This design comes from an exercise in tuning for small area, a short achievable clock period and few clock cycles on the open sky130 flow, not from production work. RTL that was checked went through simulation tests only; none was proved equivalent to the original. Some runs may be left out. An edit can pass the tests and still lose a function that they never use. Function not checked in runs 4 and 11 to 17: the RTL went through the layout flow alone.

==> config.mk <==
export PLATFORM = sky130hd
export DESIGN_NAME = accelerator_interface
export DESIGN_NICKNAME = accelerator_interface
export VERILOG_FILES = /design/flow/design.v
export SDC_FILE = /design/flow/constraint.sdc
export NUM_CORES = 4
export LEC_CHECK = 0
export CAP_MARGIN = 20
export CORE_MARGIN = 2
export CORE_UTILIZATION = 40
export SLEW_MARGIN = 20
==> constraint.sdc <==
create_clock -name core_clock -period 120.0 [get_ports {clk}]
set_input_delay 24.0000 -clock core_clock [delete_from_list [all_inputs] [get_ports {clk}]]
set_output_delay 24.0000 -clock core_clock [all_outputs]
set_load 0.01 [all_outputs]
==> design.v <==
module modulo #(parameter DATA_WIDTH = 8)(
  input  logic [DATA_WIDTH-1:0] hi,
  input  logic [DATA_WIDTH-1:0] lo,
  input  logic [DATA_WIDTH-1:0] modulant,
  output logic [DATA_WIDTH-1:0] out
);
logic [DATA_WIDTH-1:0] r [0:DATA_WIDTH];
assign r[0] = hi;
genvar i;
generate
  for (i = 0; i < DATA_WIDTH; i++) begin : g_step
    logic [DATA_WIDTH:0]   d;
    logic [DATA_WIDTH+1:0] t;
    assign d = {r[i], lo[DATA_WIDTH-1-i]};
    assign t = {1'b0, d} - {2'b00, modulant};
    assign r[i+1] = t[DATA_WIDTH+1] ? d[DATA_WIDTH-1:0] : t[DATA_WIDTH-1:0];
  end
endgenerate
assign out = r[DATA_WIDTH];
endmodule
module multiplicator #(parameter DATA_WIDTH = 8)(
  input  logic [DATA_WIDTH-1:0]   a,
  input  logic [DATA_WIDTH-1:0]   b,
  output logic [2*DATA_WIDTH-1:0] out
);
assign out = a * b;
endmodule
module accelerator_interface #(parameter DATA_WIDTH = 8)(
  input  logic [DATA_WIDTH-1:0] a,
  input  logic [DATA_WIDTH-1:0] b,
  input  logic [DATA_WIDTH-1:0] modulant,
  input  logic                  start,
  input  logic [2:0]            control,
  input  logic                  clk,
  output logic [DATA_WIDTH-1:0] result,
  output logic                  finished
);
typedef enum logic [2:0] {
  S_IDLE = 3'd0, S_ADD = 3'd1, S_SUB = 3'd2, S_DIV1 = 3'd3,
  S_DIV2 = 3'd4, S_MUL = 3'd5, S_EXP0 = 3'd6, S_EXP = 3'd7
} state_t;
state_t state;
logic [7:0] r;       
logic [7:0] a_r;     
logic [7:0] e_r;     
logic [7:0] m_r;     
logic [2:0] cnt;     
logic       pm;      
logic       fin;
logic [2:0] lead;
logic       e_zero, e_one;
always_comb begin
  lead = 3'd0;
  for (int k = 0; k < 8; k++)
    if (e_r[k]) lead = k[2:0];
end
assign e_zero = (e_r == 8'd0);
assign e_one  = (e_r == 8'd1);
logic [7:0]  y_op;
logic [15:0] prod;
logic [8:0]  t;
logic [7:0]  hi, lo;
logic [7:0]  red;
always_comb begin
  case (state)
    S_MUL:   y_op = e_r;
    S_EXP:   y_op = pm ? a_r : r;
    default: y_op = r;
  endcase
end
multiplicator #(.DATA_WIDTH(8)) u_mul (.a(r), .b(y_op), .out(prod));
always_comb begin
  case (state)
    S_ADD:   t = {1'b0, r} + {1'b0, e_r};
    S_SUB:   t = {1'b0, r} - {1'b0, e_r};
    default: t = {1'b0, r};
  endcase
end
always_comb begin
  case (state)
    S_ADD:   begin hi = {7'd0, t[8]};                    lo = t[7:0]; end
    S_SUB:   begin hi = t[8] ? {m_r[7:1], 1'b0} : 8'd0;   lo = t[7:0]; end
    S_DIV1:  begin hi = 8'd0;                            lo = t[7:0]; end
    S_DIV2:  begin hi = r;                               lo = e_r;    end
    default: begin hi = prod[15:8];                      lo = prod[7:0]; end
  endcase
end
modulo #(.DATA_WIDTH(8)) u_red (.hi(hi), .lo(lo), .modulant(m_r), .out(red));
always_ff @(posedge clk) begin
  if (start) begin
    a_r <= a;
    e_r <= b;
    m_r <= modulant;
    pm  <= 1'b0;
    cnt <= 3'd0;
    r   <= (control == 3'b011) ? 8'd1 : a;
    fin <= (control == 3'b011);
    case (control)
      3'b000:  state <= S_ADD;
      3'b001:  state <= S_SUB;
      3'b010:  state <= S_DIV1;
      3'b100:  state <= S_MUL;
      3'b101:  state <= S_EXP0;
      default: state <= S_IDLE;
    endcase
  end else begin
    case (state)
      S_ADD, S_SUB, S_MUL, S_DIV2: begin
        r     <= red;
        fin   <= 1'b1;
        state <= S_IDLE;
      end
      S_DIV1: begin
        r     <= red;
        state <= S_DIV2;
      end
      S_EXP0: begin
        if (e_zero) begin
          r     <= 8'd1;
          fin   <= 1'b1;
          state <= S_IDLE;
        end else if (e_one) begin
          fin   <= 1'b1;
          state <= S_IDLE;
        end else begin
          r   <= red;
          pm  <= e_r[lead - 3'd1];
          cnt <= lead - 3'd1;
          e_r <= e_r << (4'd9 - {1'b0, lead});
          if (!e_r[lead - 3'd1] && lead == 3'd1) begin
            fin   <= 1'b1;
            state <= S_IDLE;
          end else
            state <= S_EXP;
        end
      end
      S_EXP: begin
        r <= red;
        if (pm) begin
          pm <= 1'b0;
          if (cnt == 3'd0) begin
            fin   <= 1'b1;
            state <= S_IDLE;
          end
        end else begin
          pm  <= e_r[7];
          e_r <= e_r << 1;
          cnt <= cnt - 3'd1;
          if (!e_r[7] && cnt == 3'd1) begin
            fin   <= 1'b1;
            state <= S_IDLE;
          end
        end
      end
      default: ;
    endcase
  end
end
assign result   = r;
assign finished = fin;
endmodule
==> run.sh <==
#!/bin/bash
# synth_recipe.tcl (not shown) runs the flow's synth.tcl, then flattens the netlist and writes it again
# the make line also repeats each setting of config.mk as NAME=value (left out here)
make -C /OpenROAD-flow-scripts/flow DESIGN_CONFIG=/design/flow/config.mk WORK_HOME=/design/flow/orfs CLKGATE_MAP_FILE= SYNTH_SCRIPT=/design/flow/synth_recipe.tcl finish
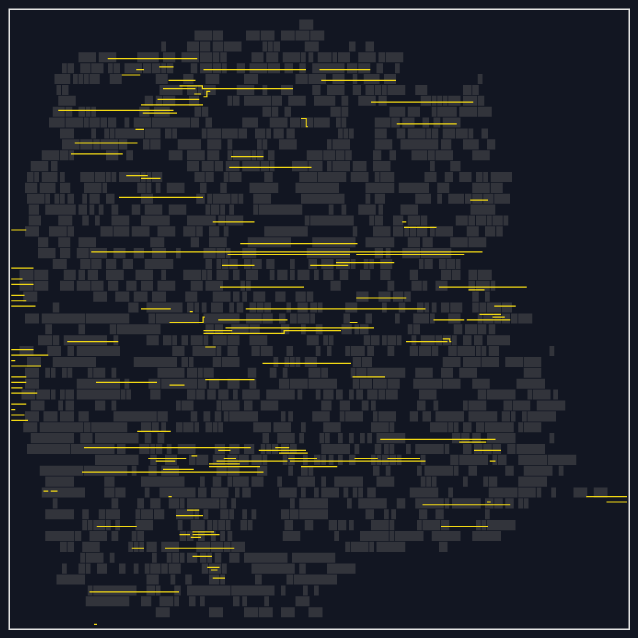
Run 1: signal wires on met3
(4 px per um)
- share of all routed wire: 5.6%
- wire length on this layer: 1400 um
- longest straight run: 97.5 um
- nets with wire on the layer: 104
- main direction: horizontal

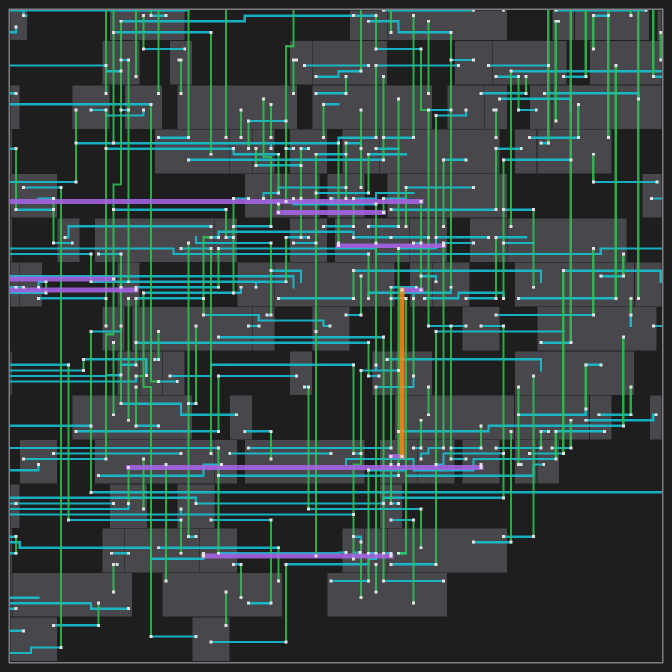
Run 1: close-up of the layout
Window x 96 to 136, y 19 to 59 um. Cells in grey, sequential cells in the stronger grey; small squares are vias.
- metal 2: green
- metal 3: purple
- metal 1: cyan
- metal 4: orange
- sequential cells in the window: 0
- most frequent: and2_1 (29), fa_1 (22), inv_1 (21)
- cells with their middle in the window: 90

==> implementation parameters, run 1 <==
Parameter                              Value

Synthesis
  Part of the Yosys area used for sequential elements    12.79%
  Top cell type by total area after synthesis    sky130_fd_sc_hd__ha_1
  Parity-gate share of the synthesized area counting xor and xnor cells    5.115%
  Combinational family with the most area after synthesis    adder cells
  Primary flip-flop cell chosen by synthesis mapping    sky130_fd_sc_hd__edfxtp_1

Critical path
  Critical path capture point type    flip-flop
  Top cell family by delay on the critical path    compound AO/OA/AOI/OAI gates
  Worst EP required    120030 ps
  Worst Path Buf+Inv    6
  Critical path origin    state[0]$_DFFE_PP_
  Most common cell on crit path    sky130_fd_sc_hd__o21ai_0
  FF-to-FF End    r[0]$_DFFE_PP_

Cells and area
  Area occupied by multi-input gates    0.007350 sq mm
  Seq/total area    11.78%
  Non-Clock Buffer Area Fraction    4.290%
  Relative area change from synthesis to final layout    8.617%

Min path
  Hold path start    cnt[2]$_SDFFE_PP0P_
  Endpoint of the worst hold path    cnt[2]$_SDFFE_PP0P_

Die
  Starting utilization of the core area    40.45%
  Chip Width    154.6 um
  Number of standard-cell rows in the floorplan    55
  Height of the chip    154.6 um

Status
  Run status    complete, no violations

Clock tree
  CTS H-tree depth    2

Routing
  Wire length on met1    12.00 mm
  Antenna Nets Post-Route    0
  Number of search-and-repair iterations in the first detailed-routing pass    9

STA
  Final TNS setup    0 ps
  RSZ-0062 raised after global routing    no
  Transition time at the pin with the least slew margin    1026 ps

Placement
  Placement Cell Area    0.009684 sq mm

Global routing
  Met2 Resource Use GR    35.99%
  GR peak layer    met2
Testbench counts for the RTL of run 1, summed over its fixed seeds: cycles 8,036.
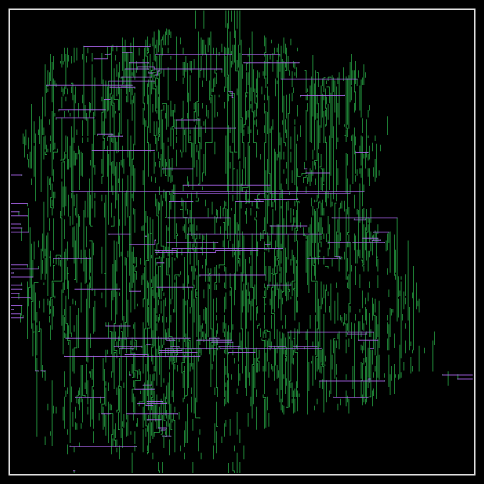
Run 1: routed metal, one colour a layer
(3 px per um) Only two layers are drawn.
- metal 3: purple (wire length 1400 um)
- metal 2: green (wire length 11600 um)
Total GRT Usage: 21.54%
final wirelength: 25.20 mm
wire length per cell after detailed routing: 17.85 um

Run 1, signal wires on met2:
(3 px per um)
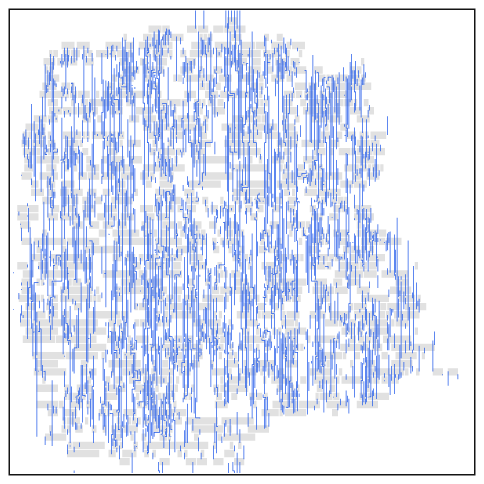

==> run 2: a larger rewrite; changed files in full <==
==> design.v <==
module modulo #(parameter DATA_WIDTH = 8)(
  input  logic [DATA_WIDTH-1:0] hi,
  input  logic [DATA_WIDTH-1:0] lo,
  input  logic [DATA_WIDTH-1:0] modulant,
  output logic [DATA_WIDTH-1:0] out
);
logic [DATA_WIDTH-1:0] r [0:DATA_WIDTH];
assign r[0] = hi;
genvar i;
generate
  for (i = 0; i < DATA_WIDTH; i++) begin : g_step
    logic [DATA_WIDTH:0]   d;
    logic [DATA_WIDTH+1:0] t;
    assign d = {r[i], lo[DATA_WIDTH-1-i]};
    assign t = {1'b0, d} - {2'b00, modulant};
    assign r[i+1] = t[DATA_WIDTH+1] ? d[DATA_WIDTH-1:0] : t[DATA_WIDTH-1:0];
  end
endgenerate
assign out = r[DATA_WIDTH];
endmodule
module multiplicator #(parameter DATA_WIDTH = 8)(
  input  logic [DATA_WIDTH-1:0]   x,
  input  logic [DATA_WIDTH-1:0]   y,
  input  logic [DATA_WIDTH-1:0]   z,
  input  logic                    cin,
  output logic [2*DATA_WIDTH-1:0] out
);
localparam int W = DATA_WIDTH;
logic [W-1:0] s [0:W-1];    
logic [W-1:0] c [0:W-1];    
genvar k, j;
generate
  for (k = 0; k < W; k++) begin : g_row
    for (j = 0; j < W; j++) begin : g_col
      logic p, u, v;
      assign p = x[j] & y[k];
      if (k == 0) begin : g_first
        assign u = z[j];
        assign v = (j == 0) ? cin : 1'b0;
      end else begin : g_next
        assign u = (j == W-1) ? 1'b0 : s[k-1][j+1];
        assign v = c[k-1][j];
      end
      assign s[k][j] = p ^ u ^ v;
      assign c[k][j] = (p & u) | (v & (p ^ u));
    end
    assign out[k] = s[k][0];
  end
endgenerate
assign out[2*W-1:W] = {1'b0, s[W-1][W-1:1]} + c[W-1];
endmodule
module accelerator_interface #(parameter DATA_WIDTH = 8)(
  input  logic [DATA_WIDTH-1:0] a,
  input  logic [DATA_WIDTH-1:0] b,
  input  logic [DATA_WIDTH-1:0] modulant,
  input  logic                  start,
  input  logic [2:0]            control,
  input  logic                  clk,
  output logic [DATA_WIDTH-1:0] result,
  output logic                  finished
);
typedef enum logic [2:0] {
  S_IDLE = 3'd0, S_ADD = 3'd1, S_SUB = 3'd2, S_DIV1 = 3'd3,
  S_DIV2 = 3'd4, S_MUL = 3'd5, S_EXP0 = 3'd6, S_EXP = 3'd7
} state_t;
state_t state;
logic [7:0] r;       
logic [7:0] a_r;     
logic [7:0] e_r;     
logic [7:0] m_r;     
logic [2:0] j;       
logic       pm;      
logic       fin;
logic [2:0] lead;    
always_comb begin
  lead = 3'd0;
  for (int k = 0; k < 8; k++)
    if (e_r[k]) lead = k[2:0];
end
logic [2:0] nidx;    
logic       nbit;
assign nidx = ((state == S_EXP0) ? lead : j) - 3'd1;
assign nbit = e_r[nidx];
logic [7:0]  y_op, z_op;
logic        cin;
logic [15:0] prod;
logic [7:0]  hi, lo;
logic [7:0]  red;
always_comb begin
  y_op = 8'd1;
  z_op = 8'd0;
  cin  = 1'b0;
  case (state)
    S_ADD:  z_op = e_r;
    S_SUB:  begin z_op = ~e_r; cin = 1'b1; end
    S_MUL:  y_op = e_r;
    S_EXP0: y_op = r;
    S_EXP:  y_op = pm ? a_r : r;
    default: ;
  endcase
end
multiplicator #(.DATA_WIDTH(8)) u_mul (.x(r), .y(y_op), .z(z_op), .cin(cin), .out(prod));
always_comb begin
  hi = prod[15:8];
  lo = prod[7:0];
  case (state)
    S_SUB:  hi = prod[8] ? 8'd0 : {m_r[7:1], 1'b0};
    S_DIV2: begin hi = r; lo = e_r; end
    default: ;
  endcase
end
modulo #(.DATA_WIDTH(8)) u_red (.hi(hi), .lo(lo), .modulant(m_r), .out(red));
always_ff @(posedge clk) begin
  if (start) begin
    a_r <= a;
    e_r <= b;
    m_r <= modulant;
    pm  <= 1'b0;
    j   <= 3'd0;
    r   <= (control == 3'b011) ? 8'd1 : a;
    fin <= (control == 3'b011);
    case (control)
      3'b000:  state <= S_ADD;
      3'b001:  state <= S_SUB;
      3'b010:  state <= S_DIV1;
      3'b100:  state <= S_MUL;
      3'b101:  state <= S_EXP0;
      default: state <= S_IDLE;
    endcase
  end else begin
    case (state)
      S_ADD, S_SUB, S_MUL, S_DIV2: begin
        r     <= red;
        fin   <= 1'b1;
        state <= S_IDLE;
      end
      S_DIV1: begin
        r     <= red;
        state <= S_DIV2;
      end
      S_EXP0: begin
        if (lead == 3'd0) begin
          if (!e_r[0]) r <= 8'd1;
          fin   <= 1'b1;
          state <= S_IDLE;
        end else begin
          r   <= red;               
          j   <= nidx;
          pm  <= nbit;
          if (nidx == 3'd0 && !nbit) begin
            fin   <= 1'b1;
            state <= S_IDLE;
          end else
            state <= S_EXP;
        end
      end
      S_EXP: begin
        r <= red;
        if (pm) begin
          pm <= 1'b0;
          if (j == 3'd0) begin
            fin   <= 1'b1;
            state <= S_IDLE;
          end
        end else begin
          j  <= nidx;
          pm <= nbit;
          if (nidx == 3'd0 && !nbit) begin
            fin   <= 1'b1;
            state <= S_IDLE;
          end
        end
      end
      default: ;
    endcase
  end
end
assign result   = r;
assign finished = fin;
endmodule
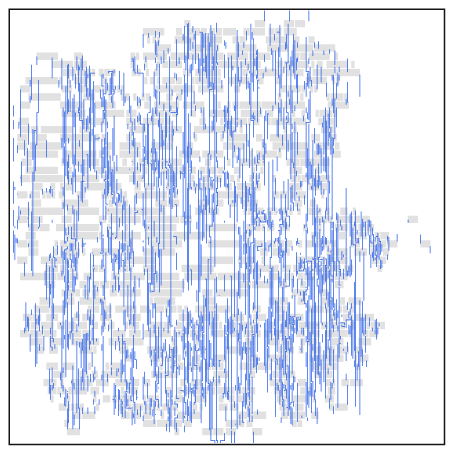
Run 2: signal wires on met2
(3 px per um)
- nets with wire on the layer: 913
- wire length on this layer: 9670 um
- main direction: vertical

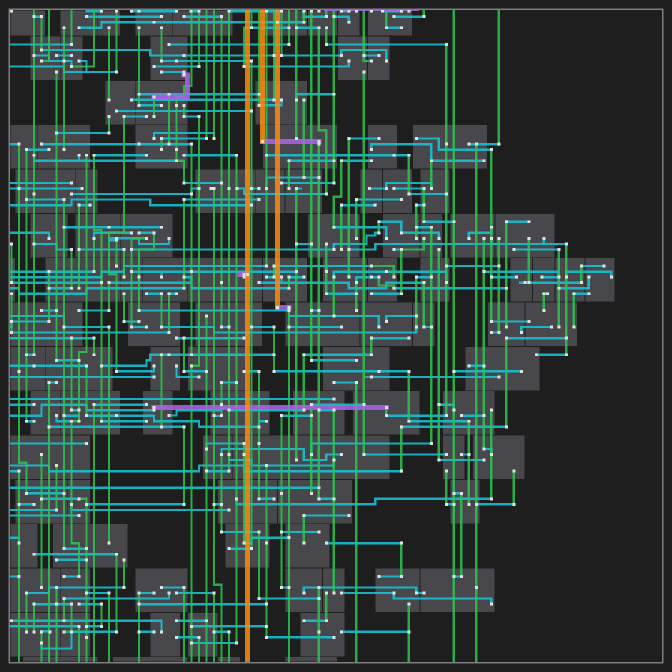
Run 2: close-up of the layout
Window x 88 to 128, y 16 to 56 um. Cells in grey, sequential cells in the stronger grey; small squares are vias.

==> run 2 against run 1 <==
Compared with the run above:
- largest cell class unchanged
- still clean
- synthesized cell count down 19%
- cell count shrank 16%
- first-iteration DRC count shrank 31%
==> implementation parameters, run 2 <==
Parameter                              Value

Critical path
  Critical path capture point type    flip-flop
  Worst EP required    120010 ps
  Worst Path Buf+Inv    3
  Top cell family by delay on the critical path    compound AO/OA/AOI/OAI gates
  FF-to-FF End    r[2]$_DFFE_PP_
  Most common cell on crit path    sky130_fd_sc_hd__a21o_1

Routing
  Antenna Nets Post-Route    0
  Final wirelength    20.95 mm
  Number of search-and-repair iterations in the first detailed-routing pass    6

Cells and area
  Relative area change from synthesis to final layout    10.00%
  Seq/total area    13.35%

Global routing
  GR peak layer    met2
  Total GRT Usage    20.42%

Synthesis
  Parity-gate share of the synthesized area counting xor and xnor cells    5.079%
  Combinational family with the most area after synthesis    adder cells
  Part of the Yosys area used for sequential elements    14.68%
  Primary flip-flop cell chosen by synthesis mapping    sky130_fd_sc_hd__edfxtp_1
  Top cell type by total area after synthesis    sky130_fd_sc_hd__fa_1

Min path
  Hold path start    j[0]$_SDFFE_PP0P_

Status
  Run status    complete, no violations

Die
  Chip Width    144.6 um
  Starting utilization of the core area    40.63%

STA
  Transition time at the pin with the least slew margin    766.2 ps
  RSZ-0062 raised after global routing    no
Testbench counts for the RTL of run 2, summed over its fixed seeds: cycles 8,036.
Run 2, routing congestion map:
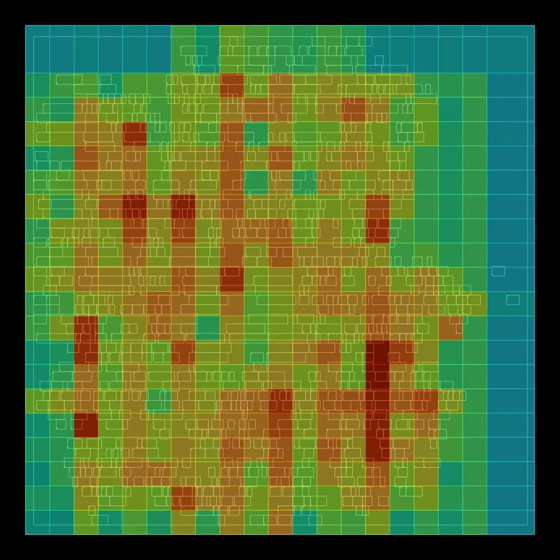

--- run 3 (changed files replaced; the others as in run 2) ---
==> design.v <==
module modulo #(parameter DATA_WIDTH = 8)(
  input  logic [DATA_WIDTH-1:0] hi,
  input  logic [DATA_WIDTH-1:0] lo,
  input  logic [DATA_WIDTH-1:0] modulant,
  output logic [DATA_WIDTH-1:0] out
);
logic [DATA_WIDTH-1:0] r [0:DATA_WIDTH];
assign r[0] = hi;
genvar i;
generate
  for (i = 0; i < DATA_WIDTH; i++) begin : g_step
    logic [DATA_WIDTH:0]   d;
    logic [DATA_WIDTH+1:0] t;
    assign d = {r[i], lo[DATA_WIDTH-1-i]};
    assign t = {1'b0, d} - {2'b00, modulant};
    assign r[i+1] = t[DATA_WIDTH+1] ? d[DATA_WIDTH-1:0] : t[DATA_WIDTH-1:0];
  end
endgenerate
assign out = r[DATA_WIDTH];
endmodule
module multiplicator #(parameter DATA_WIDTH = 8)(
  input  logic [DATA_WIDTH-1:0]   x,
  input  logic [DATA_WIDTH-1:0]   y,
  input  logic [DATA_WIDTH-1:0]   z,
  input  logic                    cin,
  output logic [2*DATA_WIDTH-1:0] out
);
localparam int W = DATA_WIDTH;
logic [W-1:0] s [0:W-1];    
logic [W-1:0] c [0:W-1];    
genvar k, j;
generate
  for (k = 0; k < W; k++) begin : g_row
    for (j = 0; j < W; j++) begin : g_col
      logic p, u, v;
      assign p = x[j] & y[k];
      if (k == 0) begin : g_first
        assign u = z[j];
        assign v = (j == 0) ? cin : 1'b0;
      end else begin : g_next
        assign u = (j == W-1) ? 1'b0 : s[k-1][j+1];
        assign v = c[k-1][j];
      end
      assign s[k][j] = p ^ u ^ v;
      assign c[k][j] = (p & u) | (v & (p ^ u));
    end
    assign out[k] = s[k][0];
  end
endgenerate
assign out[2*W-1:W] = {1'b0, s[W-1][W-1:1]} + c[W-1];
endmodule
module accelerator_interface #(parameter DATA_WIDTH = 8)(
  input  logic [DATA_WIDTH-1:0] a,
  input  logic [DATA_WIDTH-1:0] b,
  input  logic [DATA_WIDTH-1:0] modulant,
  input  logic                  start,
  input  logic [2:0]            control,
  input  logic                  clk,
  output logic [DATA_WIDTH-1:0] result,
  output logic                  finished
);
logic [7:0] a_r;     
logic [7:0] e_r;     
logic [7:0] m_r;     
logic [7:0] r;       
logic [2:0] j;       
logic       pm;      
logic       fin;
logic s_add, s_sub, s_div1, s_div2, s_mul, s_exp0, s_exp;
always_ff @(posedge clk) begin
  a_r <= a;
  e_r <= b;
  m_r <= modulant;
end
logic [2:0] lead;    
always_comb begin
  lead = 3'd0;
  for (int k = 0; k < 8; k++)
    if (e_r[k]) lead = k[2:0];
end
logic [2:0] nidx;    
logic       nbit;
assign nidx = (s_exp0 ? lead : j) - 3'd1;
assign nbit = e_r[nidx];
logic [7:0]  y_op, z_op;
logic [15:0] prod;
logic [7:0]  hi, lo;
logic [7:0]  red;
assign y_op = ({8{s_exp & pm}} & a_r)
            | ({8{s_mul}} & e_r)
            | ({8{s_exp0 | (s_exp & ~pm)}} & r)
            | {7'd0, s_add | s_sub | s_div1};
assign z_op = ({8{s_add}} & e_r) | ({8{s_sub}} & ~e_r);
multiplicator #(.DATA_WIDTH(8)) u_mul (.x(r), .y(y_op), .z(z_op), .cin(s_sub), .out(prod));
assign hi = s_div2 ? r
          : s_sub  ? (prod[8] ? 8'd0 : {m_r[7:1], 1'b0})
          :          prod[15:8];
assign lo = s_div2 ? e_r : prod[7:0];
modulo #(.DATA_WIDTH(8)) u_red (.hi(hi), .lo(lo), .modulant(m_r), .out(red));
logic last;          
always_comb begin
  last = s_add | s_sub | s_mul | s_div2;
  if (s_exp0) last = (lead == 3'd0) | (nidx == 3'd0 && !nbit);
  if (s_exp)  last = pm ? (j == 3'd0) : (nidx == 3'd0 && !nbit);
end
always_ff @(posedge clk) begin
  if (start) begin
    r      <= (control == 3'b011) ? 8'd1 : a;
    fin    <= (control == 3'b011);
    pm     <= 1'b0;
    j      <= 3'd0;
    s_add  <= (control == 3'b000);
    s_sub  <= (control == 3'b001);
    s_div1 <= (control == 3'b010);
    s_div2 <= 1'b0;
    s_mul  <= (control == 3'b100);
    s_exp0 <= (control == 3'b101);
    s_exp  <= 1'b0;
  end else begin
    if (s_exp0 && lead == 3'd0) begin
      if (!e_r[0]) r <= 8'd1;         
    end else if (s_add | s_sub | s_mul | s_div1 | s_div2 | s_exp0 | s_exp)
      r <= red;
    if (s_exp0 | (s_exp & ~pm)) begin
      j  <= nidx;
      pm <= nbit;
    end else if (s_exp)
      pm <= 1'b0;
    if (last) fin <= 1'b1;
    s_add  <= 1'b0;
    s_sub  <= 1'b0;
    s_mul  <= 1'b0;
    s_div1 <= 1'b0;
    s_div2 <= s_div1;
    s_exp0 <= 1'b0;
    s_exp  <= (s_exp0 | s_exp) & ~last;
  end
end
assign result   = r;
assign finished = fin;
endmodule
==> config.mk <==
export PLATFORM = sky130hd
export DESIGN_NAME = accelerator_interface
export DESIGN_NICKNAME = accelerator_interface
export VERILOG_FILES = /design/flow/design.v
export SDC_FILE = /design/flow/constraint.sdc
export NUM_CORES = 4
export LEC_CHECK = 0
export ABC_AREA = 1
export CAP_MARGIN = 20
export CORE_MARGIN = 2
export CORE_UTILIZATION = 40
export SLEW_MARGIN = 20
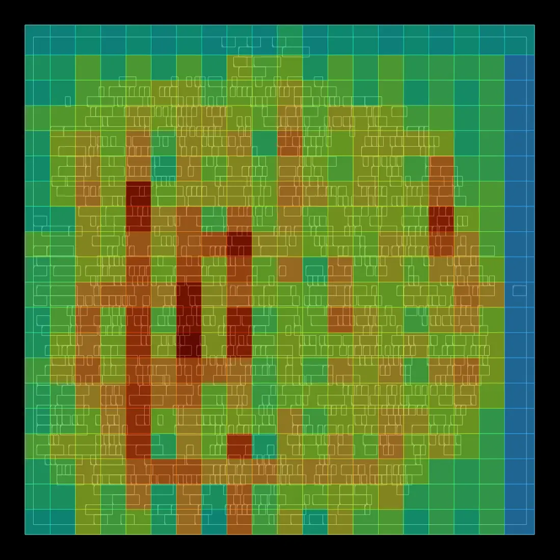
Run 3: routing congestion map
met3 Usage GRT: 1.686%
wire length per cell after detailed routing: 13.12 um

==> run 3 against run 2 <==
Compared with the run above:
- first-iteration DRC count shrank 32%
- synthesized cell count up 16%
- register-to-register slack better by 4600 ps
- wire length is 18% lower
- critical endpoint is now r[0]$_DFFE_PP_
==> implementation parameters, run 3 <==
Parameter                              Value

Cells and area
  Relative area change from synthesis to final layout    10.27%
  Count of plain and timing-repair buffers    41
  Non-Clock Buffer Area Fraction    4.960%
  Area occupied by multi-input gates    0.005479 sq mm
  Seq/total area    12.03%

Synthesis
  Primary flip-flop cell chosen by synthesis mapping    sky130_fd_sc_hd__dfxtp_1
  Part of the Yosys area used for sequential elements    13.26%
  Parity-gate share of the synthesized area counting xor and xnor cells    5.264%
  Combinational family with the most area after synthesis    adder cells
  Top cell type by total area after synthesis    sky130_fd_sc_hd__fa_1

Critical path
  Worst Path Buf+Inv    4
  Critical path capture point type    flip-flop
  Worst EP required    120050 ps
  Most common cell on crit path    sky130_fd_sc_hd__inv_1
  Critical path origin    start
  Worst-path cell chain    clkdlybuf4s50_1 > inv_1 > nor2_1 > inv_1 > or2_2 > nand2_1 > inv_1
  Top cell family by delay on the critical path    buffers and inverters

STA
  RSZ-0062 raised after global routing    no
  Min setup slack post-route    94320 ps
  Final Setup Violations    0
  Transition time at the pin with the least slew margin    741.6 ps
  Final TNS setup    0 ps

Global routing
  Met2 Resource Use GR    30.55%
  Total GRT Usage    18.23%

Min path
  Hold path start    s_div1$_SDFF_PN0_
  Endpoint of the worst hold path    s_div2$_SDFF_PP0_

Die
  Number of standard-cell rows in the floorplan    49
  Height of the chip    139.3 um
  Chip Width    139.3 um
  Starting utilization of the core area    40.75%

Placement
  Post-placement worst setup slack    94030 ps
  Placement Cell Area    0.007903 sq mm

Routing
  Wire length on met1    8.383 mm
  Antenna Nets Post-Route    0

Status
  Run status    complete, no violations

Clock tree
  TritonCTS buffer count    5
Testbench counts for the RTL of run 3, summed over its fixed seeds: cycles 8,036.
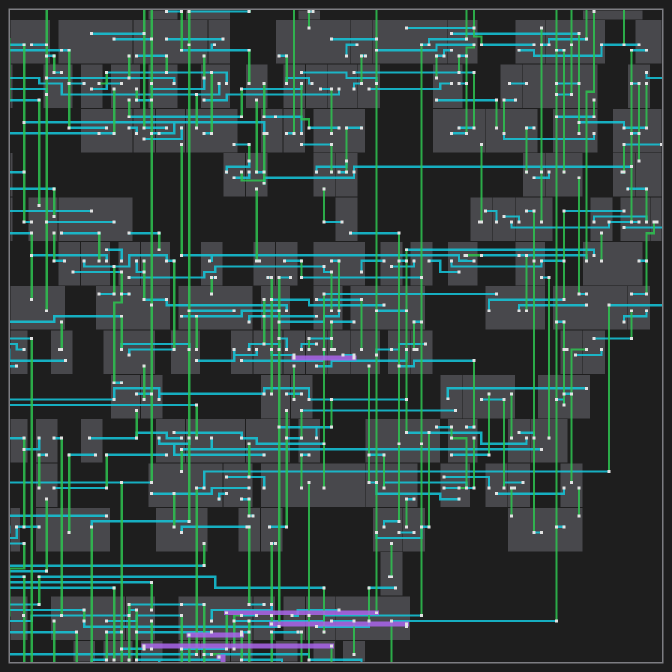
Run 3: close-up of the layout
Window x 84 to 124, y 15 to 55 um. Cells in grey, sequential cells in the stronger grey; small squares are vias.
- metal 2: green
- metal 1: cyan
- metal 3: purple
- most frequent: nand2_1 (29), inv_1 (24), ha_1 (18)
- cells with their middle in the window: 128
- sequential cells in the window: 0

Run 3, routed metal, one colour a layer:
(3 px per um) Only two layers are drawn.
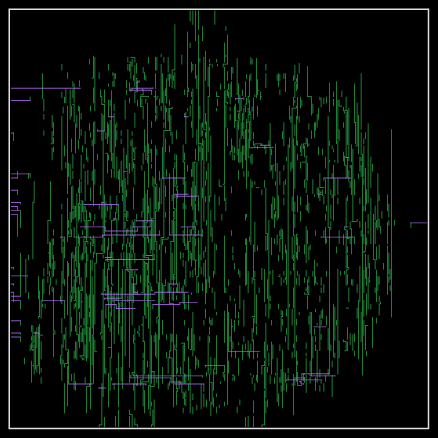

## Run 4: what changed since run 3
--- a/design.v
+++ b/design.v
@@ -1,4 +1,4 @@
-module modulo #(parameter DATA_WIDTH = 8)(
+module modulo #(parameter DATA_WIDTH = 8, parameter NRIP = 0)(
   input  logic [DATA_WIDTH-1:0] hi,
   input  logic [DATA_WIDTH-1:0] lo,
   input  logic [DATA_WIDTH-1:0] modulant,
@@ -10,10 +10,22 @@
 generate
   for (i = 0; i < DATA_WIDTH; i++) begin : g_step
     logic [DATA_WIDTH:0]   d;
-    logic [DATA_WIDTH+1:0] t;
     assign d = {r[i], lo[DATA_WIDTH-1-i]};
-    assign t = {1'b0, d} - {2'b00, modulant};
-    assign r[i+1] = t[DATA_WIDTH+1] ? d[DATA_WIDTH-1:0] : t[DATA_WIDTH-1:0];
+    if (i < DATA_WIDTH - NRIP) begin : g_fast
+      logic [DATA_WIDTH+1:0] t;
+      assign t = {1'b0, d} - {2'b00, modulant};
+      assign r[i+1] = t[DATA_WIDTH+1] ? d[DATA_WIDTH-1:0] : t[DATA_WIDTH-1:0];
+    end else begin : g_ripple
+      logic [DATA_WIDTH+1:0] bw;
+      logic [DATA_WIDTH:0]   df, mm;
+      assign mm = {1'b0, modulant};
+      assign bw[0] = 1'b0;
+      for (genvar k = 0; k <= DATA_WIDTH; k++) begin : g_bit
+        assign df[k]   = d[k] ^ mm[k] ^ bw[k];
+        assign bw[k+1] = (~d[k] & mm[k]) | (~(d[k] ^ mm[k]) & bw[k]);
+      end
+      assign r[i+1] = bw[DATA_WIDTH+1] ? d[DATA_WIDTH-1:0] : df[DATA_WIDTH-1:0];
+    end
   end
 endgenerate
 assign out = r[DATA_WIDTH];
@@ -47,7 +59,14 @@
     assign out[k] = s[k][0];
   end
 endgenerate
-assign out[2*W-1:W] = {1'b0, s[W-1][W-1:1]} + c[W-1];
+logic [W:0]   fc;
+logic [W-1:0] fa;
+assign fa = {1'b0, s[W-1][W-1:1]};
+assign fc[0] = 1'b0;
+for (genvar q = 0; q < W; q++) begin : g_fin
+  assign out[W+q] = fa[q] ^ c[W-1][q] ^ fc[q];
+  assign fc[q+1]  = (fa[q] & c[W-1][q]) | (fc[q] & (fa[q] ^ c[W-1][q]));
+end
 endmodule
 module accelerator_interface #(parameter DATA_WIDTH = 8)(
   input  logic [DATA_WIDTH-1:0] a,
==> flow/run.sh (new file) <==
#!/bin/bash
# Own layout flow: the standard layout (standard.sh) with two changes.
#  1. Synthesis runs the standard flow's synthesis script with ABC mapping for area
#     (flow/synth.tcl, flow/area.abc); registers come out as in the standard
#     synthesis, only the logic between them is mapped differently.
#  2. Port buffers are sky130_fd_sc_hd__buf_2 cells (buffer_ports -buffer_cell).
# Every step's full log is in orfs/logs/; make's own output is in flow_make.log.
set -euo pipefail
W=$(pwd)
export OWN_ABC_SCRIPT=$W/flow/area.abc
export OWN_ABC_D=22000
export BUFFER_PORTS_ARGS="-buffer_cell sky130_fd_sc_hd__buf_2"
sed "s#SYNTH_SCRIPT=[^ ]*#SYNTH_SCRIPT=$W/flow/synth.tcl#" standard.sh > own_standard.sh
grep -q "SYNTH_SCRIPT=$W/flow/synth.tcl" own_standard.sh
bash own_standard.sh > flow_make.log 2>&1
test -s out/final.def
==> flow/area.abc (new file) <==
strash
dch
map -a
strash
dch
map -a
topo
stime -c
buffer -c
upsize -c
dnsize -c
==> flow/synth.tcl (new file) <==
# The standard flow's synthesis script (synth_recipe.tcl) unchanged, except that ABC maps
# the logic with the script in $OWN_ABC_SCRIPT (delay target $OWN_ABC_D ps)
# in place of ORFS's abc_speed / abc_area script.
proc synth {args} { yosys synth -nofsm -noshare {*}$args }
proc abc {args} {
  set i [lsearch -exact $args -script]
  if {$i >= 0} { lset args [expr {$i + 1}] $::env(OWN_ABC_SCRIPT) }
  set i [lsearch -exact $args -D]
  if {$i >= 0} { set args [lreplace $args $i [expr {$i + 1}]] }
  if {[info exists ::env(OWN_ABC_D)]} { lappend args -D $::env(OWN_ABC_D) }
  yosys abc {*}$args
}
source $::env(SCRIPTS_DIR)/synth.tcl
# left out here: clear keep_hierarchy, flatten, clean up, hide names made inside functions, write 1_2_yosys.v
==> standard.sh (new file) <==
#!/bin/bash
# synth_recipe.tcl (not shown) runs the flow's synth.tcl, then flattens the netlist and writes it again
# the make line also repeats each setting of config.mk as NAME=value (left out here)
make -C /OpenROAD-flow-scripts/flow DESIGN_CONFIG=/design/flow/config.mk WORK_HOME=/design/flow/orfs CLKGATE_MAP_FILE= SYNTH_SCRIPT=/design/flow/synth_recipe.tcl "${@:-finish}"
--- a/config.mk
+++ b/config.mk
@@ -5,7 +5,6 @@
 export SDC_FILE = /design/flow/constraint.sdc
 export NUM_CORES = 4
 export LEC_CHECK = 0
-export ABC_AREA = 1
 export CAP_MARGIN = 20
 export CORE_MARGIN = 2
 export CORE_UTILIZATION = 40
removed: run.sh
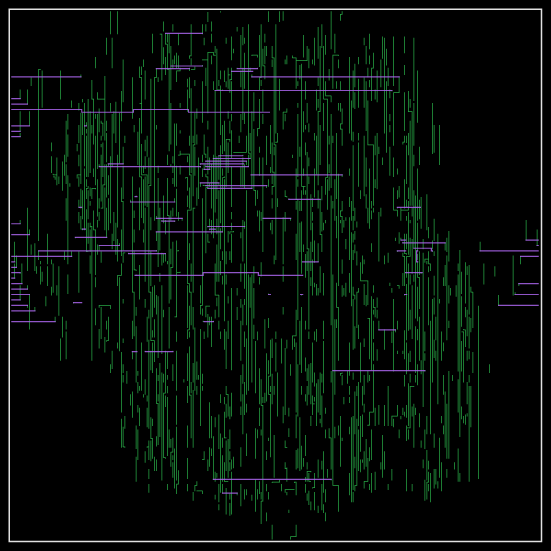
Run 4: routed metal, one colour a layer
(4 px per um) Only two layers are drawn.
- metal 2: green (wire length 7370 um)
- metal 3: purple (wire length 715 um)
total number of vias: 5574
final wirelength: 16.39 mm

==> run 4 against run 3 <==
Compared with the run above:
- cell count is 16% lower
- utilization is 1.2 points lower
- die area is 9.3% lower
- critical endpoint unchanged
- design area is 11% lower
- still clean on timing, DRC and antenna
- critical path depth is 122 higher
- highest routed layer unchanged
- clock skew is 1.9 ps lower
- sequential cell count stayed put
- fmax is 1.6% higher
==> implementation parameters, run 4 <==
Parameter                              Value

Cells and area
  Non-Clock Buffer Area Fraction    2.791%
  Count of plain and timing-repair buffers    39
  Seq/total area    13.54%
  Relative area change from synthesis to final layout    8.314%
  Area occupied by multi-input gates    0.005060 sq mm

Routing
  Wire length on met1    8.091 mm
  Number of search-and-repair iterations in the first detailed-routing pass    6
  Antenna Nets Post-Route    0

Critical path
  Most common cell on crit path    sky130_fd_sc_hd__nor2_1
  Top cell family by delay on the critical path    compound AO/OA/AOI/OAI gates
  Critical path capture point type    flip-flop
  Worst Path Buf+Inv    19
  FF-to-FF End    r[0]$_DFFE_PP_

STA
  Min setup slack post-route    94740 ps
  Final TNS setup    0 ps
  RSZ-0062 raised after global routing    no

Die
  Chip Width    132.7 um
  Height of the chip    132.7 um

Synthesis
  Primary flip-flop cell chosen by synthesis mapping    sky130_fd_sc_hd__dfxtp_1
  Top cell type by total area after synthesis    sky130_fd_sc_hd__fa_1
  Parity-gate share of the synthesized area counting xor and xnor cells    5.688%
  Part of the Yosys area used for sequential elements    14.66%
  Combinational family with the most area after synthesis    adder cells

Placement
  Placement Cell Area    0.007002 sq mm

Status
  Run status    complete, no violations
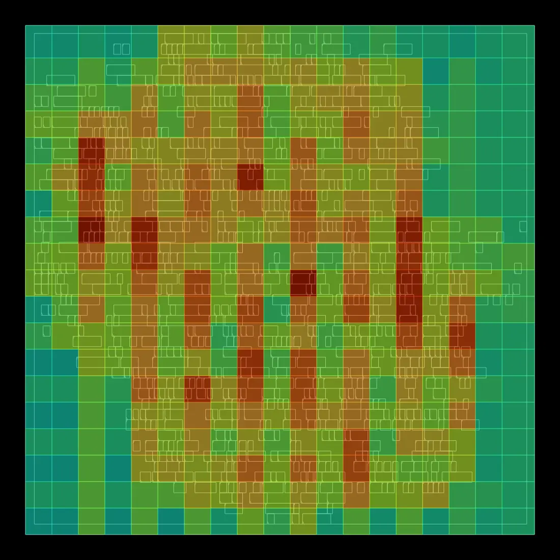
Run 4: routing congestion map
wire length per cell after detailed routing: 14.91 um
met3 Usage GRT: 2.337%
Global Route met1 Usage: 28.29%
met2 Resource Use GR: 30.83%
Total GRT Usage: 19.33%

Run 4, signal wires on met3:
(4 px per um)
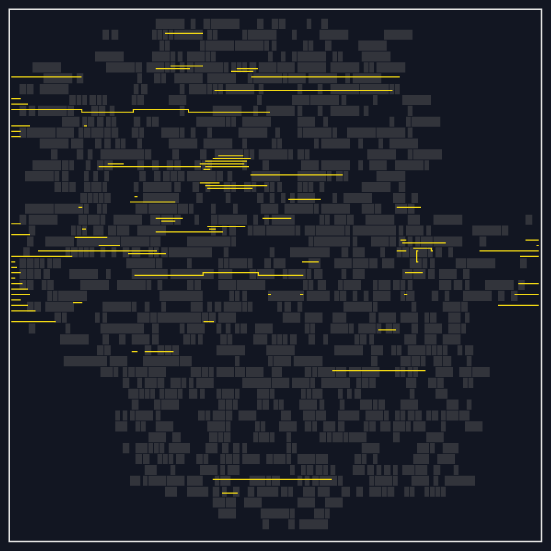

## Run 5: what changed since run 4
--- a/design.v
+++ b/design.v
@@ -83,9 +83,11 @@
 logic [7:0] m_r;     
 logic [7:0] r;       
 logic [2:0] j;       
-logic       pm;      
 logic       fin;
-logic s_add, s_sub, s_div1, s_div2, s_mul, s_exp0, s_exp;
+logic f_add, f_sub, f_div1, f_div2, f_mul;
+logic f_sq;          
+logic f_mula;        
+logic f_e0;          
 always_ff @(posedge clk) begin
   a_r <= a;
   e_r <= b;
@@ -99,60 +101,55 @@
 end
 logic [2:0] nidx;    
 logic       nbit;
-assign nidx = (s_exp0 ? lead : j) - 3'd1;
+assign nidx = (f_e0 ? lead : j) - 3'd1;
 assign nbit = e_r[nidx];
 logic [7:0]  y_op, z_op;
 logic [15:0] prod;
-logic [7:0]  hi, lo;
+logic [7:0]  hi;
 logic [7:0]  red;
-assign y_op = ({8{s_exp & pm}} & a_r)
-            | ({8{s_mul}} & e_r)
-            | ({8{s_exp0 | (s_exp & ~pm)}} & r)
-            | {7'd0, s_add | s_sub | s_div1};
-assign z_op = ({8{s_add}} & e_r) | ({8{s_sub}} & ~e_r);
-multiplicator #(.DATA_WIDTH(8)) u_mul (.x(r), .y(y_op), .z(z_op), .cin(s_sub), .out(prod));
-assign hi = s_div2 ? r
-          : s_sub  ? (prod[8] ? 8'd0 : {m_r[7:1], 1'b0})
+assign y_op = ({8{f_mula}} & a_r)
+            | ({8{f_mul}}  & e_r)
+            | ({8{f_sq}}   & r)
+            | {7'd0, f_add | f_sub | f_div1};
+assign z_op = ({8{f_add | f_div2}} & e_r) | ({8{f_sub}} & ~e_r);
+multiplicator #(.DATA_WIDTH(8)) u_mul (.x(r), .y(y_op), .z(z_op), .cin(f_sub), .out(prod));
+assign hi = f_div2 ? r
+          : f_sub  ? (prod[8] ? 8'd0 : {m_r[7:1], 1'b0})
           :          prod[15:8];
-assign lo = s_div2 ? e_r : prod[7:0];
-modulo #(.DATA_WIDTH(8)) u_red (.hi(hi), .lo(lo), .modulant(m_r), .out(red));
-logic last;          
-always_comb begin
-  last = s_add | s_sub | s_mul | s_div2;
-  if (s_exp0) last = (lead == 3'd0) | (nidx == 3'd0 && !nbit);
-  if (s_exp)  last = pm ? (j == 3'd0) : (nidx == 3'd0 && !nbit);
-end
+modulo #(.DATA_WIDTH(8)) u_red (.hi(hi), .lo(prod[7:0]), .modulant(m_r), .out(red));
+logic e_small;       
+logic sq_last;       
+assign e_small = f_e0 & (lead == 3'd0);
+assign sq_last = (nidx == 3'd0) & ~nbit;
 always_ff @(posedge clk) begin
   if (start) begin
     r      <= (control == 3'b011) ? 8'd1 : a;
     fin    <= (control == 3'b011);
-    pm     <= 1'b0;
-    j      <= 3'd0;
-    s_add  <= (control == 3'b000);
-    s_sub  <= (control == 3'b001);
-    s_div1 <= (control == 3'b010);
-    s_div2 <= 1'b0;
-    s_mul  <= (control == 3'b100);
-    s_exp0 <= (control == 3'b101);
-    s_exp  <= 1'b0;
+    f_add  <= (control == 3'b000);
+    f_sub  <= (control == 3'b001);
+    f_div1 <= (control == 3'b010);
+    f_div2 <= 1'b0;
+    f_mul  <= (control == 3'b100);
+    f_sq   <= (control == 3'b101);
+    f_e0   <= (control == 3'b101);
+    f_mula <= 1'b0;
   end else begin
-    if (s_exp0 && lead == 3'd0) begin
+    if (e_small) begin
       if (!e_r[0]) r <= 8'd1;         
-    end else if (s_add | s_sub | s_mul | s_div1 | s_div2 | s_exp0 | s_exp)
+    end else if (f_add | f_sub | f_div1 | f_div2 | f_mul | f_sq | f_mula)
       r <= red;
-    if (s_exp0 | (s_exp & ~pm)) begin
-      j  <= nidx;
-      pm <= nbit;
-    end else if (s_exp)
-      pm <= 1'b0;
-    if (last) fin <= 1'b1;
-    s_add  <= 1'b0;
-    s_sub  <= 1'b0;
-    s_mul  <= 1'b0;
-    s_div1 <= 1'b0;
-    s_div2 <= s_div1;
-    s_exp0 <= 1'b0;
-    s_exp  <= (s_exp0 | s_exp) & ~last;
+    if (f_add | f_sub | f_div2 | f_mul | e_small
+        | (f_sq & sq_last) | (f_mula & (j == 3'd0)))
+      fin <= 1'b1;
+    if (f_sq) j <= nidx;
+    f_add  <= 1'b0;
+    f_sub  <= 1'b0;
+    f_mul  <= 1'b0;
+    f_div1 <= 1'b0;
+    f_div2 <= f_div1;
+    f_e0   <= 1'b0;
+    f_sq   <= (f_sq & ~e_small & ~nbit & ~sq_last) | (f_mula & (j != 3'd0));
+    f_mula <= f_sq & ~e_small & nbit;
   end
 end
 assign result   = r;
--- a/config.mk
+++ b/config.mk
@@ -7,5 +7,6 @@
 export LEC_CHECK = 0
 export CAP_MARGIN = 20
 export CORE_MARGIN = 2
-export CORE_UTILIZATION = 40
+export CORE_UTILIZATION = 65
+export PLACE_DENSITY = 0.75
 export SLEW_MARGIN = 20
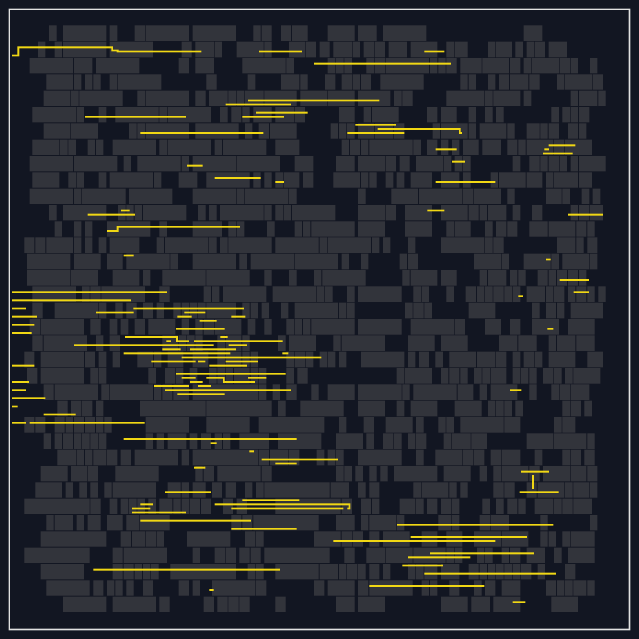
Run 5: signal wires on met3
(6 px per um)
- share of all routed wire: 6.3%
- longest straight run: 30.8 um
- nets with wire on the layer: 76
- wire length on this layer: 933 um
- main direction: horizontal
final wirelength: 14.79 mm
met3 Usage GRT: 4.000%
total number of vias: 5605

==> run 5 against run 4 <==
Compared with the run above:
- hold slack better by 37 ps
- sequential share of layout area up 1.2 points
- register-to-register slack better by 260 ps
- global-route usage up 10 points
- first-iteration DRC count down 7.0%
- largest cell class unchanged
- highest routed layer unchanged
==> implementation parameters, run 5 <==
Parameter                              Value

Status
  Run status    complete, no violations

Die
  Tapcell Cnt    133
  Number of standard-cell rows in the floorplan    36
  Height of the chip    103.1 um

Critical path
  Top cell family by delay on the critical path    compound AO/OA/AOI/OAI gates
  Critical path capture point type    flip-flop
  RR Startpoint    f_mula$_SDFF_PP0_
  Worst Path Buf+Inv    3
  Worst-path cell chain    buf_2 > nor2_1 > inv_1 > nor4_1 > inv_1 > nor4_1 > a31oi_1
  Critical path origin    start
  Worst EP required    119940 ps
  FF-to-FF End    r[2]$_DFFE_PP_
  Critical path start-end classification    input port to flip-flop

Placement
  Cell total after placement    985
  Placement Cell Area    0.006688 sq mm
  Count of buffers from port buffering    37
  Post-placement worst setup slack    94350 ps

Synthesis
  Primary flip-flop cell chosen by synthesis mapping    sky130_fd_sc_hd__dfxtp_1
  Top cell type by total area after synthesis    sky130_fd_sc_hd__fa_1
  Part of the Yosys area used for sequential elements    15.67%
  Parity-gate share of the synthesized area counting xor and xnor cells    5.348%
  Combinational family with the most area after synthesis    adder cells

Cells and area
  Relative area change from synthesis to final layout    6.503%
  Non-Clock Buffer Area Fraction    2.832%
  Largest area class, layout    multi-input combinational cells
  Seq/total area    14.71%
  Area occupied by multi-input gates    0.004837 sq mm
  Count of plain and timing-repair buffers    38

Global routing
  Met2 Resource Use GR    51.65%
  Global Route met1 Usage    37.28%
  Total GRT Usage    29.46%

Min path
  Endpoint of the worst hold path    f_div2$_SDFF_PP0_
  Hold path start    f_div1$_SDFF_PN0_

Routing
  Number of search-and-repair iterations in the first detailed-routing pass    5
  Wire length per cell after detailed routing    14.89 um
  Wire length on met1    6.200 mm

STA
  Min setup slack post-route    94680 ps
  RSZ-0062 raised after global routing    no
  Max-Slew Margin vs Limit    40.08%
  Final Setup Violations    0
  Final TNS setup    0 ps
  Transition time at the pin with the least slew margin    894.6 ps

Clock tree
  Hold buffer count at cts    0
  TritonCTS buffer count    5
Testbench counts for the RTL of run 5, summed over its fixed seeds: cycles 8,036.
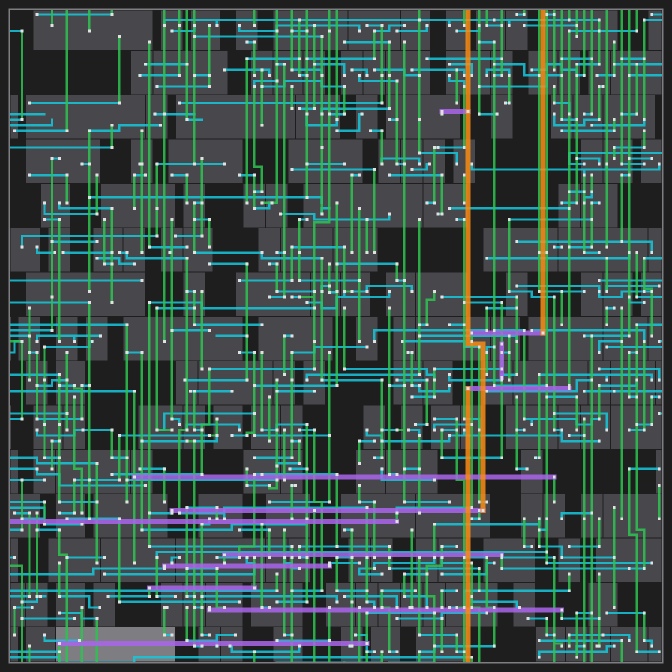
Run 5: close-up of the layout
Window x 57 to 97, y 6 to 46 um. Cells in grey, sequential cells in the stronger grey; small squares are vias.

Run 5, signal wires on met2:
(4 px per um)
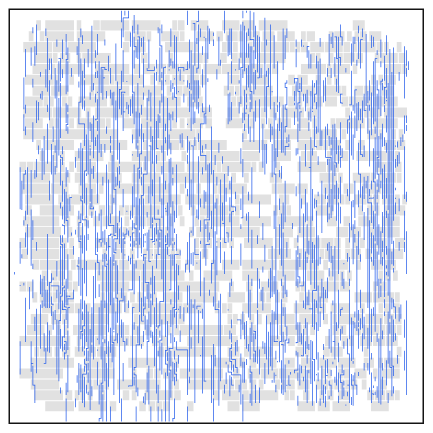

## Run 6: what changed since run 5
--- a/config.mk
+++ b/config.mk
@@ -7,6 +7,5 @@
 export LEC_CHECK = 0
 export CAP_MARGIN = 20
 export CORE_MARGIN = 2
-export CORE_UTILIZATION = 65
-export PLACE_DENSITY = 0.75
+export CORE_UTILIZATION = 40
 export SLEW_MARGIN = 20
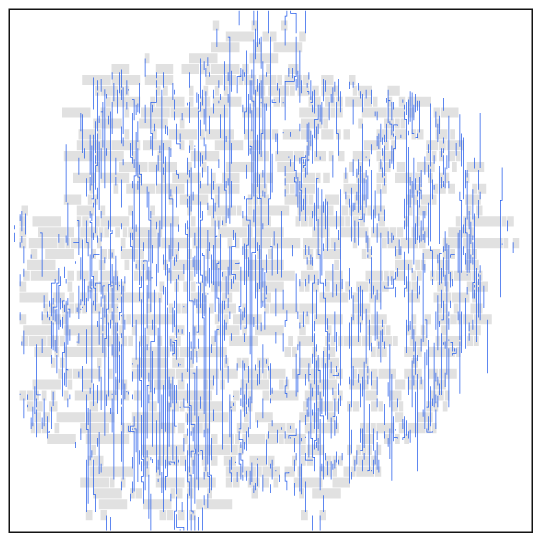
Run 6: signal wires on met2
(4 px per um)
- main direction: vertical
- longest straight run: 50.7 um
- wire length on this layer: 7040 um
- nets with wire on the layer: 811
- share of all routed wire: 47%

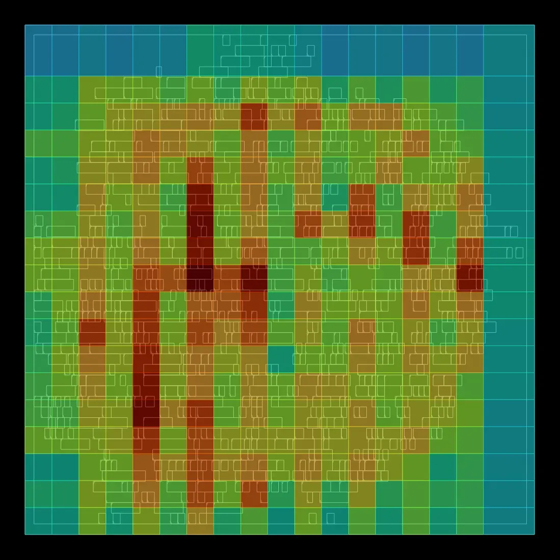
Run 6: routing congestion map
wire length per cell after detailed routing: 13.83 um
Total GRT Usage: 18.52%
met3 Usage GRT: 2.337%
Global Route met1 Usage: 25.29%

==> run 6 against run 5 <==
Compared with the run above:
- still clean
- sequential share of layout area fell by 0.34 points
- setup slack worse by 100 ps
- clock-buffer cell count stayed put
- via count is 4.0% lower
- die area grew 60%
- clock skew increased by 0.58 ps
- hold slack got worse by 4.3 ps
- cell count up 8.4%
- critical path type unchanged
- critical endpoint unchanged
- largest cell class unchanged
- highest routed layer unchanged
==> implementation parameters, run 6 <==
Parameter                              Value

Clock tree
  TritonCTS buffer count    5
  CTS H-tree depth    2
  Hold buffer count at cts    0

Critical path
  FF-to-FF End    r[2]$_DFFE_PP_
  Worst-path cell chain    buf_2 > nor2_1 > inv_1 > nor4_1 > inv_1 > nor4_1 > a31oi_1
  Critical path start-end classification    input port to flip-flop
  Worst Path Buf+Inv    3
  Top cell family by delay on the critical path    compound AO/OA/AOI/OAI gates
  Critical path capture point type    flip-flop
  Worst EP required    119920 ps
  RR Startpoint    f_mula$_SDFF_PP0_

Placement
  Count of buffers from port buffering    37
  Placement Cell Area    0.006792 sq mm
  Post-placement worst setup slack    94280 ps

STA
  Final TNS setup    0 ps
  RSZ-0062 raised after global routing    no
  Max-Slew Margin vs Limit    36.52%
  Min setup slack post-route    94570 ps
  Final Setup Violations    0

Synthesis
  Primary flip-flop cell chosen by synthesis mapping    sky130_fd_sc_hd__dfxtp_1
  Part of the Yosys area used for sequential elements    15.67%
  Combinational family with the most area after synthesis    adder cells
  Top cell type by total area after synthesis    sky130_fd_sc_hd__fa_1
  Parity-gate share of the synthesized area counting xor and xnor cells    5.348%

Die
  Tapcell Cnt    216
  Chip Width    130.4 um
  Number of standard-cell rows in the floorplan    46
  Height of the chip    130.4 um
  Starting utilization of the core area    40.50%

Min path
  Endpoint of the worst hold path    f_div2$_SDFF_PP0_
  Hold path start    f_div1$_SDFF_PN0_

Routing
  Number of search-and-repair iterations in the first detailed-routing pass    5
  Final wirelength    14.88 mm

Cells and area
  Largest area class, layout    multi-input combinational cells
  Non-Clock Buffer Area Fraction    2.767%
  Area occupied by multi-input gates    0.004837 sq mm
  Relative area change from synthesis to final layout    9.011%

Status
  Run status    complete, no violations

Global routing
  GR peak layer    met2
Run 6, close-up of the layout:
Window x 78 to 118, y 13 to 53 um. Cells in grey, sequential cells in the stronger grey; small squares are vias.
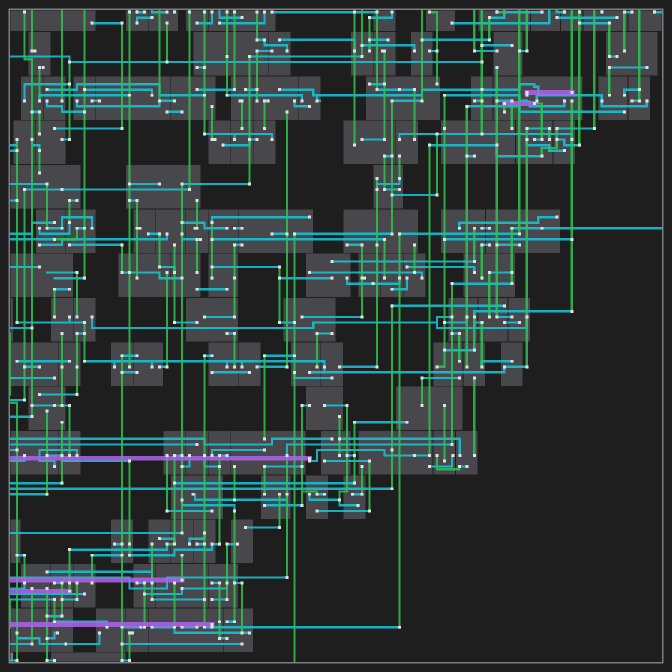

## Run 7: what changed since run 6
--- a/config.mk
+++ b/config.mk
@@ -8,4 +8,5 @@
 export CAP_MARGIN = 20
 export CORE_MARGIN = 2
 export CORE_UTILIZATION = 40
+export CTS_BUF_LIST = sky130_fd_sc_hd__clkbuf_8
 export SLEW_MARGIN = 20
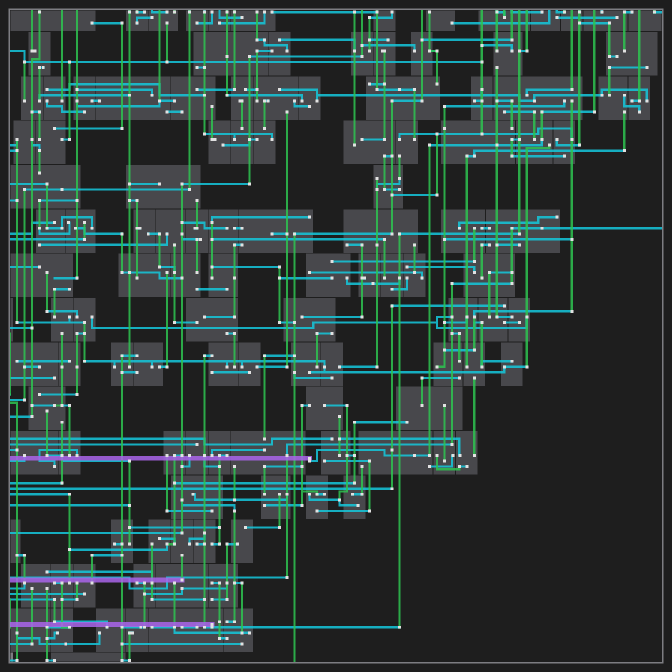
Run 7: close-up of the layout
Window x 78 to 118, y 13 to 53 um. Cells in grey, sequential cells in the stronger grey; small squares are vias.
- metal 2: green
- metal 1: cyan
- metal 3: purple
- most frequent: nand2_1 (22), nor2_1 (15), a21oi_1 (14)
- sequential cells in the window: 0
- cells with their middle in the window: 105

==> run 7 against run 6 <==
Compared with the run above:
- still clean
- sequential share of layout area is 0.12 points higher
- via count is 0.19% lower
- global-route usage fell by 0.050 points
- setup slack improved by 42 ps
- design area decreased by 0.81%
- area after synthesis stayed put
- sequential cell count unchanged
- non-clock buffer count did not move
- fmax rose by 0.17%
- register-to-register slack about the same
- critical endpoint unchanged
- largest cell class unchanged
- highest routed layer unchanged
==> implementation parameters, run 7 <==
Parameter                              Value

Status
  Run status    complete, no violations

STA
  Max-Slew Margin vs Limit    38.22%
  RSZ-0062 raised after global routing    no
  Setup skew after layout    24.89 ps
  Final TNS setup    0 ps
  Final Setup Violations    0
  Transition time at the pin with the least slew margin    922.4 ps
  Worst hold slack across all endpoints    477.1 ps
  Min setup slack post-route    94610 ps

Die
  Height of the chip    130.4 um
  Tapcell Cnt    216
  Starting utilization of the core area    40.50%
  Chip Width    130.4 um
  Number of standard-cell rows in the floorplan    46

Min path
  Hold path start    f_div1$_SDFF_PN0_
  Endpoint of the worst hold path    f_div2$_SDFF_PP0_
  Hold Crit Class    flip-flop to flip-flop

Cells and area
  Fraction of area in multi-input gates    70.04%
  Area occupied by multi-input gates    0.004837 sq mm
  Count of plain and timing-repair buffers    38
  Non-Clock Buffer Area Fraction    2.790%
  Relative area change from synthesis to final layout    8.129%
  Seq/total area    14.49%
  Largest area class, layout    multi-input combinational cells

Synthesis
  Primary flip-flop cell chosen by synthesis mapping    sky130_fd_sc_hd__dfxtp_1
  Share of synthesized area spent on multiplexers    0.1567%
  Part of the Yosys area used for sequential elements    15.67%
  Combinational family with the most area after synthesis    adder cells
  Parity-gate share of the synthesized area counting xor and xnor cells    5.348%

Critical path
  Critical path start-end classification    input port to flip-flop
  Critical path origin    start
  Worst-path cell chain    buf_2 > nor2_1 > inv_1 > nor4_1 > inv_1 > nor4_1 > a31oi_1
  FF-to-FF End    r[2]$_DFFE_PP_
  Worst Path Buf+Inv    3
  RR Startpoint    f_mula$_SDFF_PP0_
  Top cell family by delay on the critical path    compound AO/OA/AOI/OAI gates
  Critical path capture point type    flip-flop

Global routing
  Global Route met1 Usage    25.28%
  Total GRT Usage    18.47%
  Met3 Usage GRT    2.337%

Clock tree
  TritonCTS buffer count    5
  CTS H-tree depth    2
  Hold buffer count at cts    0

Routing
  Routed length on met3    603 um
  Antenna Nets Post-Route    0
  Wire length on met1    7.086 mm

Placement
  Count of buffers from port buffering    37
  Placement Cell Area    0.006792 sq mm
  Post-placement worst setup slack    94280 ps
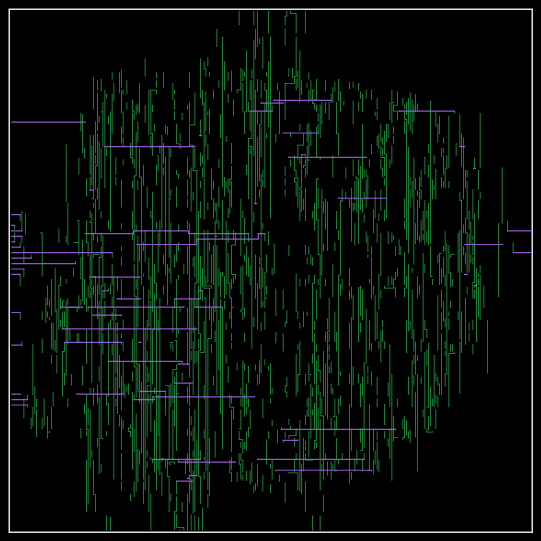
Run 7: routed metal, one colour a layer
(4 px per um) Only two layers are drawn.
wire length per cell after detailed routing: 13.84 um
final wirelength: 14.90 mm

Run 7, routing congestion map:
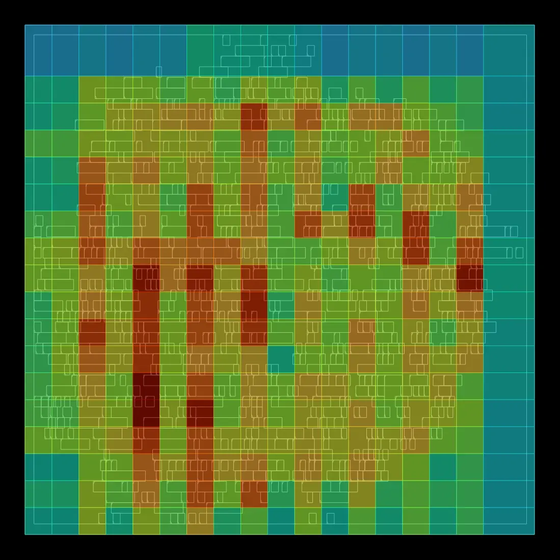

## Run 8: what changed since run 7
--- a/flow/run.sh
+++ b/flow/run.sh
@@ -9,6 +9,7 @@
 W=$(pwd)
 export OWN_ABC_SCRIPT=$W/flow/area.abc
 export OWN_ABC_D=22000
+export SETUP_SLACK_MARGIN=95.3
 export BUFFER_PORTS_ARGS="-buffer_cell sky130_fd_sc_hd__buf_2"
 sed "s#SYNTH_SCRIPT=[^ ]*#SYNTH_SCRIPT=$W/flow/synth.tcl#" standard.sh > own_standard.sh
 grep -q "SYNTH_SCRIPT=$W/flow/synth.tcl" own_standard.sh
==> flow/area.abc (replaced) <==
strash
dc2
dch
map -a
strash
dc2
dch
map -a
strash
dc2
dch
map -a
topo
stime -c
buffer -c
upsize -c
dnsize -c
--- a/config.mk
+++ b/config.mk
@@ -8,5 +8,4 @@
 export CAP_MARGIN = 20
 export CORE_MARGIN = 2
 export CORE_UTILIZATION = 40
-export CTS_BUF_LIST = sky130_fd_sc_hd__clkbuf_8
 export SLEW_MARGIN = 20
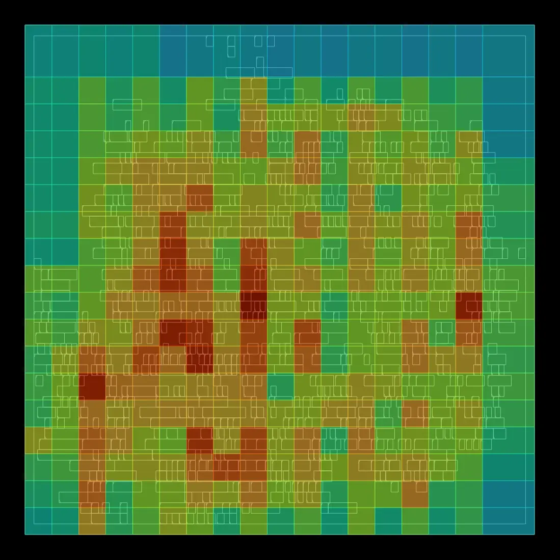
Run 8: routing congestion map
Total GRT Usage: 18.20%
met3 Usage GRT: 2.117%
Global Route met1 Usage: 23.76%
GR peak layer: met2

==> run 8 against run 7 <==
Compared with the run above:
- sequential cell count unchanged
- non-clock buffer count grew 20
- clock skew decreased by 16 ps
- global-route usage decreased by 0.26 points
- fmax is 1.9% higher
- synthesized cell count grew 0.36%
- setup slack gained 480 ps
- wire length increased by 0.28%
- area after synthesis grew 0.39%
- utilization increased by 1.9 points
==> implementation parameters, run 8 <==
Parameter                              Value

Status
  Run status    complete, no violations

Placement
  Cell total after placement    1071

Die
  Height of the chip    130.6 um
  Chip Width    130.6 um
  Starting utilization of the core area    40.66%

Critical path
  Worst EP required    96000 ps
  Top cell family by delay on the critical path    flip-flops
  FF-to-FF End    r[0]$_DFFE_PP_
  Worst-path cell chain    buf_6
  Critical path capture point type    output port

STA
  Final Setup Violations    0
  Final TNS setup    0 ps
  RSZ-0062 raised after global routing    yes
  Setup skew after layout    8.415 ps
  Worst hold slack across all endpoints    501.0 ps
  Min setup slack post-route    95090 ps

Cells and area
  Non-Clock Buffer Area Fraction    4.845%
  Seq/total area    13.89%
  Count of plain and timing-repair buffers    58

Routing
  Total number of vias    5387
  Wire length per cell after detailed routing    13.59 um
  Wire length on met1    6.945 mm
  Antenna Nets Post-Route    0

Clock tree
  TritonCTS buffer count    5

Min path
  Endpoint of the worst hold path    f_div2$_SDFF_PP0_
  Hold path start    f_div1$_SDFF_PN0_
  Hold Crit Class    flip-flop to flip-flop

Synthesis
  Share of synthesized area spent on multiplexers    0.5659%
  Combinational family with the most area after synthesis    adder cells
  Primary flip-flop cell chosen by synthesis mapping    sky130_fd_sc_hd__dfxtp_1
  Part of the Yosys area used for sequential elements    15.61%
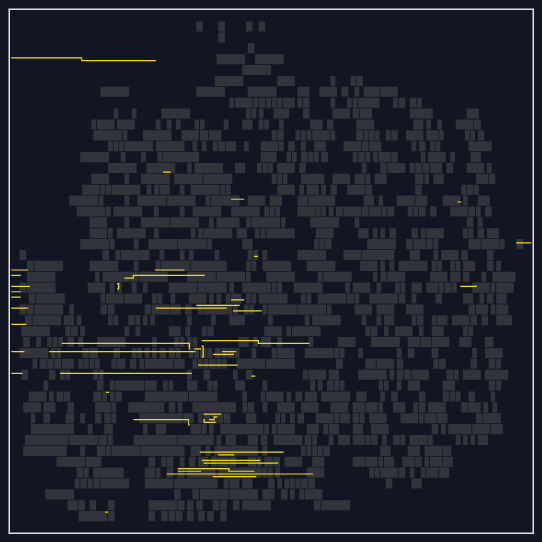
Run 8: signal wires on met3
(4 px per um)
- nets with wire on the layer: 39
- share of all routed wire: 3.0%
- main direction: horizontal
- longest straight run: 36.3 um

Run 8, routed metal, one colour a layer:
(4 px per um) Only two layers are drawn.
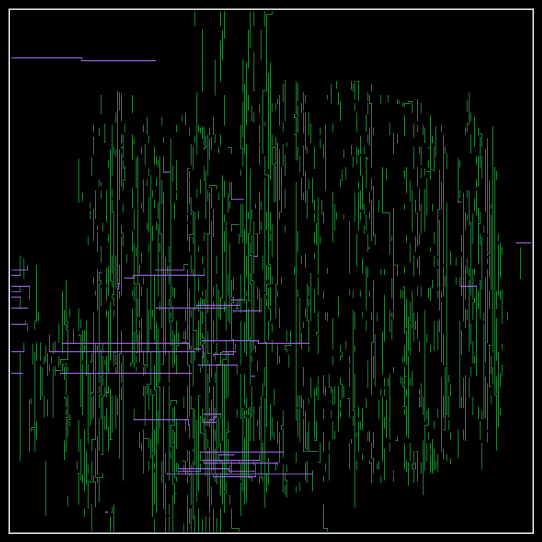

## Run 9: what changed since run 8
--- a/flow/run.sh
+++ b/flow/run.sh
@@ -9,7 +9,6 @@
 W=$(pwd)
 export OWN_ABC_SCRIPT=$W/flow/area.abc
 export OWN_ABC_D=22000
-export SETUP_SLACK_MARGIN=95.3
 export BUFFER_PORTS_ARGS="-buffer_cell sky130_fd_sc_hd__buf_2"
 sed "s#SYNTH_SCRIPT=[^ ]*#SYNTH_SCRIPT=$W/flow/synth.tcl#" standard.sh > own_standard.sh
 grep -q "SYNTH_SCRIPT=$W/flow/synth.tcl" own_standard.sh
--- a/config.mk
+++ b/config.mk
@@ -7,5 +7,6 @@
 export LEC_CHECK = 0
 export CAP_MARGIN = 20
 export CORE_MARGIN = 2
-export CORE_UTILIZATION = 40
+export CORE_UTILIZATION = 55
+export PLACE_DENSITY = 0.7
 export SLEW_MARGIN = 20
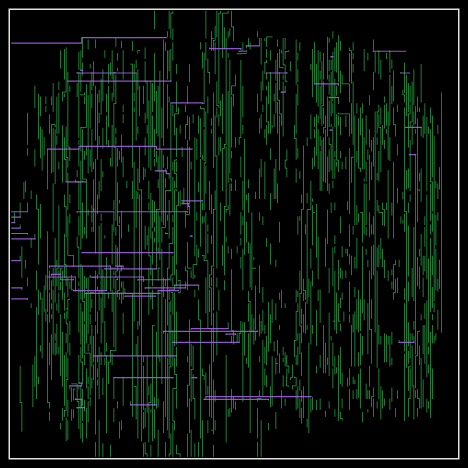
Run 9: routed metal, one colour a layer
(4 px per um) Only two layers are drawn.
- metal 3: purple (wire length 532 um)
- metal 2: green (wire length 7720 um)
final wirelength: 15.07 mm
total number of vias: 5457

==> run 9 against run 8 <==
Compared with the run above:
- still clean on timing, DRC and antenna
- register-to-register slack lost 1600 ps
- clock-buffer cell count is the same
- fmax shrank 0.85%
- utilization grew 14 points
- critical path depth grew 4
- via count grew 1.3%
- highest routed layer unchanged
==> implementation parameters, run 9 <==
Parameter                              Value

Critical path
  Worst EP required    120050 ps
  FF-to-FF End    r[0]$_DFFE_PP_
  Critical path origin    start
  Critical path start-end classification    input port to flip-flop
  Top cell family by delay on the critical path    compound AO/OA/AOI/OAI gates
  RR Startpoint    f_sub$_SDFF_PN0_
  Worst-path cell chain    buf_2 > inv_1 > a31oi_1 > inv_1 > o22a_1
  Critical path capture point type    flip-flop

STA
  RSZ-0062 raised after global routing    no
  Max-Slew Margin vs Limit    49.86%
  Setup skew after layout    6.524 ps
  Worst hold slack across all endpoints    492.0 ps

Cells and area
  Area occupied by multi-input gates    0.004846 sq mm
  Count of plain and timing-repair buffers    38
  Relative area change from synthesis to final layout    7.141%
  Fraction of area in multi-input gates    70.53%
  Non-Clock Buffer Area Fraction    2.805%
  Largest area class, layout    multi-input combinational cells
  Seq/total area    14.57%

Synthesis
  Share of synthesized area spent on multiplexers    0.5659%
  Top cell type by total area after synthesis    sky130_fd_sc_hd__fa_1
  Parity-gate share of the synthesized area counting xor and xnor cells    5.190%
  Primary flip-flop cell chosen by synthesis mapping    sky130_fd_sc_hd__dfxtp_1

Die
  Starting utilization of the core area    56.16%
  Height of the chip    112.0 um
  Number of standard-cell rows in the floorplan    39
  Chip Width    112.0 um
  Tapcell Cnt    143

Clock tree
  CTS H-tree depth    2
  TritonCTS buffer count    5

Min path
  Endpoint of the worst hold path    f_div2$_SDFF_PP0_
  Hold Crit Class    flip-flop to flip-flop

Placement
  Placement Cell Area    0.006729 sq mm
  Cell total after placement    998

Global routing
  Met3 Usage GRT    2.613%
  Met2 Resource Use GR    46.75%
  Total GRT Usage    25.16%
  Global Route met1 Usage    31.16%

Routing
  Number of search-and-repair iterations in the first detailed-routing pass    6
  Wire length on met1    6.553 mm
  Wire length per cell after detailed routing    14.98 um
  Routed length on met3    532 um

Status
  Run status    complete, no violations
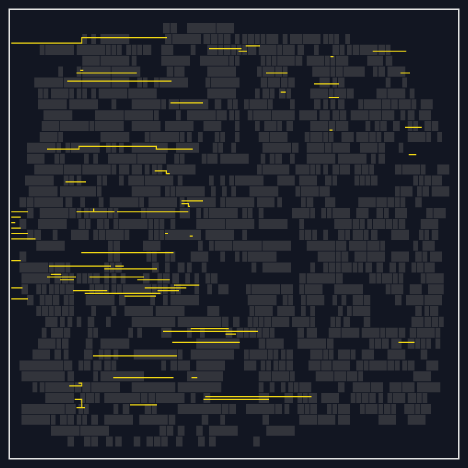
Run 9: signal wires on met3
(4 px per um)
- main direction: horizontal
- nets with wire on the layer: 53
- share of all routed wire: 3.5%
- wire length on this layer: 532 um
- longest straight run: 26.2 um

Run 9, signal wires on met2:
(4 px per um)
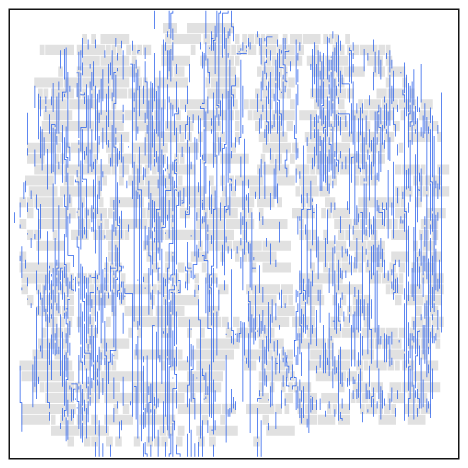

## Run 10: what changed since run 9
--- a/config.mk
+++ b/config.mk
@@ -7,6 +7,6 @@
 export LEC_CHECK = 0
 export CAP_MARGIN = 20
 export CORE_MARGIN = 2
-export CORE_UTILIZATION = 55
-export PLACE_DENSITY = 0.7
+export CORE_UTILIZATION = 40
+export CTS_BUF_LIST = sky130_fd_sc_hd__clkbuf_8 sky130_fd_sc_hd__clkbuf_16
 export SLEW_MARGIN = 20
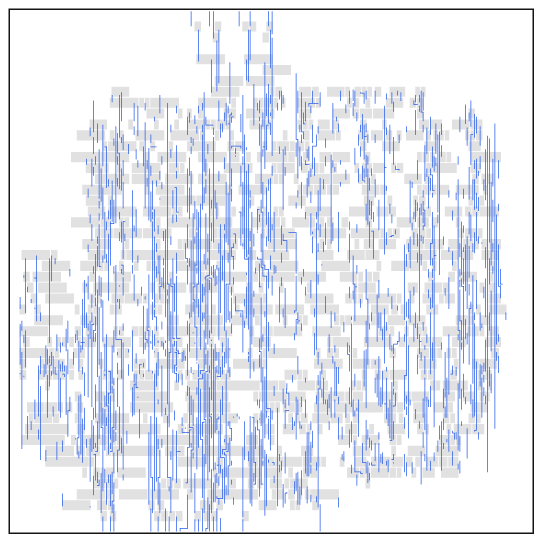
Run 10: signal wires on met2
(4 px per um)
final wirelength: 14.55 mm
total number of vias: 5324
met2 Resource Use GR: 31.59%

==> run 10 against run 9 <==
Compared with the run above:
- global-route usage down 7.1 points
- synthesized cell count unchanged
- critical path depth unchanged
- non-clock buffer count unchanged
- die area up 36%
- cell count up 7.3%
- hold slack better by 22 ps
- area after synthesis unchanged
- critical path type unchanged
- critical endpoint unchanged
- highest routed layer unchanged
==> implementation parameters, run 10 <==
Parameter                              Value

Die
  Tapcell Cnt    216
  Chip Width    130.6 um
  Number of standard-cell rows in the floorplan    46
  Starting utilization of the core area    40.66%
  Height of the chip    130.6 um

STA
  Min setup slack post-route    94920 ps
  Final TNS setup    0 ps
  RSZ-0062 raised after global routing    no
  Max-Slew Margin vs Limit    46.86%
  Worst hold slack across all endpoints    513.9 ps
  Final Setup Violations    0
  Setup skew after layout    7.711 ps

Synthesis
  Parity-gate share of the synthesized area counting xor and xnor cells    5.190%
  Share of synthesized area spent on multiplexers    0.5659%
  Top cell type by total area after synthesis    sky130_fd_sc_hd__fa_1
  Part of the Yosys area used for sequential elements    15.61%
  Primary flip-flop cell chosen by synthesis mapping    sky130_fd_sc_hd__dfxtp_1

Cells and area
  Largest area class, layout    multi-input combinational cells
  Seq/total area    14.32%
  Area occupied by multi-input gates    0.004846 sq mm
  Relative area change from synthesis to final layout    9.034%
  Non-Clock Buffer Area Fraction    2.756%

Critical path
  Critical path start-end classification    input port to flip-flop
  Critical path capture point type    flip-flop
  RR Startpoint    f_sub$_SDFF_PN0_
  Worst Path Buf+Inv    3
  Worst EP required    120050 ps
  Critical path origin    start
  Top cell family by delay on the critical path    compound AO/OA/AOI/OAI gates
  Most common cell on crit path    sky130_fd_sc_hd__inv_1
  Worst-path cell chain    buf_2 > inv_1 > a31oi_1 > inv_1 > o22a_1

Min path
  Endpoint of the worst hold path    f_div2$_SDFF_PP0_
  Hold Crit Class    flip-flop to flip-flop
  Hold path start    f_div1$_SDFF_PN0_

Routing
  Wire length on met1    6.944 mm
  Antenna Nets Post-Route    0
  Number of search-and-repair iterations in the first detailed-routing pass    4

Placement
  Cell total after placement    1071
  Post-placement worst setup slack    94590 ps

Global routing
  Met3 Usage GRT    1.669%
  GR peak layer    met2
  Global Route met1 Usage    24.38%

Clock tree
  TritonCTS buffer count    5
  Hold buffer count at cts    0
  CTS H-tree depth    2

Status
  Run status    complete, no violations
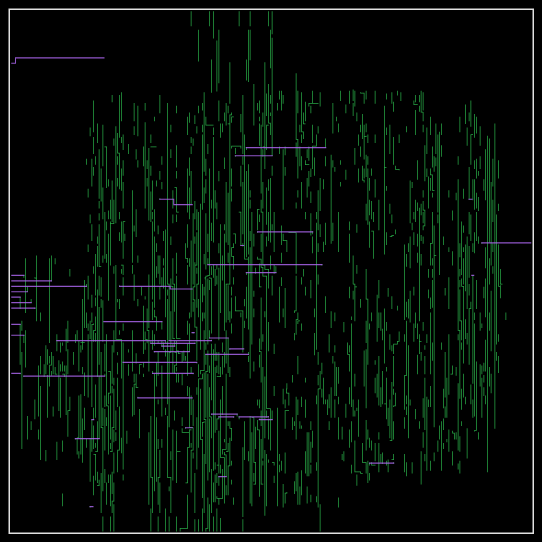
Run 10: routed metal, one colour a layer
(4 px per um) Only two layers are drawn.
Total GRT Usage: 18.10%
wire length per cell after detailed routing: 13.48 um

Run 10, signal wires on met3:
(4 px per um)
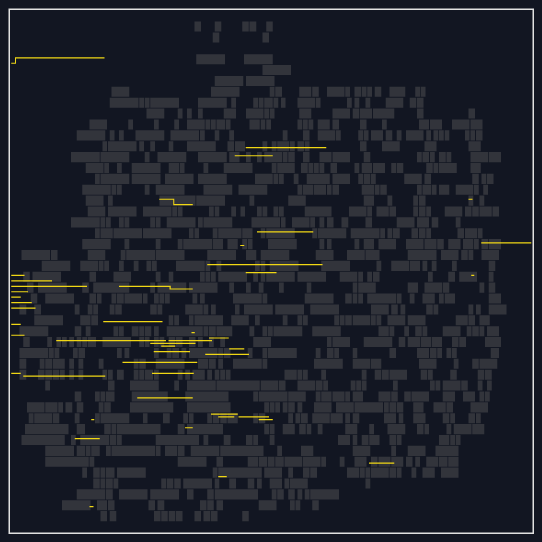

## Run 11: what changed since run 10
--- a/design.v
+++ b/design.v
@@ -1,4 +1,4 @@
-module modulo #(parameter DATA_WIDTH = 8, parameter NRIP = 0)(
+module modulo #(parameter DATA_WIDTH = 8, parameter NRIP = 1)(
   input  logic [DATA_WIDTH-1:0] hi,
   input  logic [DATA_WIDTH-1:0] lo,
   input  logic [DATA_WIDTH-1:0] modulant,
--- a/config.mk
+++ b/config.mk
@@ -8,5 +8,4 @@
 export CAP_MARGIN = 20
 export CORE_MARGIN = 2
 export CORE_UTILIZATION = 40
-export CTS_BUF_LIST = sky130_fd_sc_hd__clkbuf_8 sky130_fd_sc_hd__clkbuf_16
 export SLEW_MARGIN = 20
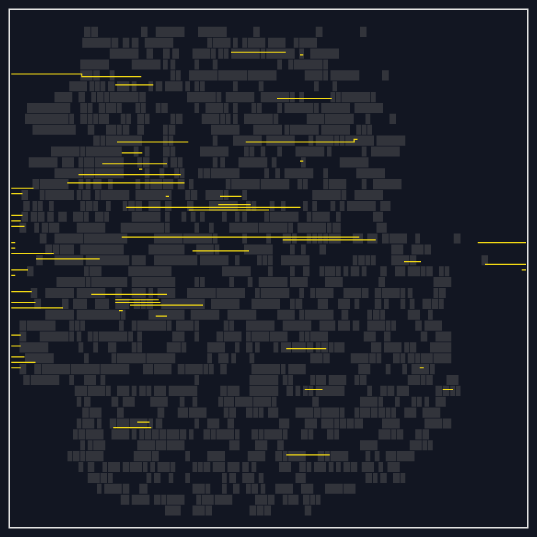
Run 11: signal wires on met3
(4 px per um)
- share of all routed wire: 4.0%
- nets with wire on the layer: 48
- longest straight run: 59.1 um
- wire length on this layer: 575 um

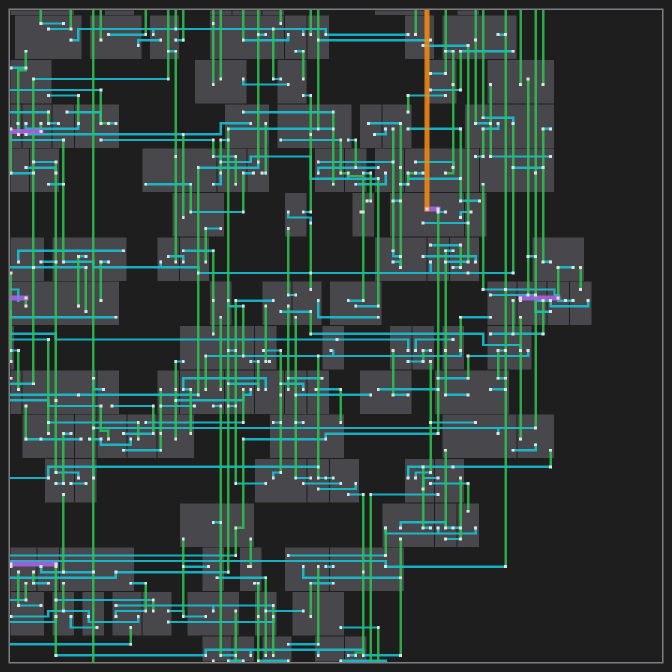
Run 11: close-up of the layout
Window x 77 to 117, y 12 to 52 um. Cells in grey, sequential cells in the stronger grey; small squares are vias.
- metal 1: cyan
- metal 3: purple
- metal 2: green
- metal 4: orange
- cells with their middle in the window: 110
- sequential cells in the window: 0
- most frequent: nand2_1 (16), ha_1 (16), o21ai_0 (15)

==> run 11 against run 10 <==
Compared with the run above:
- design area is 2.3% lower
- non-clock buffer count unchanged
- global-route usage hardly changed
- via count down 3.6%
- area after synthesis down 2.2%
- critical endpoint is now r[6]$_DFFE_PP_
- critical path type is now flip-flop to flip-flop
- sequential cell count unchanged
==> implementation parameters, run 11 <==
Parameter                              Value

Global routing
  Met3 Usage GRT    1.941%
  Global Route met1 Usage    25.84%
  Met2 Resource Use GR    30.22%

Critical path
  Worst Path Buf+Inv    12
  Worst EP required    120040 ps
  Critical path capture point type    flip-flop

Synthesis
  Part of the Yosys area used for sequential elements    15.96%
  Combinational family with the most area after synthesis    adder cells
  Top cell type by total area after synthesis    sky130_fd_sc_hd__fa_1

Routing
  Number of search-and-repair iterations in the first detailed-routing pass    5
  Routed length on met3    574 um
  Wire length per cell after detailed routing    13.94 um
  Wire length on met1    6.837 mm

STA
  Min setup slack post-route    94690 ps
  Final Setup Violations    0
  Max-Slew Margin vs Limit    46.82%
  Transition time at the pin with the least slew margin    794.2 ps

Die
  Chip Width    129.2 um
  Starting utilization of the core area    41.11%
  Number of standard-cell rows in the floorplan    45

Cells and area
  Largest area class, layout    multi-input combinational cells
  Relative area change from synthesis to final layout    8.897%
  Seq/total area    14.65%

Clock tree
  Hold buffer count at cts    0
  TritonCTS buffer count    5

Min path
  Hold Crit Class    flip-flop to flip-flop
  Hold path start    f_div1$_SDFF_PN0_

Status
  Run status    complete, no violations

Placement
  Placement Cell Area    0.006664 sq mm
Run 11, routed metal, one colour a layer:
(4 px per um) Only two layers are drawn.
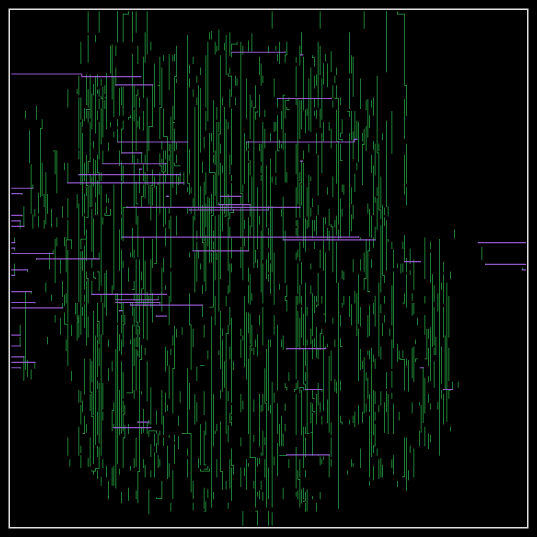

## Run 12: what changed since run 11
--- a/flow/run.sh
+++ b/flow/run.sh
@@ -9,6 +9,7 @@
 W=$(pwd)
 export OWN_ABC_SCRIPT=$W/flow/area.abc
 export OWN_ABC_D=22000
+export SETUP_SLACK_MARGIN=94.9
 export BUFFER_PORTS_ARGS="-buffer_cell sky130_fd_sc_hd__buf_2"
 sed "s#SYNTH_SCRIPT=[^ ]*#SYNTH_SCRIPT=$W/flow/synth.tcl#" standard.sh > own_standard.sh
 grep -q "SYNTH_SCRIPT=$W/flow/synth.tcl" own_standard.sh
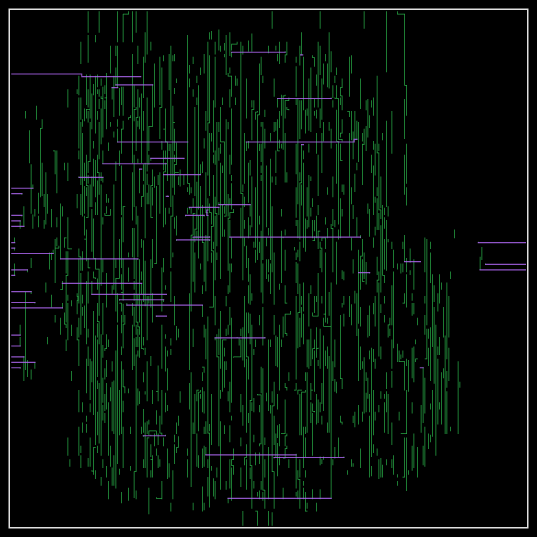
Run 12: routed metal, one colour a layer
(4 px per um) Only two layers are drawn.
- metal 3: purple (wire length 507 um)
- metal 2: green (wire length 7050 um)

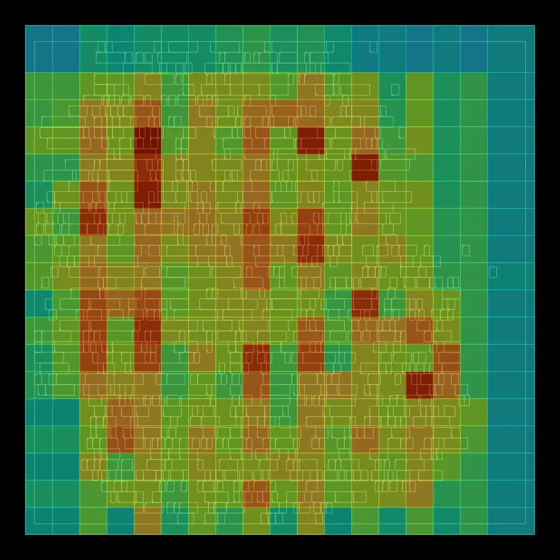
Run 12: routing congestion map
Total GRT Usage: 18.11%
met2 Resource Use GR: 30.25%

==> run 12 against run 11 <==
Compared with the run above:
- area after synthesis unchanged
- register-to-register slack better by 2000 ps
- hold slack about the same
- clock-buffer cell count unchanged
- synthesized cell count unchanged
- sequential cell count is the same
- critical path depth decreased by 102
- first-iteration DRC count grew 2.5%
- via count increased by 1.9%
- largest cell class unchanged
==> implementation parameters, run 12 <==
Parameter                              Value

Cells and area
  Area occupied by multi-input gates    0.004802 sq mm
  Fraction of area in multi-input gates    68.23%
  Relative area change from synthesis to final layout    12.21%
  Largest area class, layout    multi-input combinational cells
  Seq/total area    14.22%
  Count of plain and timing-repair buffers    58

Min path
  Hold Crit Class    flip-flop to flip-flop
  Endpoint of the worst hold path    f_div2$_SDFF_PP0_

Synthesis
  Top cell type by total area after synthesis    sky130_fd_sc_hd__fa_1
  Parity-gate share of the synthesized area counting xor and xnor cells    4.748%
  Share of synthesized area spent on multiplexers    0.7381%
  Combinational family with the most area after synthesis    adder cells
  Part of the Yosys area used for sequential elements    15.96%

Routing
  Final wirelength    14.67 mm
  Antenna Nets Post-Route    0
  Wire length on met1    6.996 mm

Die
  Tapcell Cnt    211
  Starting utilization of the core area    41.11%
  Height of the chip    129.2 um

Placement
  Placement Cell Area    0.006664 sq mm
  Count of buffers from port buffering    37
  Cell total after placement    1023
  Post-placement worst setup slack    94580 ps

Critical path
  Top cell family by delay on the critical path    flip-flops
  FF-to-FF End    r[3]$_DFFE_PP_
  Critical path origin    r[4]$_DFFE_PP_
  Critical path capture point type    output port
  Worst Path Buf+Inv    1
  Worst-path cell chain    buf_2
  Critical path start-end classification    flip-flop to output port

STA
  RSZ-0062 raised after global routing    no
  Transition time at the pin with the least slew margin    787.8 ps
  Max-Slew Margin vs Limit    47.25%
  Setup skew after layout    5.398 ps

Status
  Run status    complete, no violations

Global routing
  GR peak layer    met2

Clock tree
  CTS H-tree depth    2
Run 12, signal wires on met2:
(4 px per um)
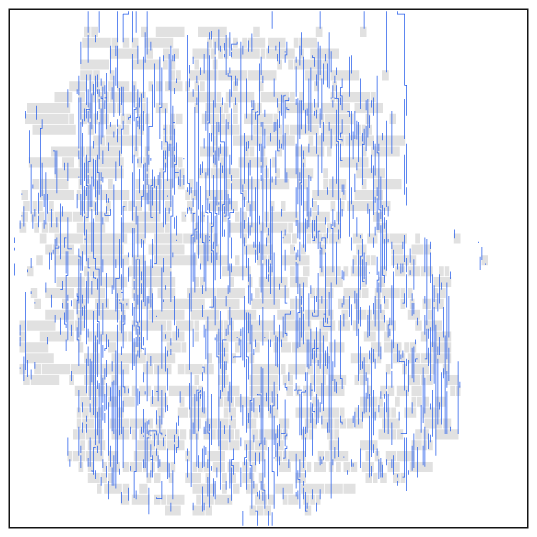

## Run 13: what changed since run 12
--- a/flow/run.sh
+++ b/flow/run.sh
@@ -10,6 +10,7 @@
 export OWN_ABC_SCRIPT=$W/flow/area.abc
 export OWN_ABC_D=22000
 export SETUP_SLACK_MARGIN=94.9
+export SETUP_MOVE_SEQUENCE=sizeup,swap
 export BUFFER_PORTS_ARGS="-buffer_cell sky130_fd_sc_hd__buf_2"
 sed "s#SYNTH_SCRIPT=[^ ]*#SYNTH_SCRIPT=$W/flow/synth.tcl#" standard.sh > own_standard.sh
 grep -q "SYNTH_SCRIPT=$W/flow/synth.tcl" own_standard.sh
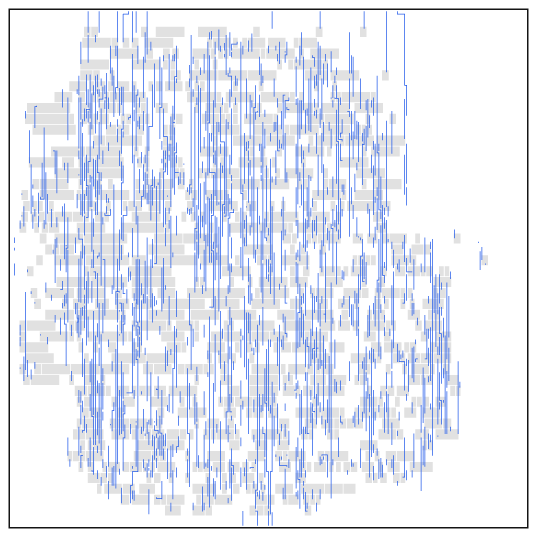
Run 13: signal wires on met2
(4 px per um)
- main direction: vertical
- nets with wire on the layer: 808

==> run 13 against run 12 <==
Compared with the run above:
- still clean on timing, DRC and antenna
- via count fell by 1.9%
- global-route usage did not move
- area after synthesis did not move
- highest routed layer unchanged
==> implementation parameters, run 13 <==
Parameter                              Value

Status
  Run status    complete, no violations

Global routing
  Total GRT Usage    18.11%
  GR peak layer    met2

Routing
  Number of search-and-repair iterations in the first detailed-routing pass    5
  Final wirelength    14.48 mm
  Antenna Nets Post-Route    0

Die
  Height of the chip    129.2 um
  Chip Width    129.2 um

Min path
  Endpoint of the worst hold path    f_div2$_SDFF_PP0_
  Hold Crit Class    flip-flop to flip-flop
  Hold path start    f_div1$_SDFF_PN0_

Cells and area
  Relative area change from synthesis to final layout    10.51%
  Largest area class, layout    multi-input combinational cells
  Fraction of area in multi-input gates    69.91%
  Seq/total area    14.44%
  Count of plain and timing-repair buffers    38

Synthesis
  Parity-gate share of the synthesized area counting xor and xnor cells    4.748%
  Combinational family with the most area after synthesis    adder cells
  Primary flip-flop cell chosen by synthesis mapping    sky130_fd_sc_hd__dfxtp_1
  Share of synthesized area spent on multiplexers    0.7381%

Critical path
  Worst EP required    96000 ps
  Top cell family by delay on the critical path    flip-flops
  Critical path origin    r[5]$_DFFE_PP_
  Worst Path Buf+Inv    1
  Worst-path cell chain    buf_2
  FF-to-FF End    r[6]$_DFFE_PP_

Placement
  Count of buffers from port buffering    37
  Placement Cell Area    0.006664 sq mm
  Post-placement worst setup slack    94580 ps

STA
  Min setup slack post-route    94910 ps
  Setup skew after layout    5.153 ps
  Max-Slew Margin vs Limit    46.21%
  Final TNS setup    0 ps
  Final Setup Violations    0
  Worst hold slack across all endpoints    460.3 ps

Clock tree
  Hold buffer count at cts    0
  CTS H-tree depth    2
  TritonCTS buffer count    5
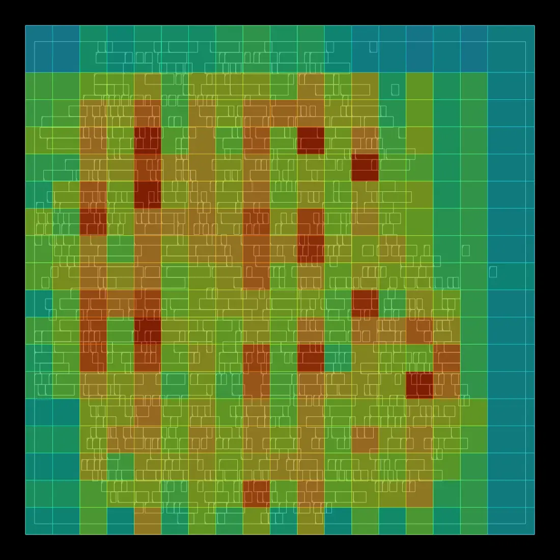
Run 13: routing congestion map
met3 Usage GRT: 1.941%
Global Route met1 Usage: 25.81%
wire length per cell after detailed routing: 14.05 um
utilization of the core after routing: 45.43%

Run 13, close-up of the layout:
Window x 77 to 117, y 12 to 52 um. Cells in grey, sequential cells in the stronger grey; small squares are vias.
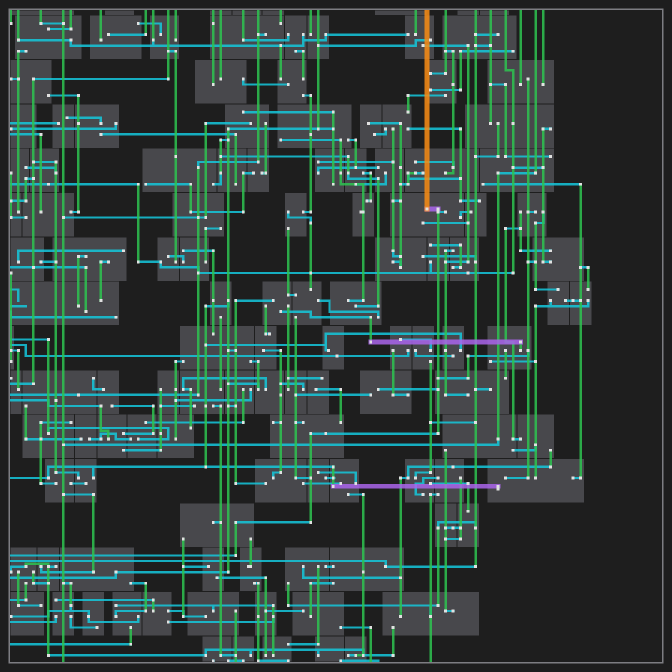

## Run 14: what changed since run 13
--- a/design.v
+++ b/design.v
@@ -1,4 +1,4 @@
-module modulo #(parameter DATA_WIDTH = 8, parameter NRIP = 1)(
+module modulo #(parameter DATA_WIDTH = 8, parameter NRIP = 2)(
   input  logic [DATA_WIDTH-1:0] hi,
   input  logic [DATA_WIDTH-1:0] lo,
   input  logic [DATA_WIDTH-1:0] modulant,
--- a/flow/run.sh
+++ b/flow/run.sh
@@ -10,7 +10,6 @@
 export OWN_ABC_SCRIPT=$W/flow/area.abc
 export OWN_ABC_D=22000
 export SETUP_SLACK_MARGIN=94.9
-export SETUP_MOVE_SEQUENCE=sizeup,swap
 export BUFFER_PORTS_ARGS="-buffer_cell sky130_fd_sc_hd__buf_2"
 sed "s#SYNTH_SCRIPT=[^ ]*#SYNTH_SCRIPT=$W/flow/synth.tcl#" standard.sh > own_standard.sh
 grep -q "SYNTH_SCRIPT=$W/flow/synth.tcl" own_standard.sh
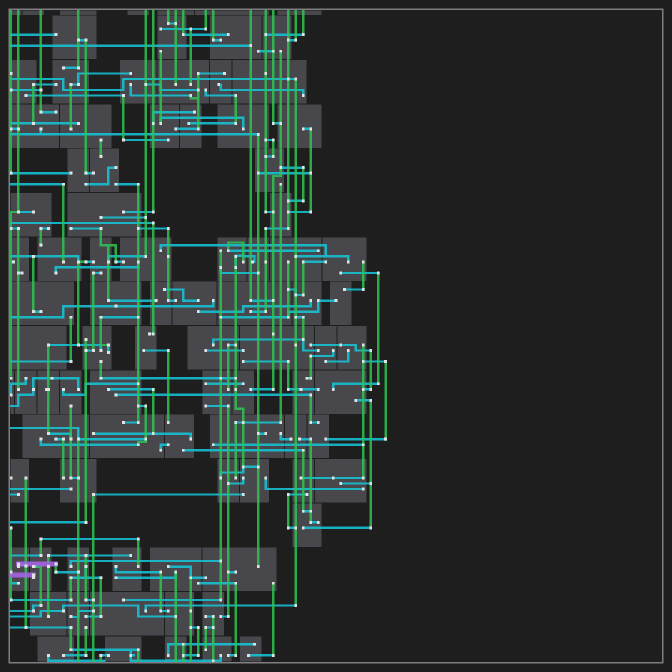
Run 14: close-up of the layout
Window x 77 to 117, y 12 to 52 um. Cells in grey, sequential cells in the stronger grey; small squares are vias.
- metal 2: green
- metal 1: cyan
- metal 3: purple
- cells with their middle in the window: 79
- most frequent: inv_1 (11), a21oi_1 (10), ha_1 (10)
- sequential cells in the window: 0

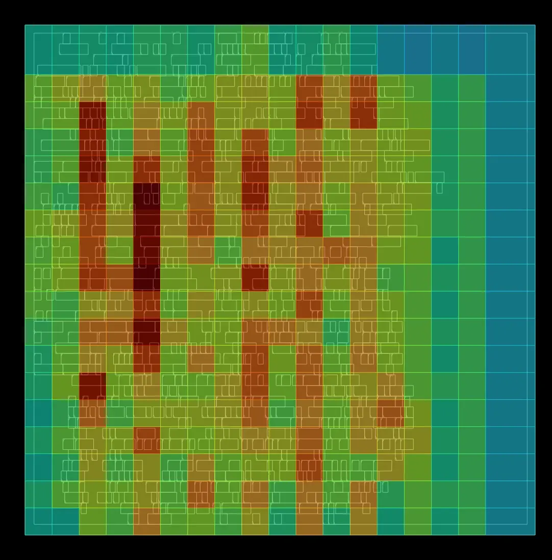
Run 14: routing congestion map
Total GRT Usage: 18.93%
wire length per cell after detailed routing: 14.66 um
Global Route met1 Usage: 26.59%
met2 Resource Use GR: 31.69%

==> run 14 against run 13 <==
Compared with the run above:
- still clean on timing, DRC and antenna
- sequential cell count stayed put
- wire length is 5.3% higher
- die area is 1.1% higher
- critical path type unchanged
- critical endpoint is now result[1]
==> implementation parameters, run 14 <==
Parameter                              Value

Critical path
  Worst Path Buf+Inv    1
  FF-to-FF End    r[3]$_DFFE_PP_
  Top cell family by delay on the critical path    flip-flops
  Critical path start-end classification    flip-flop to output port
  Worst-path cell chain    buf_2
  Critical path origin    r[1]$_DFFE_PP_
  Worst EP required    96000 ps

Cells and area
  Count of plain and timing-repair buffers    55
  Antenna fix cells    0
  Seq/total area    14.04%
  Fraction of area in multi-input gates    68.88%
  Relative area change from synthesis to final layout    12.82%
  Largest area class, layout    multi-input combinational cells
  Utilization of the core after routing    45.54%
  Non-Clock Buffer Area Fraction    4.476%
  Area occupied by multi-input gates    0.004928 sq mm

Clock tree
  Hold buffer count at cts    0

Die
  Height of the chip    129.9 um
  Number of standard-cell rows in the floorplan    46
  Chip Width    129.9 um

Routing
  Final wirelength    15.25 mm
  Total number of vias    5179
  Routed length on met3    580 um
  Antenna Nets Post-Route    0
  Top routing layer used    met4
  Wire length on met1    7.147 mm

STA
  Transition time at the pin with the least slew margin    941.4 ps
  Setup skew after layout    10.08 ps
  Max-Slew Margin vs Limit    36.66%
  Final Setup Violations    0
  Min setup slack post-route    94930 ps
  Final TNS setup    0 ps
  RSZ-0062 raised after global routing    no

Global routing
  GR peak layer    met2
  Met3 Usage GRT    1.927%

Min path
  Endpoint of the worst hold path    f_div2$_SDFF_PP0_
  Hold Crit Class    flip-flop to flip-flop

Synthesis
  Flip-flop and latch count after synthesis    44
  Primary flip-flop cell chosen by synthesis mapping    sky130_fd_sc_hd__dfxtp_1
  Basic-gate share of the synthesized area counting and, or, nand and nor cells    18.19%
  Part of the Yosys area used for sequential elements    15.78%
  Parity-gate share of the synthesized area counting xor and xnor cells    4.143%
  Top cell type by total area after synthesis    sky130_fd_sc_hd__fa_1
  Number of enable flip-flop cells after synthesis    12
  Share of synthesized area spent on multiplexers    0.4735%

Placement
  Count of buffers from port buffering    37
  Placement Cell Area    0.006741 sq mm
  Cell total after placement    1015

Status
  Run status    complete, no violations
Run 14, signal wires on met2:
(4 px per um)
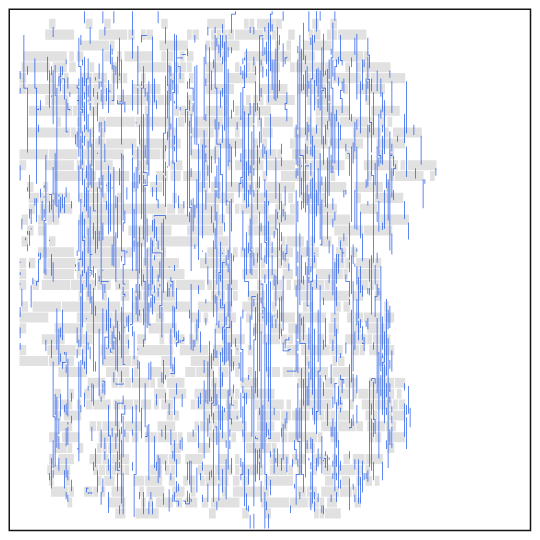

## Run 15: what changed since run 14
--- a/flow/run.sh
+++ b/flow/run.sh
@@ -10,6 +10,7 @@
 export OWN_ABC_SCRIPT=$W/flow/area.abc
 export OWN_ABC_D=22000
 export SETUP_SLACK_MARGIN=94.9
+export SETUP_MOVE_SEQUENCE=sizeup,swap
 export BUFFER_PORTS_ARGS="-buffer_cell sky130_fd_sc_hd__buf_2"
 sed "s#SYNTH_SCRIPT=[^ ]*#SYNTH_SCRIPT=$W/flow/synth.tcl#" standard.sh > own_standard.sh
 grep -q "SYNTH_SCRIPT=$W/flow/synth.tcl" own_standard.sh
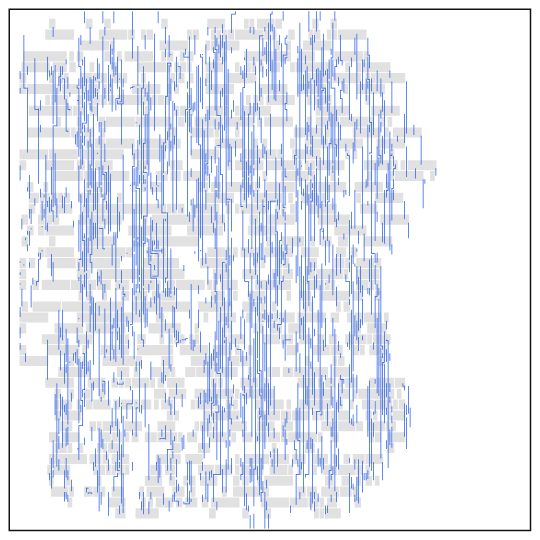
Run 15: signal wires on met2
(4 px per um)
- longest straight run: 56.1 um
- wire length on this layer: 7210 um
met2 Resource Use GR: 31.54%
final wirelength: 15.12 mm
total number of vias: 5103

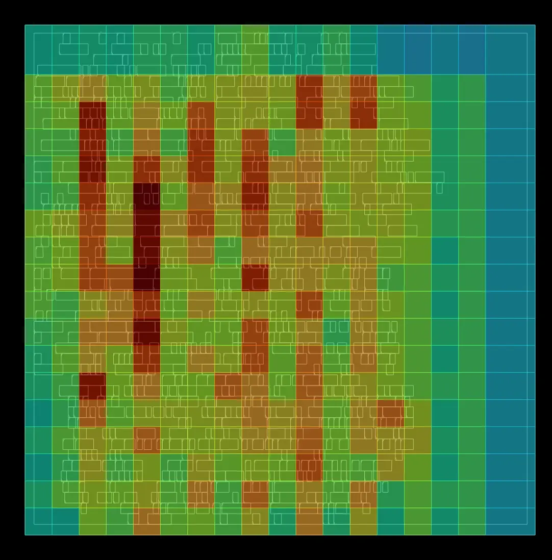
Run 15: routing congestion map
met3 Usage GRT: 1.845%
Global Route met1 Usage: 26.54%
Total GRT Usage: 18.86%
utilization of the core after routing: 45.09%

==> run 15 against run 14 <==
Compared with the run above:
- wire length decreased by 0.81%
- via count decreased by 1.5%
- synthesized cell count unchanged
- sequential share of layout area increased by 0.10 points
- area after synthesis unchanged
==> implementation parameters, run 15 <==
Parameter                              Value

STA
  Max-Slew Margin vs Limit    35.56%
  Final Setup Violations    0
  Final TNS setup    0 ps
  RSZ-0062 raised after global routing    no

Critical path
  Worst Path Buf+Inv    1
  Worst-path cell chain    buf_2
  FF-to-FF End    r[3]$_DFFE_PP_
  Worst EP required    96000 ps
  RR Startpoint    r[0]$_DFFE_PP_

Synthesis
  Flip-flop and latch count after synthesis    44
  Basic-gate share of the synthesized area counting and, or, nand and nor cells    18.19%
  Part of the Yosys area used for sequential elements    15.78%
  Primary flip-flop cell chosen by synthesis mapping    sky130_fd_sc_hd__dfxtp_1

Clock tree
  TritonCTS buffer count    5

Placement
  Cell total after placement    1015
  Count of buffers from port buffering    37

Routing
  Routed length on met3    621 um
  Number of search-and-repair iterations in the first detailed-routing pass    5
  Top routing layer used    met4
  Wire length on met1    7.085 mm
  Wire length per cell after detailed routing    14.78 um

Die
  Chip Width    129.9 um
  Height of the chip    129.9 um

Min path
  Hold path start    f_div1$_SDFF_PN0_
  Endpoint of the worst hold path    f_div2$_SDFF_PP0_

Cells and area
  Non-Clock Buffer Area Fraction    2.719%
  Relative area change from synthesis to final layout    11.72%
  Largest area class, layout    multi-input combinational cells

Global routing
  GR peak layer    met2

Status
  Run status    complete, no violations
Run 15, signal wires on met3:
(4 px per um)
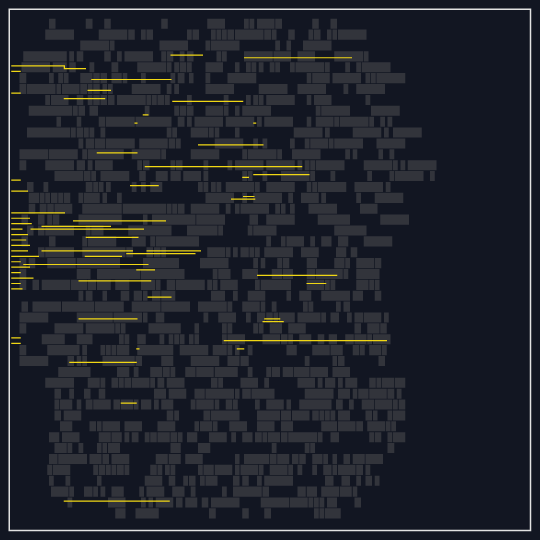

## Run 16: what changed since run 15
--- a/design.v
+++ b/design.v
@@ -1,4 +1,4 @@
-module modulo #(parameter DATA_WIDTH = 8, parameter NRIP = 2)(
+module modulo #(parameter DATA_WIDTH = 8, parameter NRIP = 4)(
   input  logic [DATA_WIDTH-1:0] hi,
   input  logic [DATA_WIDTH-1:0] lo,
   input  logic [DATA_WIDTH-1:0] modulant,
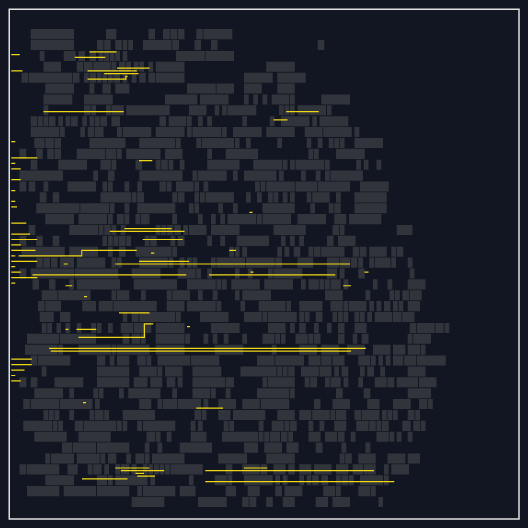
Run 16: signal wires on met3
(4 px per um)
- main direction: horizontal
- nets with wire on the layer: 60
- share of all routed wire: 4.6%
final wirelength: 15.23 mm
total number of vias: 4958
met3 Usage GRT: 3.099%

==> run 16 against run 15 <==
Compared with the run above:
- still clean
- cell count down 7.7%
- clock-buffer cell count decreased by 1
- utilization up 2.2 points
- non-clock buffer count shrank 1
- first-iteration DRC count is 6.5% higher
- area after synthesis is 4.5% lower
- wire length is 0.67% higher
- fmax down 2.0%
- via count is 2.8% lower
- setup slack got worse by 510 ps
- design area decreased by 2.2%
==> implementation parameters, run 16 <==
Parameter                              Value

Min path
  Endpoint of the worst hold path    f_div2$_SDFF_PP0_
  Hold Crit Class    flip-flop to flip-flop
  Hold path start    f_div1$_SDFF_PN0_

Placement
  Count of buffers from port buffering    37
  Placement Cell Area    0.006541 sq mm
  Cell total after placement    936
  Post-placement worst setup slack    92880 ps

STA
  Final Setup Violations    0
  Transition time at the pin with the least slew margin    822.6 ps
  Worst hold slack across all endpoints    498.2 ps
  RSZ-0062 raised after global routing    yes
  Min setup slack post-route    94430 ps
  Max-Slew Margin vs Limit    44.91%
  Setup skew after layout    9.229 ps
  Final TNS setup    0 ps

Clock tree
  Hold buffer count at cts    0
  TritonCTS buffer count    5
  CTS H-tree depth    2

Critical path
  Worst EP required    120040 ps
  Worst Path Buf+Inv    8
  RR Startpoint    r[0]$_DFFE_PP_
  Top cell family by delay on the critical path    adder cells
  Crit start category    flip-flop
  Depth of the worst register-to-register path    105
  Critical path origin    r[0]$_DFFE_PP_
  Most common cell on crit path    sky130_fd_sc_hd__fa_2
  Critical path capture point type    flip-flop

Global routing
  Total GRT Usage    19.53%
  Global Route met1 Usage    25.64%
  GR peak layer    met2

Cells and area
  Non-Clock Buffer Area Fraction    2.672%
  Area occupied by multi-input gates    0.004878 sq mm
  Antenna fix cells    0
  Fraction of area in multi-input gates    70.39%
  Utilization of the core after routing    47.33%
  Seq/total area    14.52%

Die
  Number of ports placed on the die boundary    38
  Starting utilization of the core area    41.38%
  Chip Width    127.1 um
  Height of the chip    127.1 um

Synthesis
  Arithmetic-cell share of the synthesized area counting full adders, half adders and majority gates    40.02%
  Ranking of synthesized cells by area    sky130_fd_sc_hd__fa_1, sky130_fd_sc_hd__ha_1, sky130_fd_sc_hd__dfxtp_1
  Basic-gate share of the synthesized area counting and, or, nand and nor cells    16.99%
  Primary flip-flop cell chosen by synthesis mapping    sky130_fd_sc_hd__dfxtp_1
  Top cell type by total area after synthesis    sky130_fd_sc_hd__fa_1
  Share of synthesized area spent on multiplexers    1.074%
  Part of the Yosys area used for sequential elements    16.52%
  Combinational family with the most area after synthesis    adder cells

Routing
  Antenna Nets Post-Route    0
  Number of search-and-repair iterations in the first detailed-routing pass    5
  Routed length on met3    700 um
  Wire length on met1    6.829 mm

Status
  Run status    complete, no violations
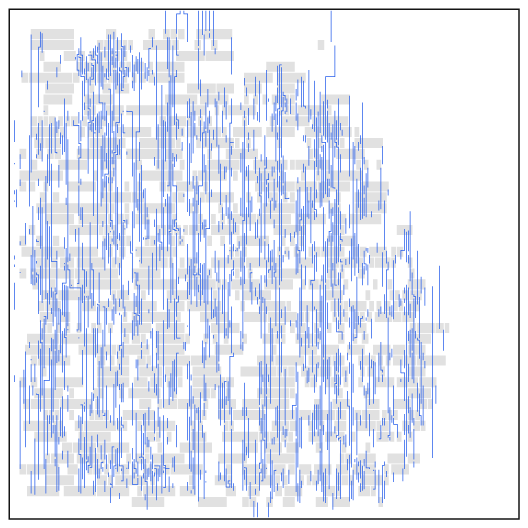
Run 16: signal wires on met2
(4 px per um)
- wire length on this layer: 7510 um
- nets with wire on the layer: 805

Run 16, close-up of the layout:
Window x 75 to 115, y 12 to 52 um. Cells in grey, sequential cells in the stronger grey; small squares are vias.
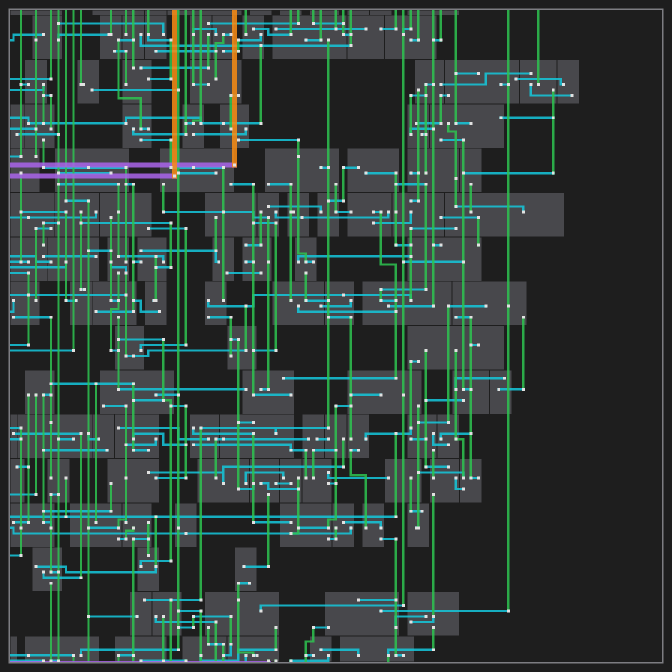

## Run 17: what changed since run 16
--- a/design.v
+++ b/design.v
@@ -1,4 +1,4 @@
-module modulo #(parameter DATA_WIDTH = 8, parameter NRIP = 4)(
+module modulo #(parameter DATA_WIDTH = 8, parameter NRIP = 8)(
   input  logic [DATA_WIDTH-1:0] hi,
   input  logic [DATA_WIDTH-1:0] lo,
   input  logic [DATA_WIDTH-1:0] modulant,
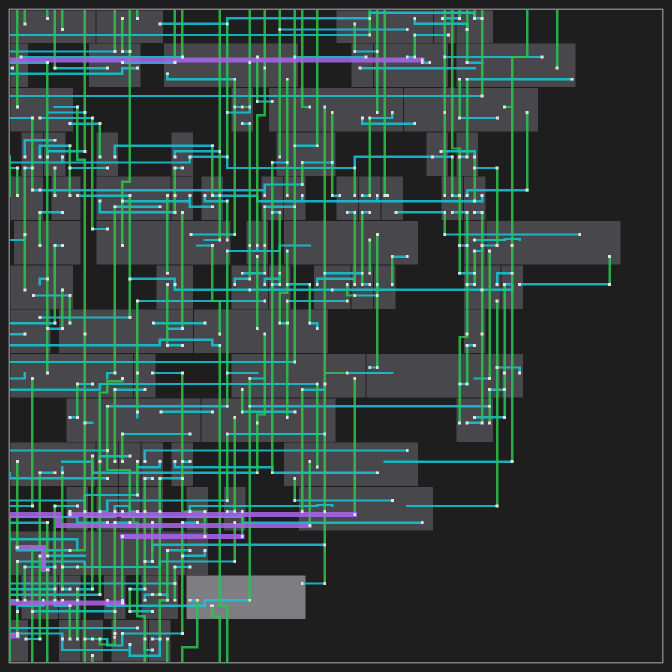
Run 17: close-up of the layout
Window x 72 to 112, y 11 to 51 um. Cells in grey, sequential cells in the stronger grey; small squares are vias.
- metal 1: cyan
- metal 2: green
- metal 3: purple
- cells with their middle in the window: 84
- sequential cells in the window: 1
- netlist names of flops here include: `m_r` (1)
- most frequent: nand2_1 (31), fa_2 (17), nor2_1 (8)

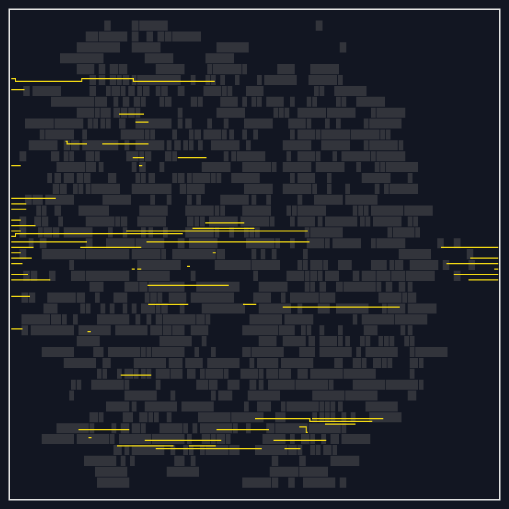
Run 17: signal wires on met3
(4 px per um)
- longest straight run: 45.1 um
- share of all routed wire: 4.6%
- nets with wire on the layer: 48
- wire length on this layer: 631 um

==> run 17 against run 16 <==
Compared with the run above:
- largest cell class unchanged
- still clean on timing, DRC and antenna
- cell count decreased by 12%
- critical path depth increased by 8
- via count decreased by 14%
- non-clock buffer count increased by 1
- utilization decreased by 0.52 points
- first-iteration DRC count decreased by 12%
- area after synthesis decreased by 7.7%
- synthesized cell count decreased by 16%
- clock skew increased by 1.1 ps
- clock-buffer cell count unchanged
==> implementation parameters, run 17 <==
Parameter                              Value

Status
  Run status    complete, no violations

Synthesis
  Primary flip-flop cell chosen by synthesis mapping    sky130_fd_sc_hd__dfxtp_1
  Number of enable flip-flop cells after synthesis    12
  Flip-flop and latch count after synthesis    44
  Arithmetic-cell share of the synthesized area counting full adders, half adders and majority gates    45.56%
  Share of synthesized area spent on multiplexers    1.253%
  Basic-gate share of the synthesized area counting and, or, nand and nor cells    17.01%
  Part of the Yosys area used for sequential elements    17.90%
  Ranking of synthesized cells by area    sky130_fd_sc_hd__fa_1, sky130_fd_sc_hd__dfxtp_1, sky130_fd_sc_hd__nand2_1
  Combinational family with the most area after synthesis    adder cells

Critical path
  FF-to-FF End    r[2]$_DFFE_PP_
  Top cell family by delay on the critical path    adder cells
  Critical path start-end classification    flip-flop to flip-flop
  Critical path capture point type    flip-flop
  RR Startpoint    f_sub$_SDFF_PN0_
  Depth of the worst register-to-register path    113
  Most common cell on crit path    sky130_fd_sc_hd__fa_2

Placement
  Count of buffers from port buffering    37
  Cell total after placement    820
  Post-placement worst setup slack    89890 ps

STA
  Min setup slack post-route    90760 ps
  RSZ-0062 raised after global routing    yes
  Final TNS setup    0 ps
  Max-Slew Margin vs Limit    40.57%
  Worst hold slack across all endpoints    487.9 ps
  Transition time at the pin with the least slew margin    890.2 ps
  Final Setup Violations    0
  Setup skew after layout    10.28 ps

Global routing
  Global Route met1 Usage    29.15%
  Met3 Usage GRT    3.113%
  GR peak layer    met2
  Met2 Resource Use GR    32.47%

Routing
  Wire length per cell after detailed routing    16.51 um
  Number of search-and-repair iterations in the first detailed-routing pass    4
  Antenna Nets Post-Route    0
  Final wirelength    13.67 mm
  Routed length on met3    630 um
  Top routing layer used    met4

Die
  Chip Width    122.2 um
  Starting utilization of the core area    40.60%
  Tapcell Cnt    180
  Number of ports placed on the die boundary    38

Min path
  Hold Crit Class    flip-flop to flip-flop
  Endpoint of the worst hold path    f_div2$_SDFF_PP0_

Cells and area
  Antenna fix cells    0
  Seq/total area    15.55%
  Count of plain and timing-repair buffers    38
  Relative area change from synthesis to final layout    15.28%
  Utilization of the core after routing    46.80%
  Area occupied by multi-input gates    0.004529 sq mm

Clock tree
  TritonCTS buffer count    5
  Hold buffer count at cts    0

==> afterwards: timing with drivers on the ports <==
The results above use ideal ports. As a check the final layouts listed here were re-extracted and re-timed, cells and wires unchanged.
Step 1 assumes that a clkbuf_16 drives the clock port and a buf_2 every other input.
Step 2, shift: input delay + t, output delay - t, t = (earliest + latest rising clock arrival at the registers) / 2. This alone moves slack from input paths to output paths.
Slacks: no drivers / after step 1 / after step 2; pairs: no drivers / after step 1.
| run | t, ns | setup WS [ns] | slew at the worst register clock pin (ns) |
|---|---|---|---|
| run 1 | 0.320 | 93.968 / 93.968 / 93.671 | 0.07 / 0.07 |
| run 2 | 0.314 | 93.830 / 93.830 / 93.740 | 0.06 / 0.06 |
| run 3 | 0.331 | 94.324 / 94.340 / 94.009 | 0.07 / 0.07 |
| run 4 | 0.336 | 94.737 / 94.737 / 94.576 | 0.08 / 0.08 |
| run 5 | 0.340 | 94.676 / 94.690 / 94.350 | 0.10 / 0.10 |
| run 6 | 0.337 | 94.572 / 94.590 / 94.253 | 0.08 / 0.08 |
| run 7 | 0.356 | 94.614 / 94.628 / 94.272 | 0.12 / 0.12 |
| run 8 | 0.327 | 95.091 / 95.054 / 95.018 | 0.07 / 0.07 |
| run 9 | 0.329 | 94.877 / 94.895 / 94.566 | 0.06 / 0.06 |
| run 10 | 0.332 | 94.919 / 94.938 / 94.608 | 0.07 / 0.07 |
| run 11 | 0.315 | 94.690 / 94.690 / 94.670 | 0.06 / 0.06 |
| run 12 | 0.315 | 94.966 / 94.934 / 94.708 | 0.06 / 0.06 |
| run 13 | 0.315 | 94.911 / 94.879 / 94.698 | 0.06 / 0.06 |
| run 14 | 0.324 | 94.934 / 94.896 / 94.702 | 0.07 / 0.07 |
| run 15 | 0.324 | 94.938 / 94.900 / 94.702 | 0.07 / 0.07 |
| run 16 | 0.324 | 94.432 / 94.432 / 94.432 | 0.07 / 0.07 |
| run 17 | 0.329 | 90.763 / 90.763 / 90.763 | 0.07 / 0.07 |
After both steps setup and hold are still met in every run listed. The setup slack of run 7, which loses most, moves by +0.014 ns with the drivers and by -0.342 ns with both steps.
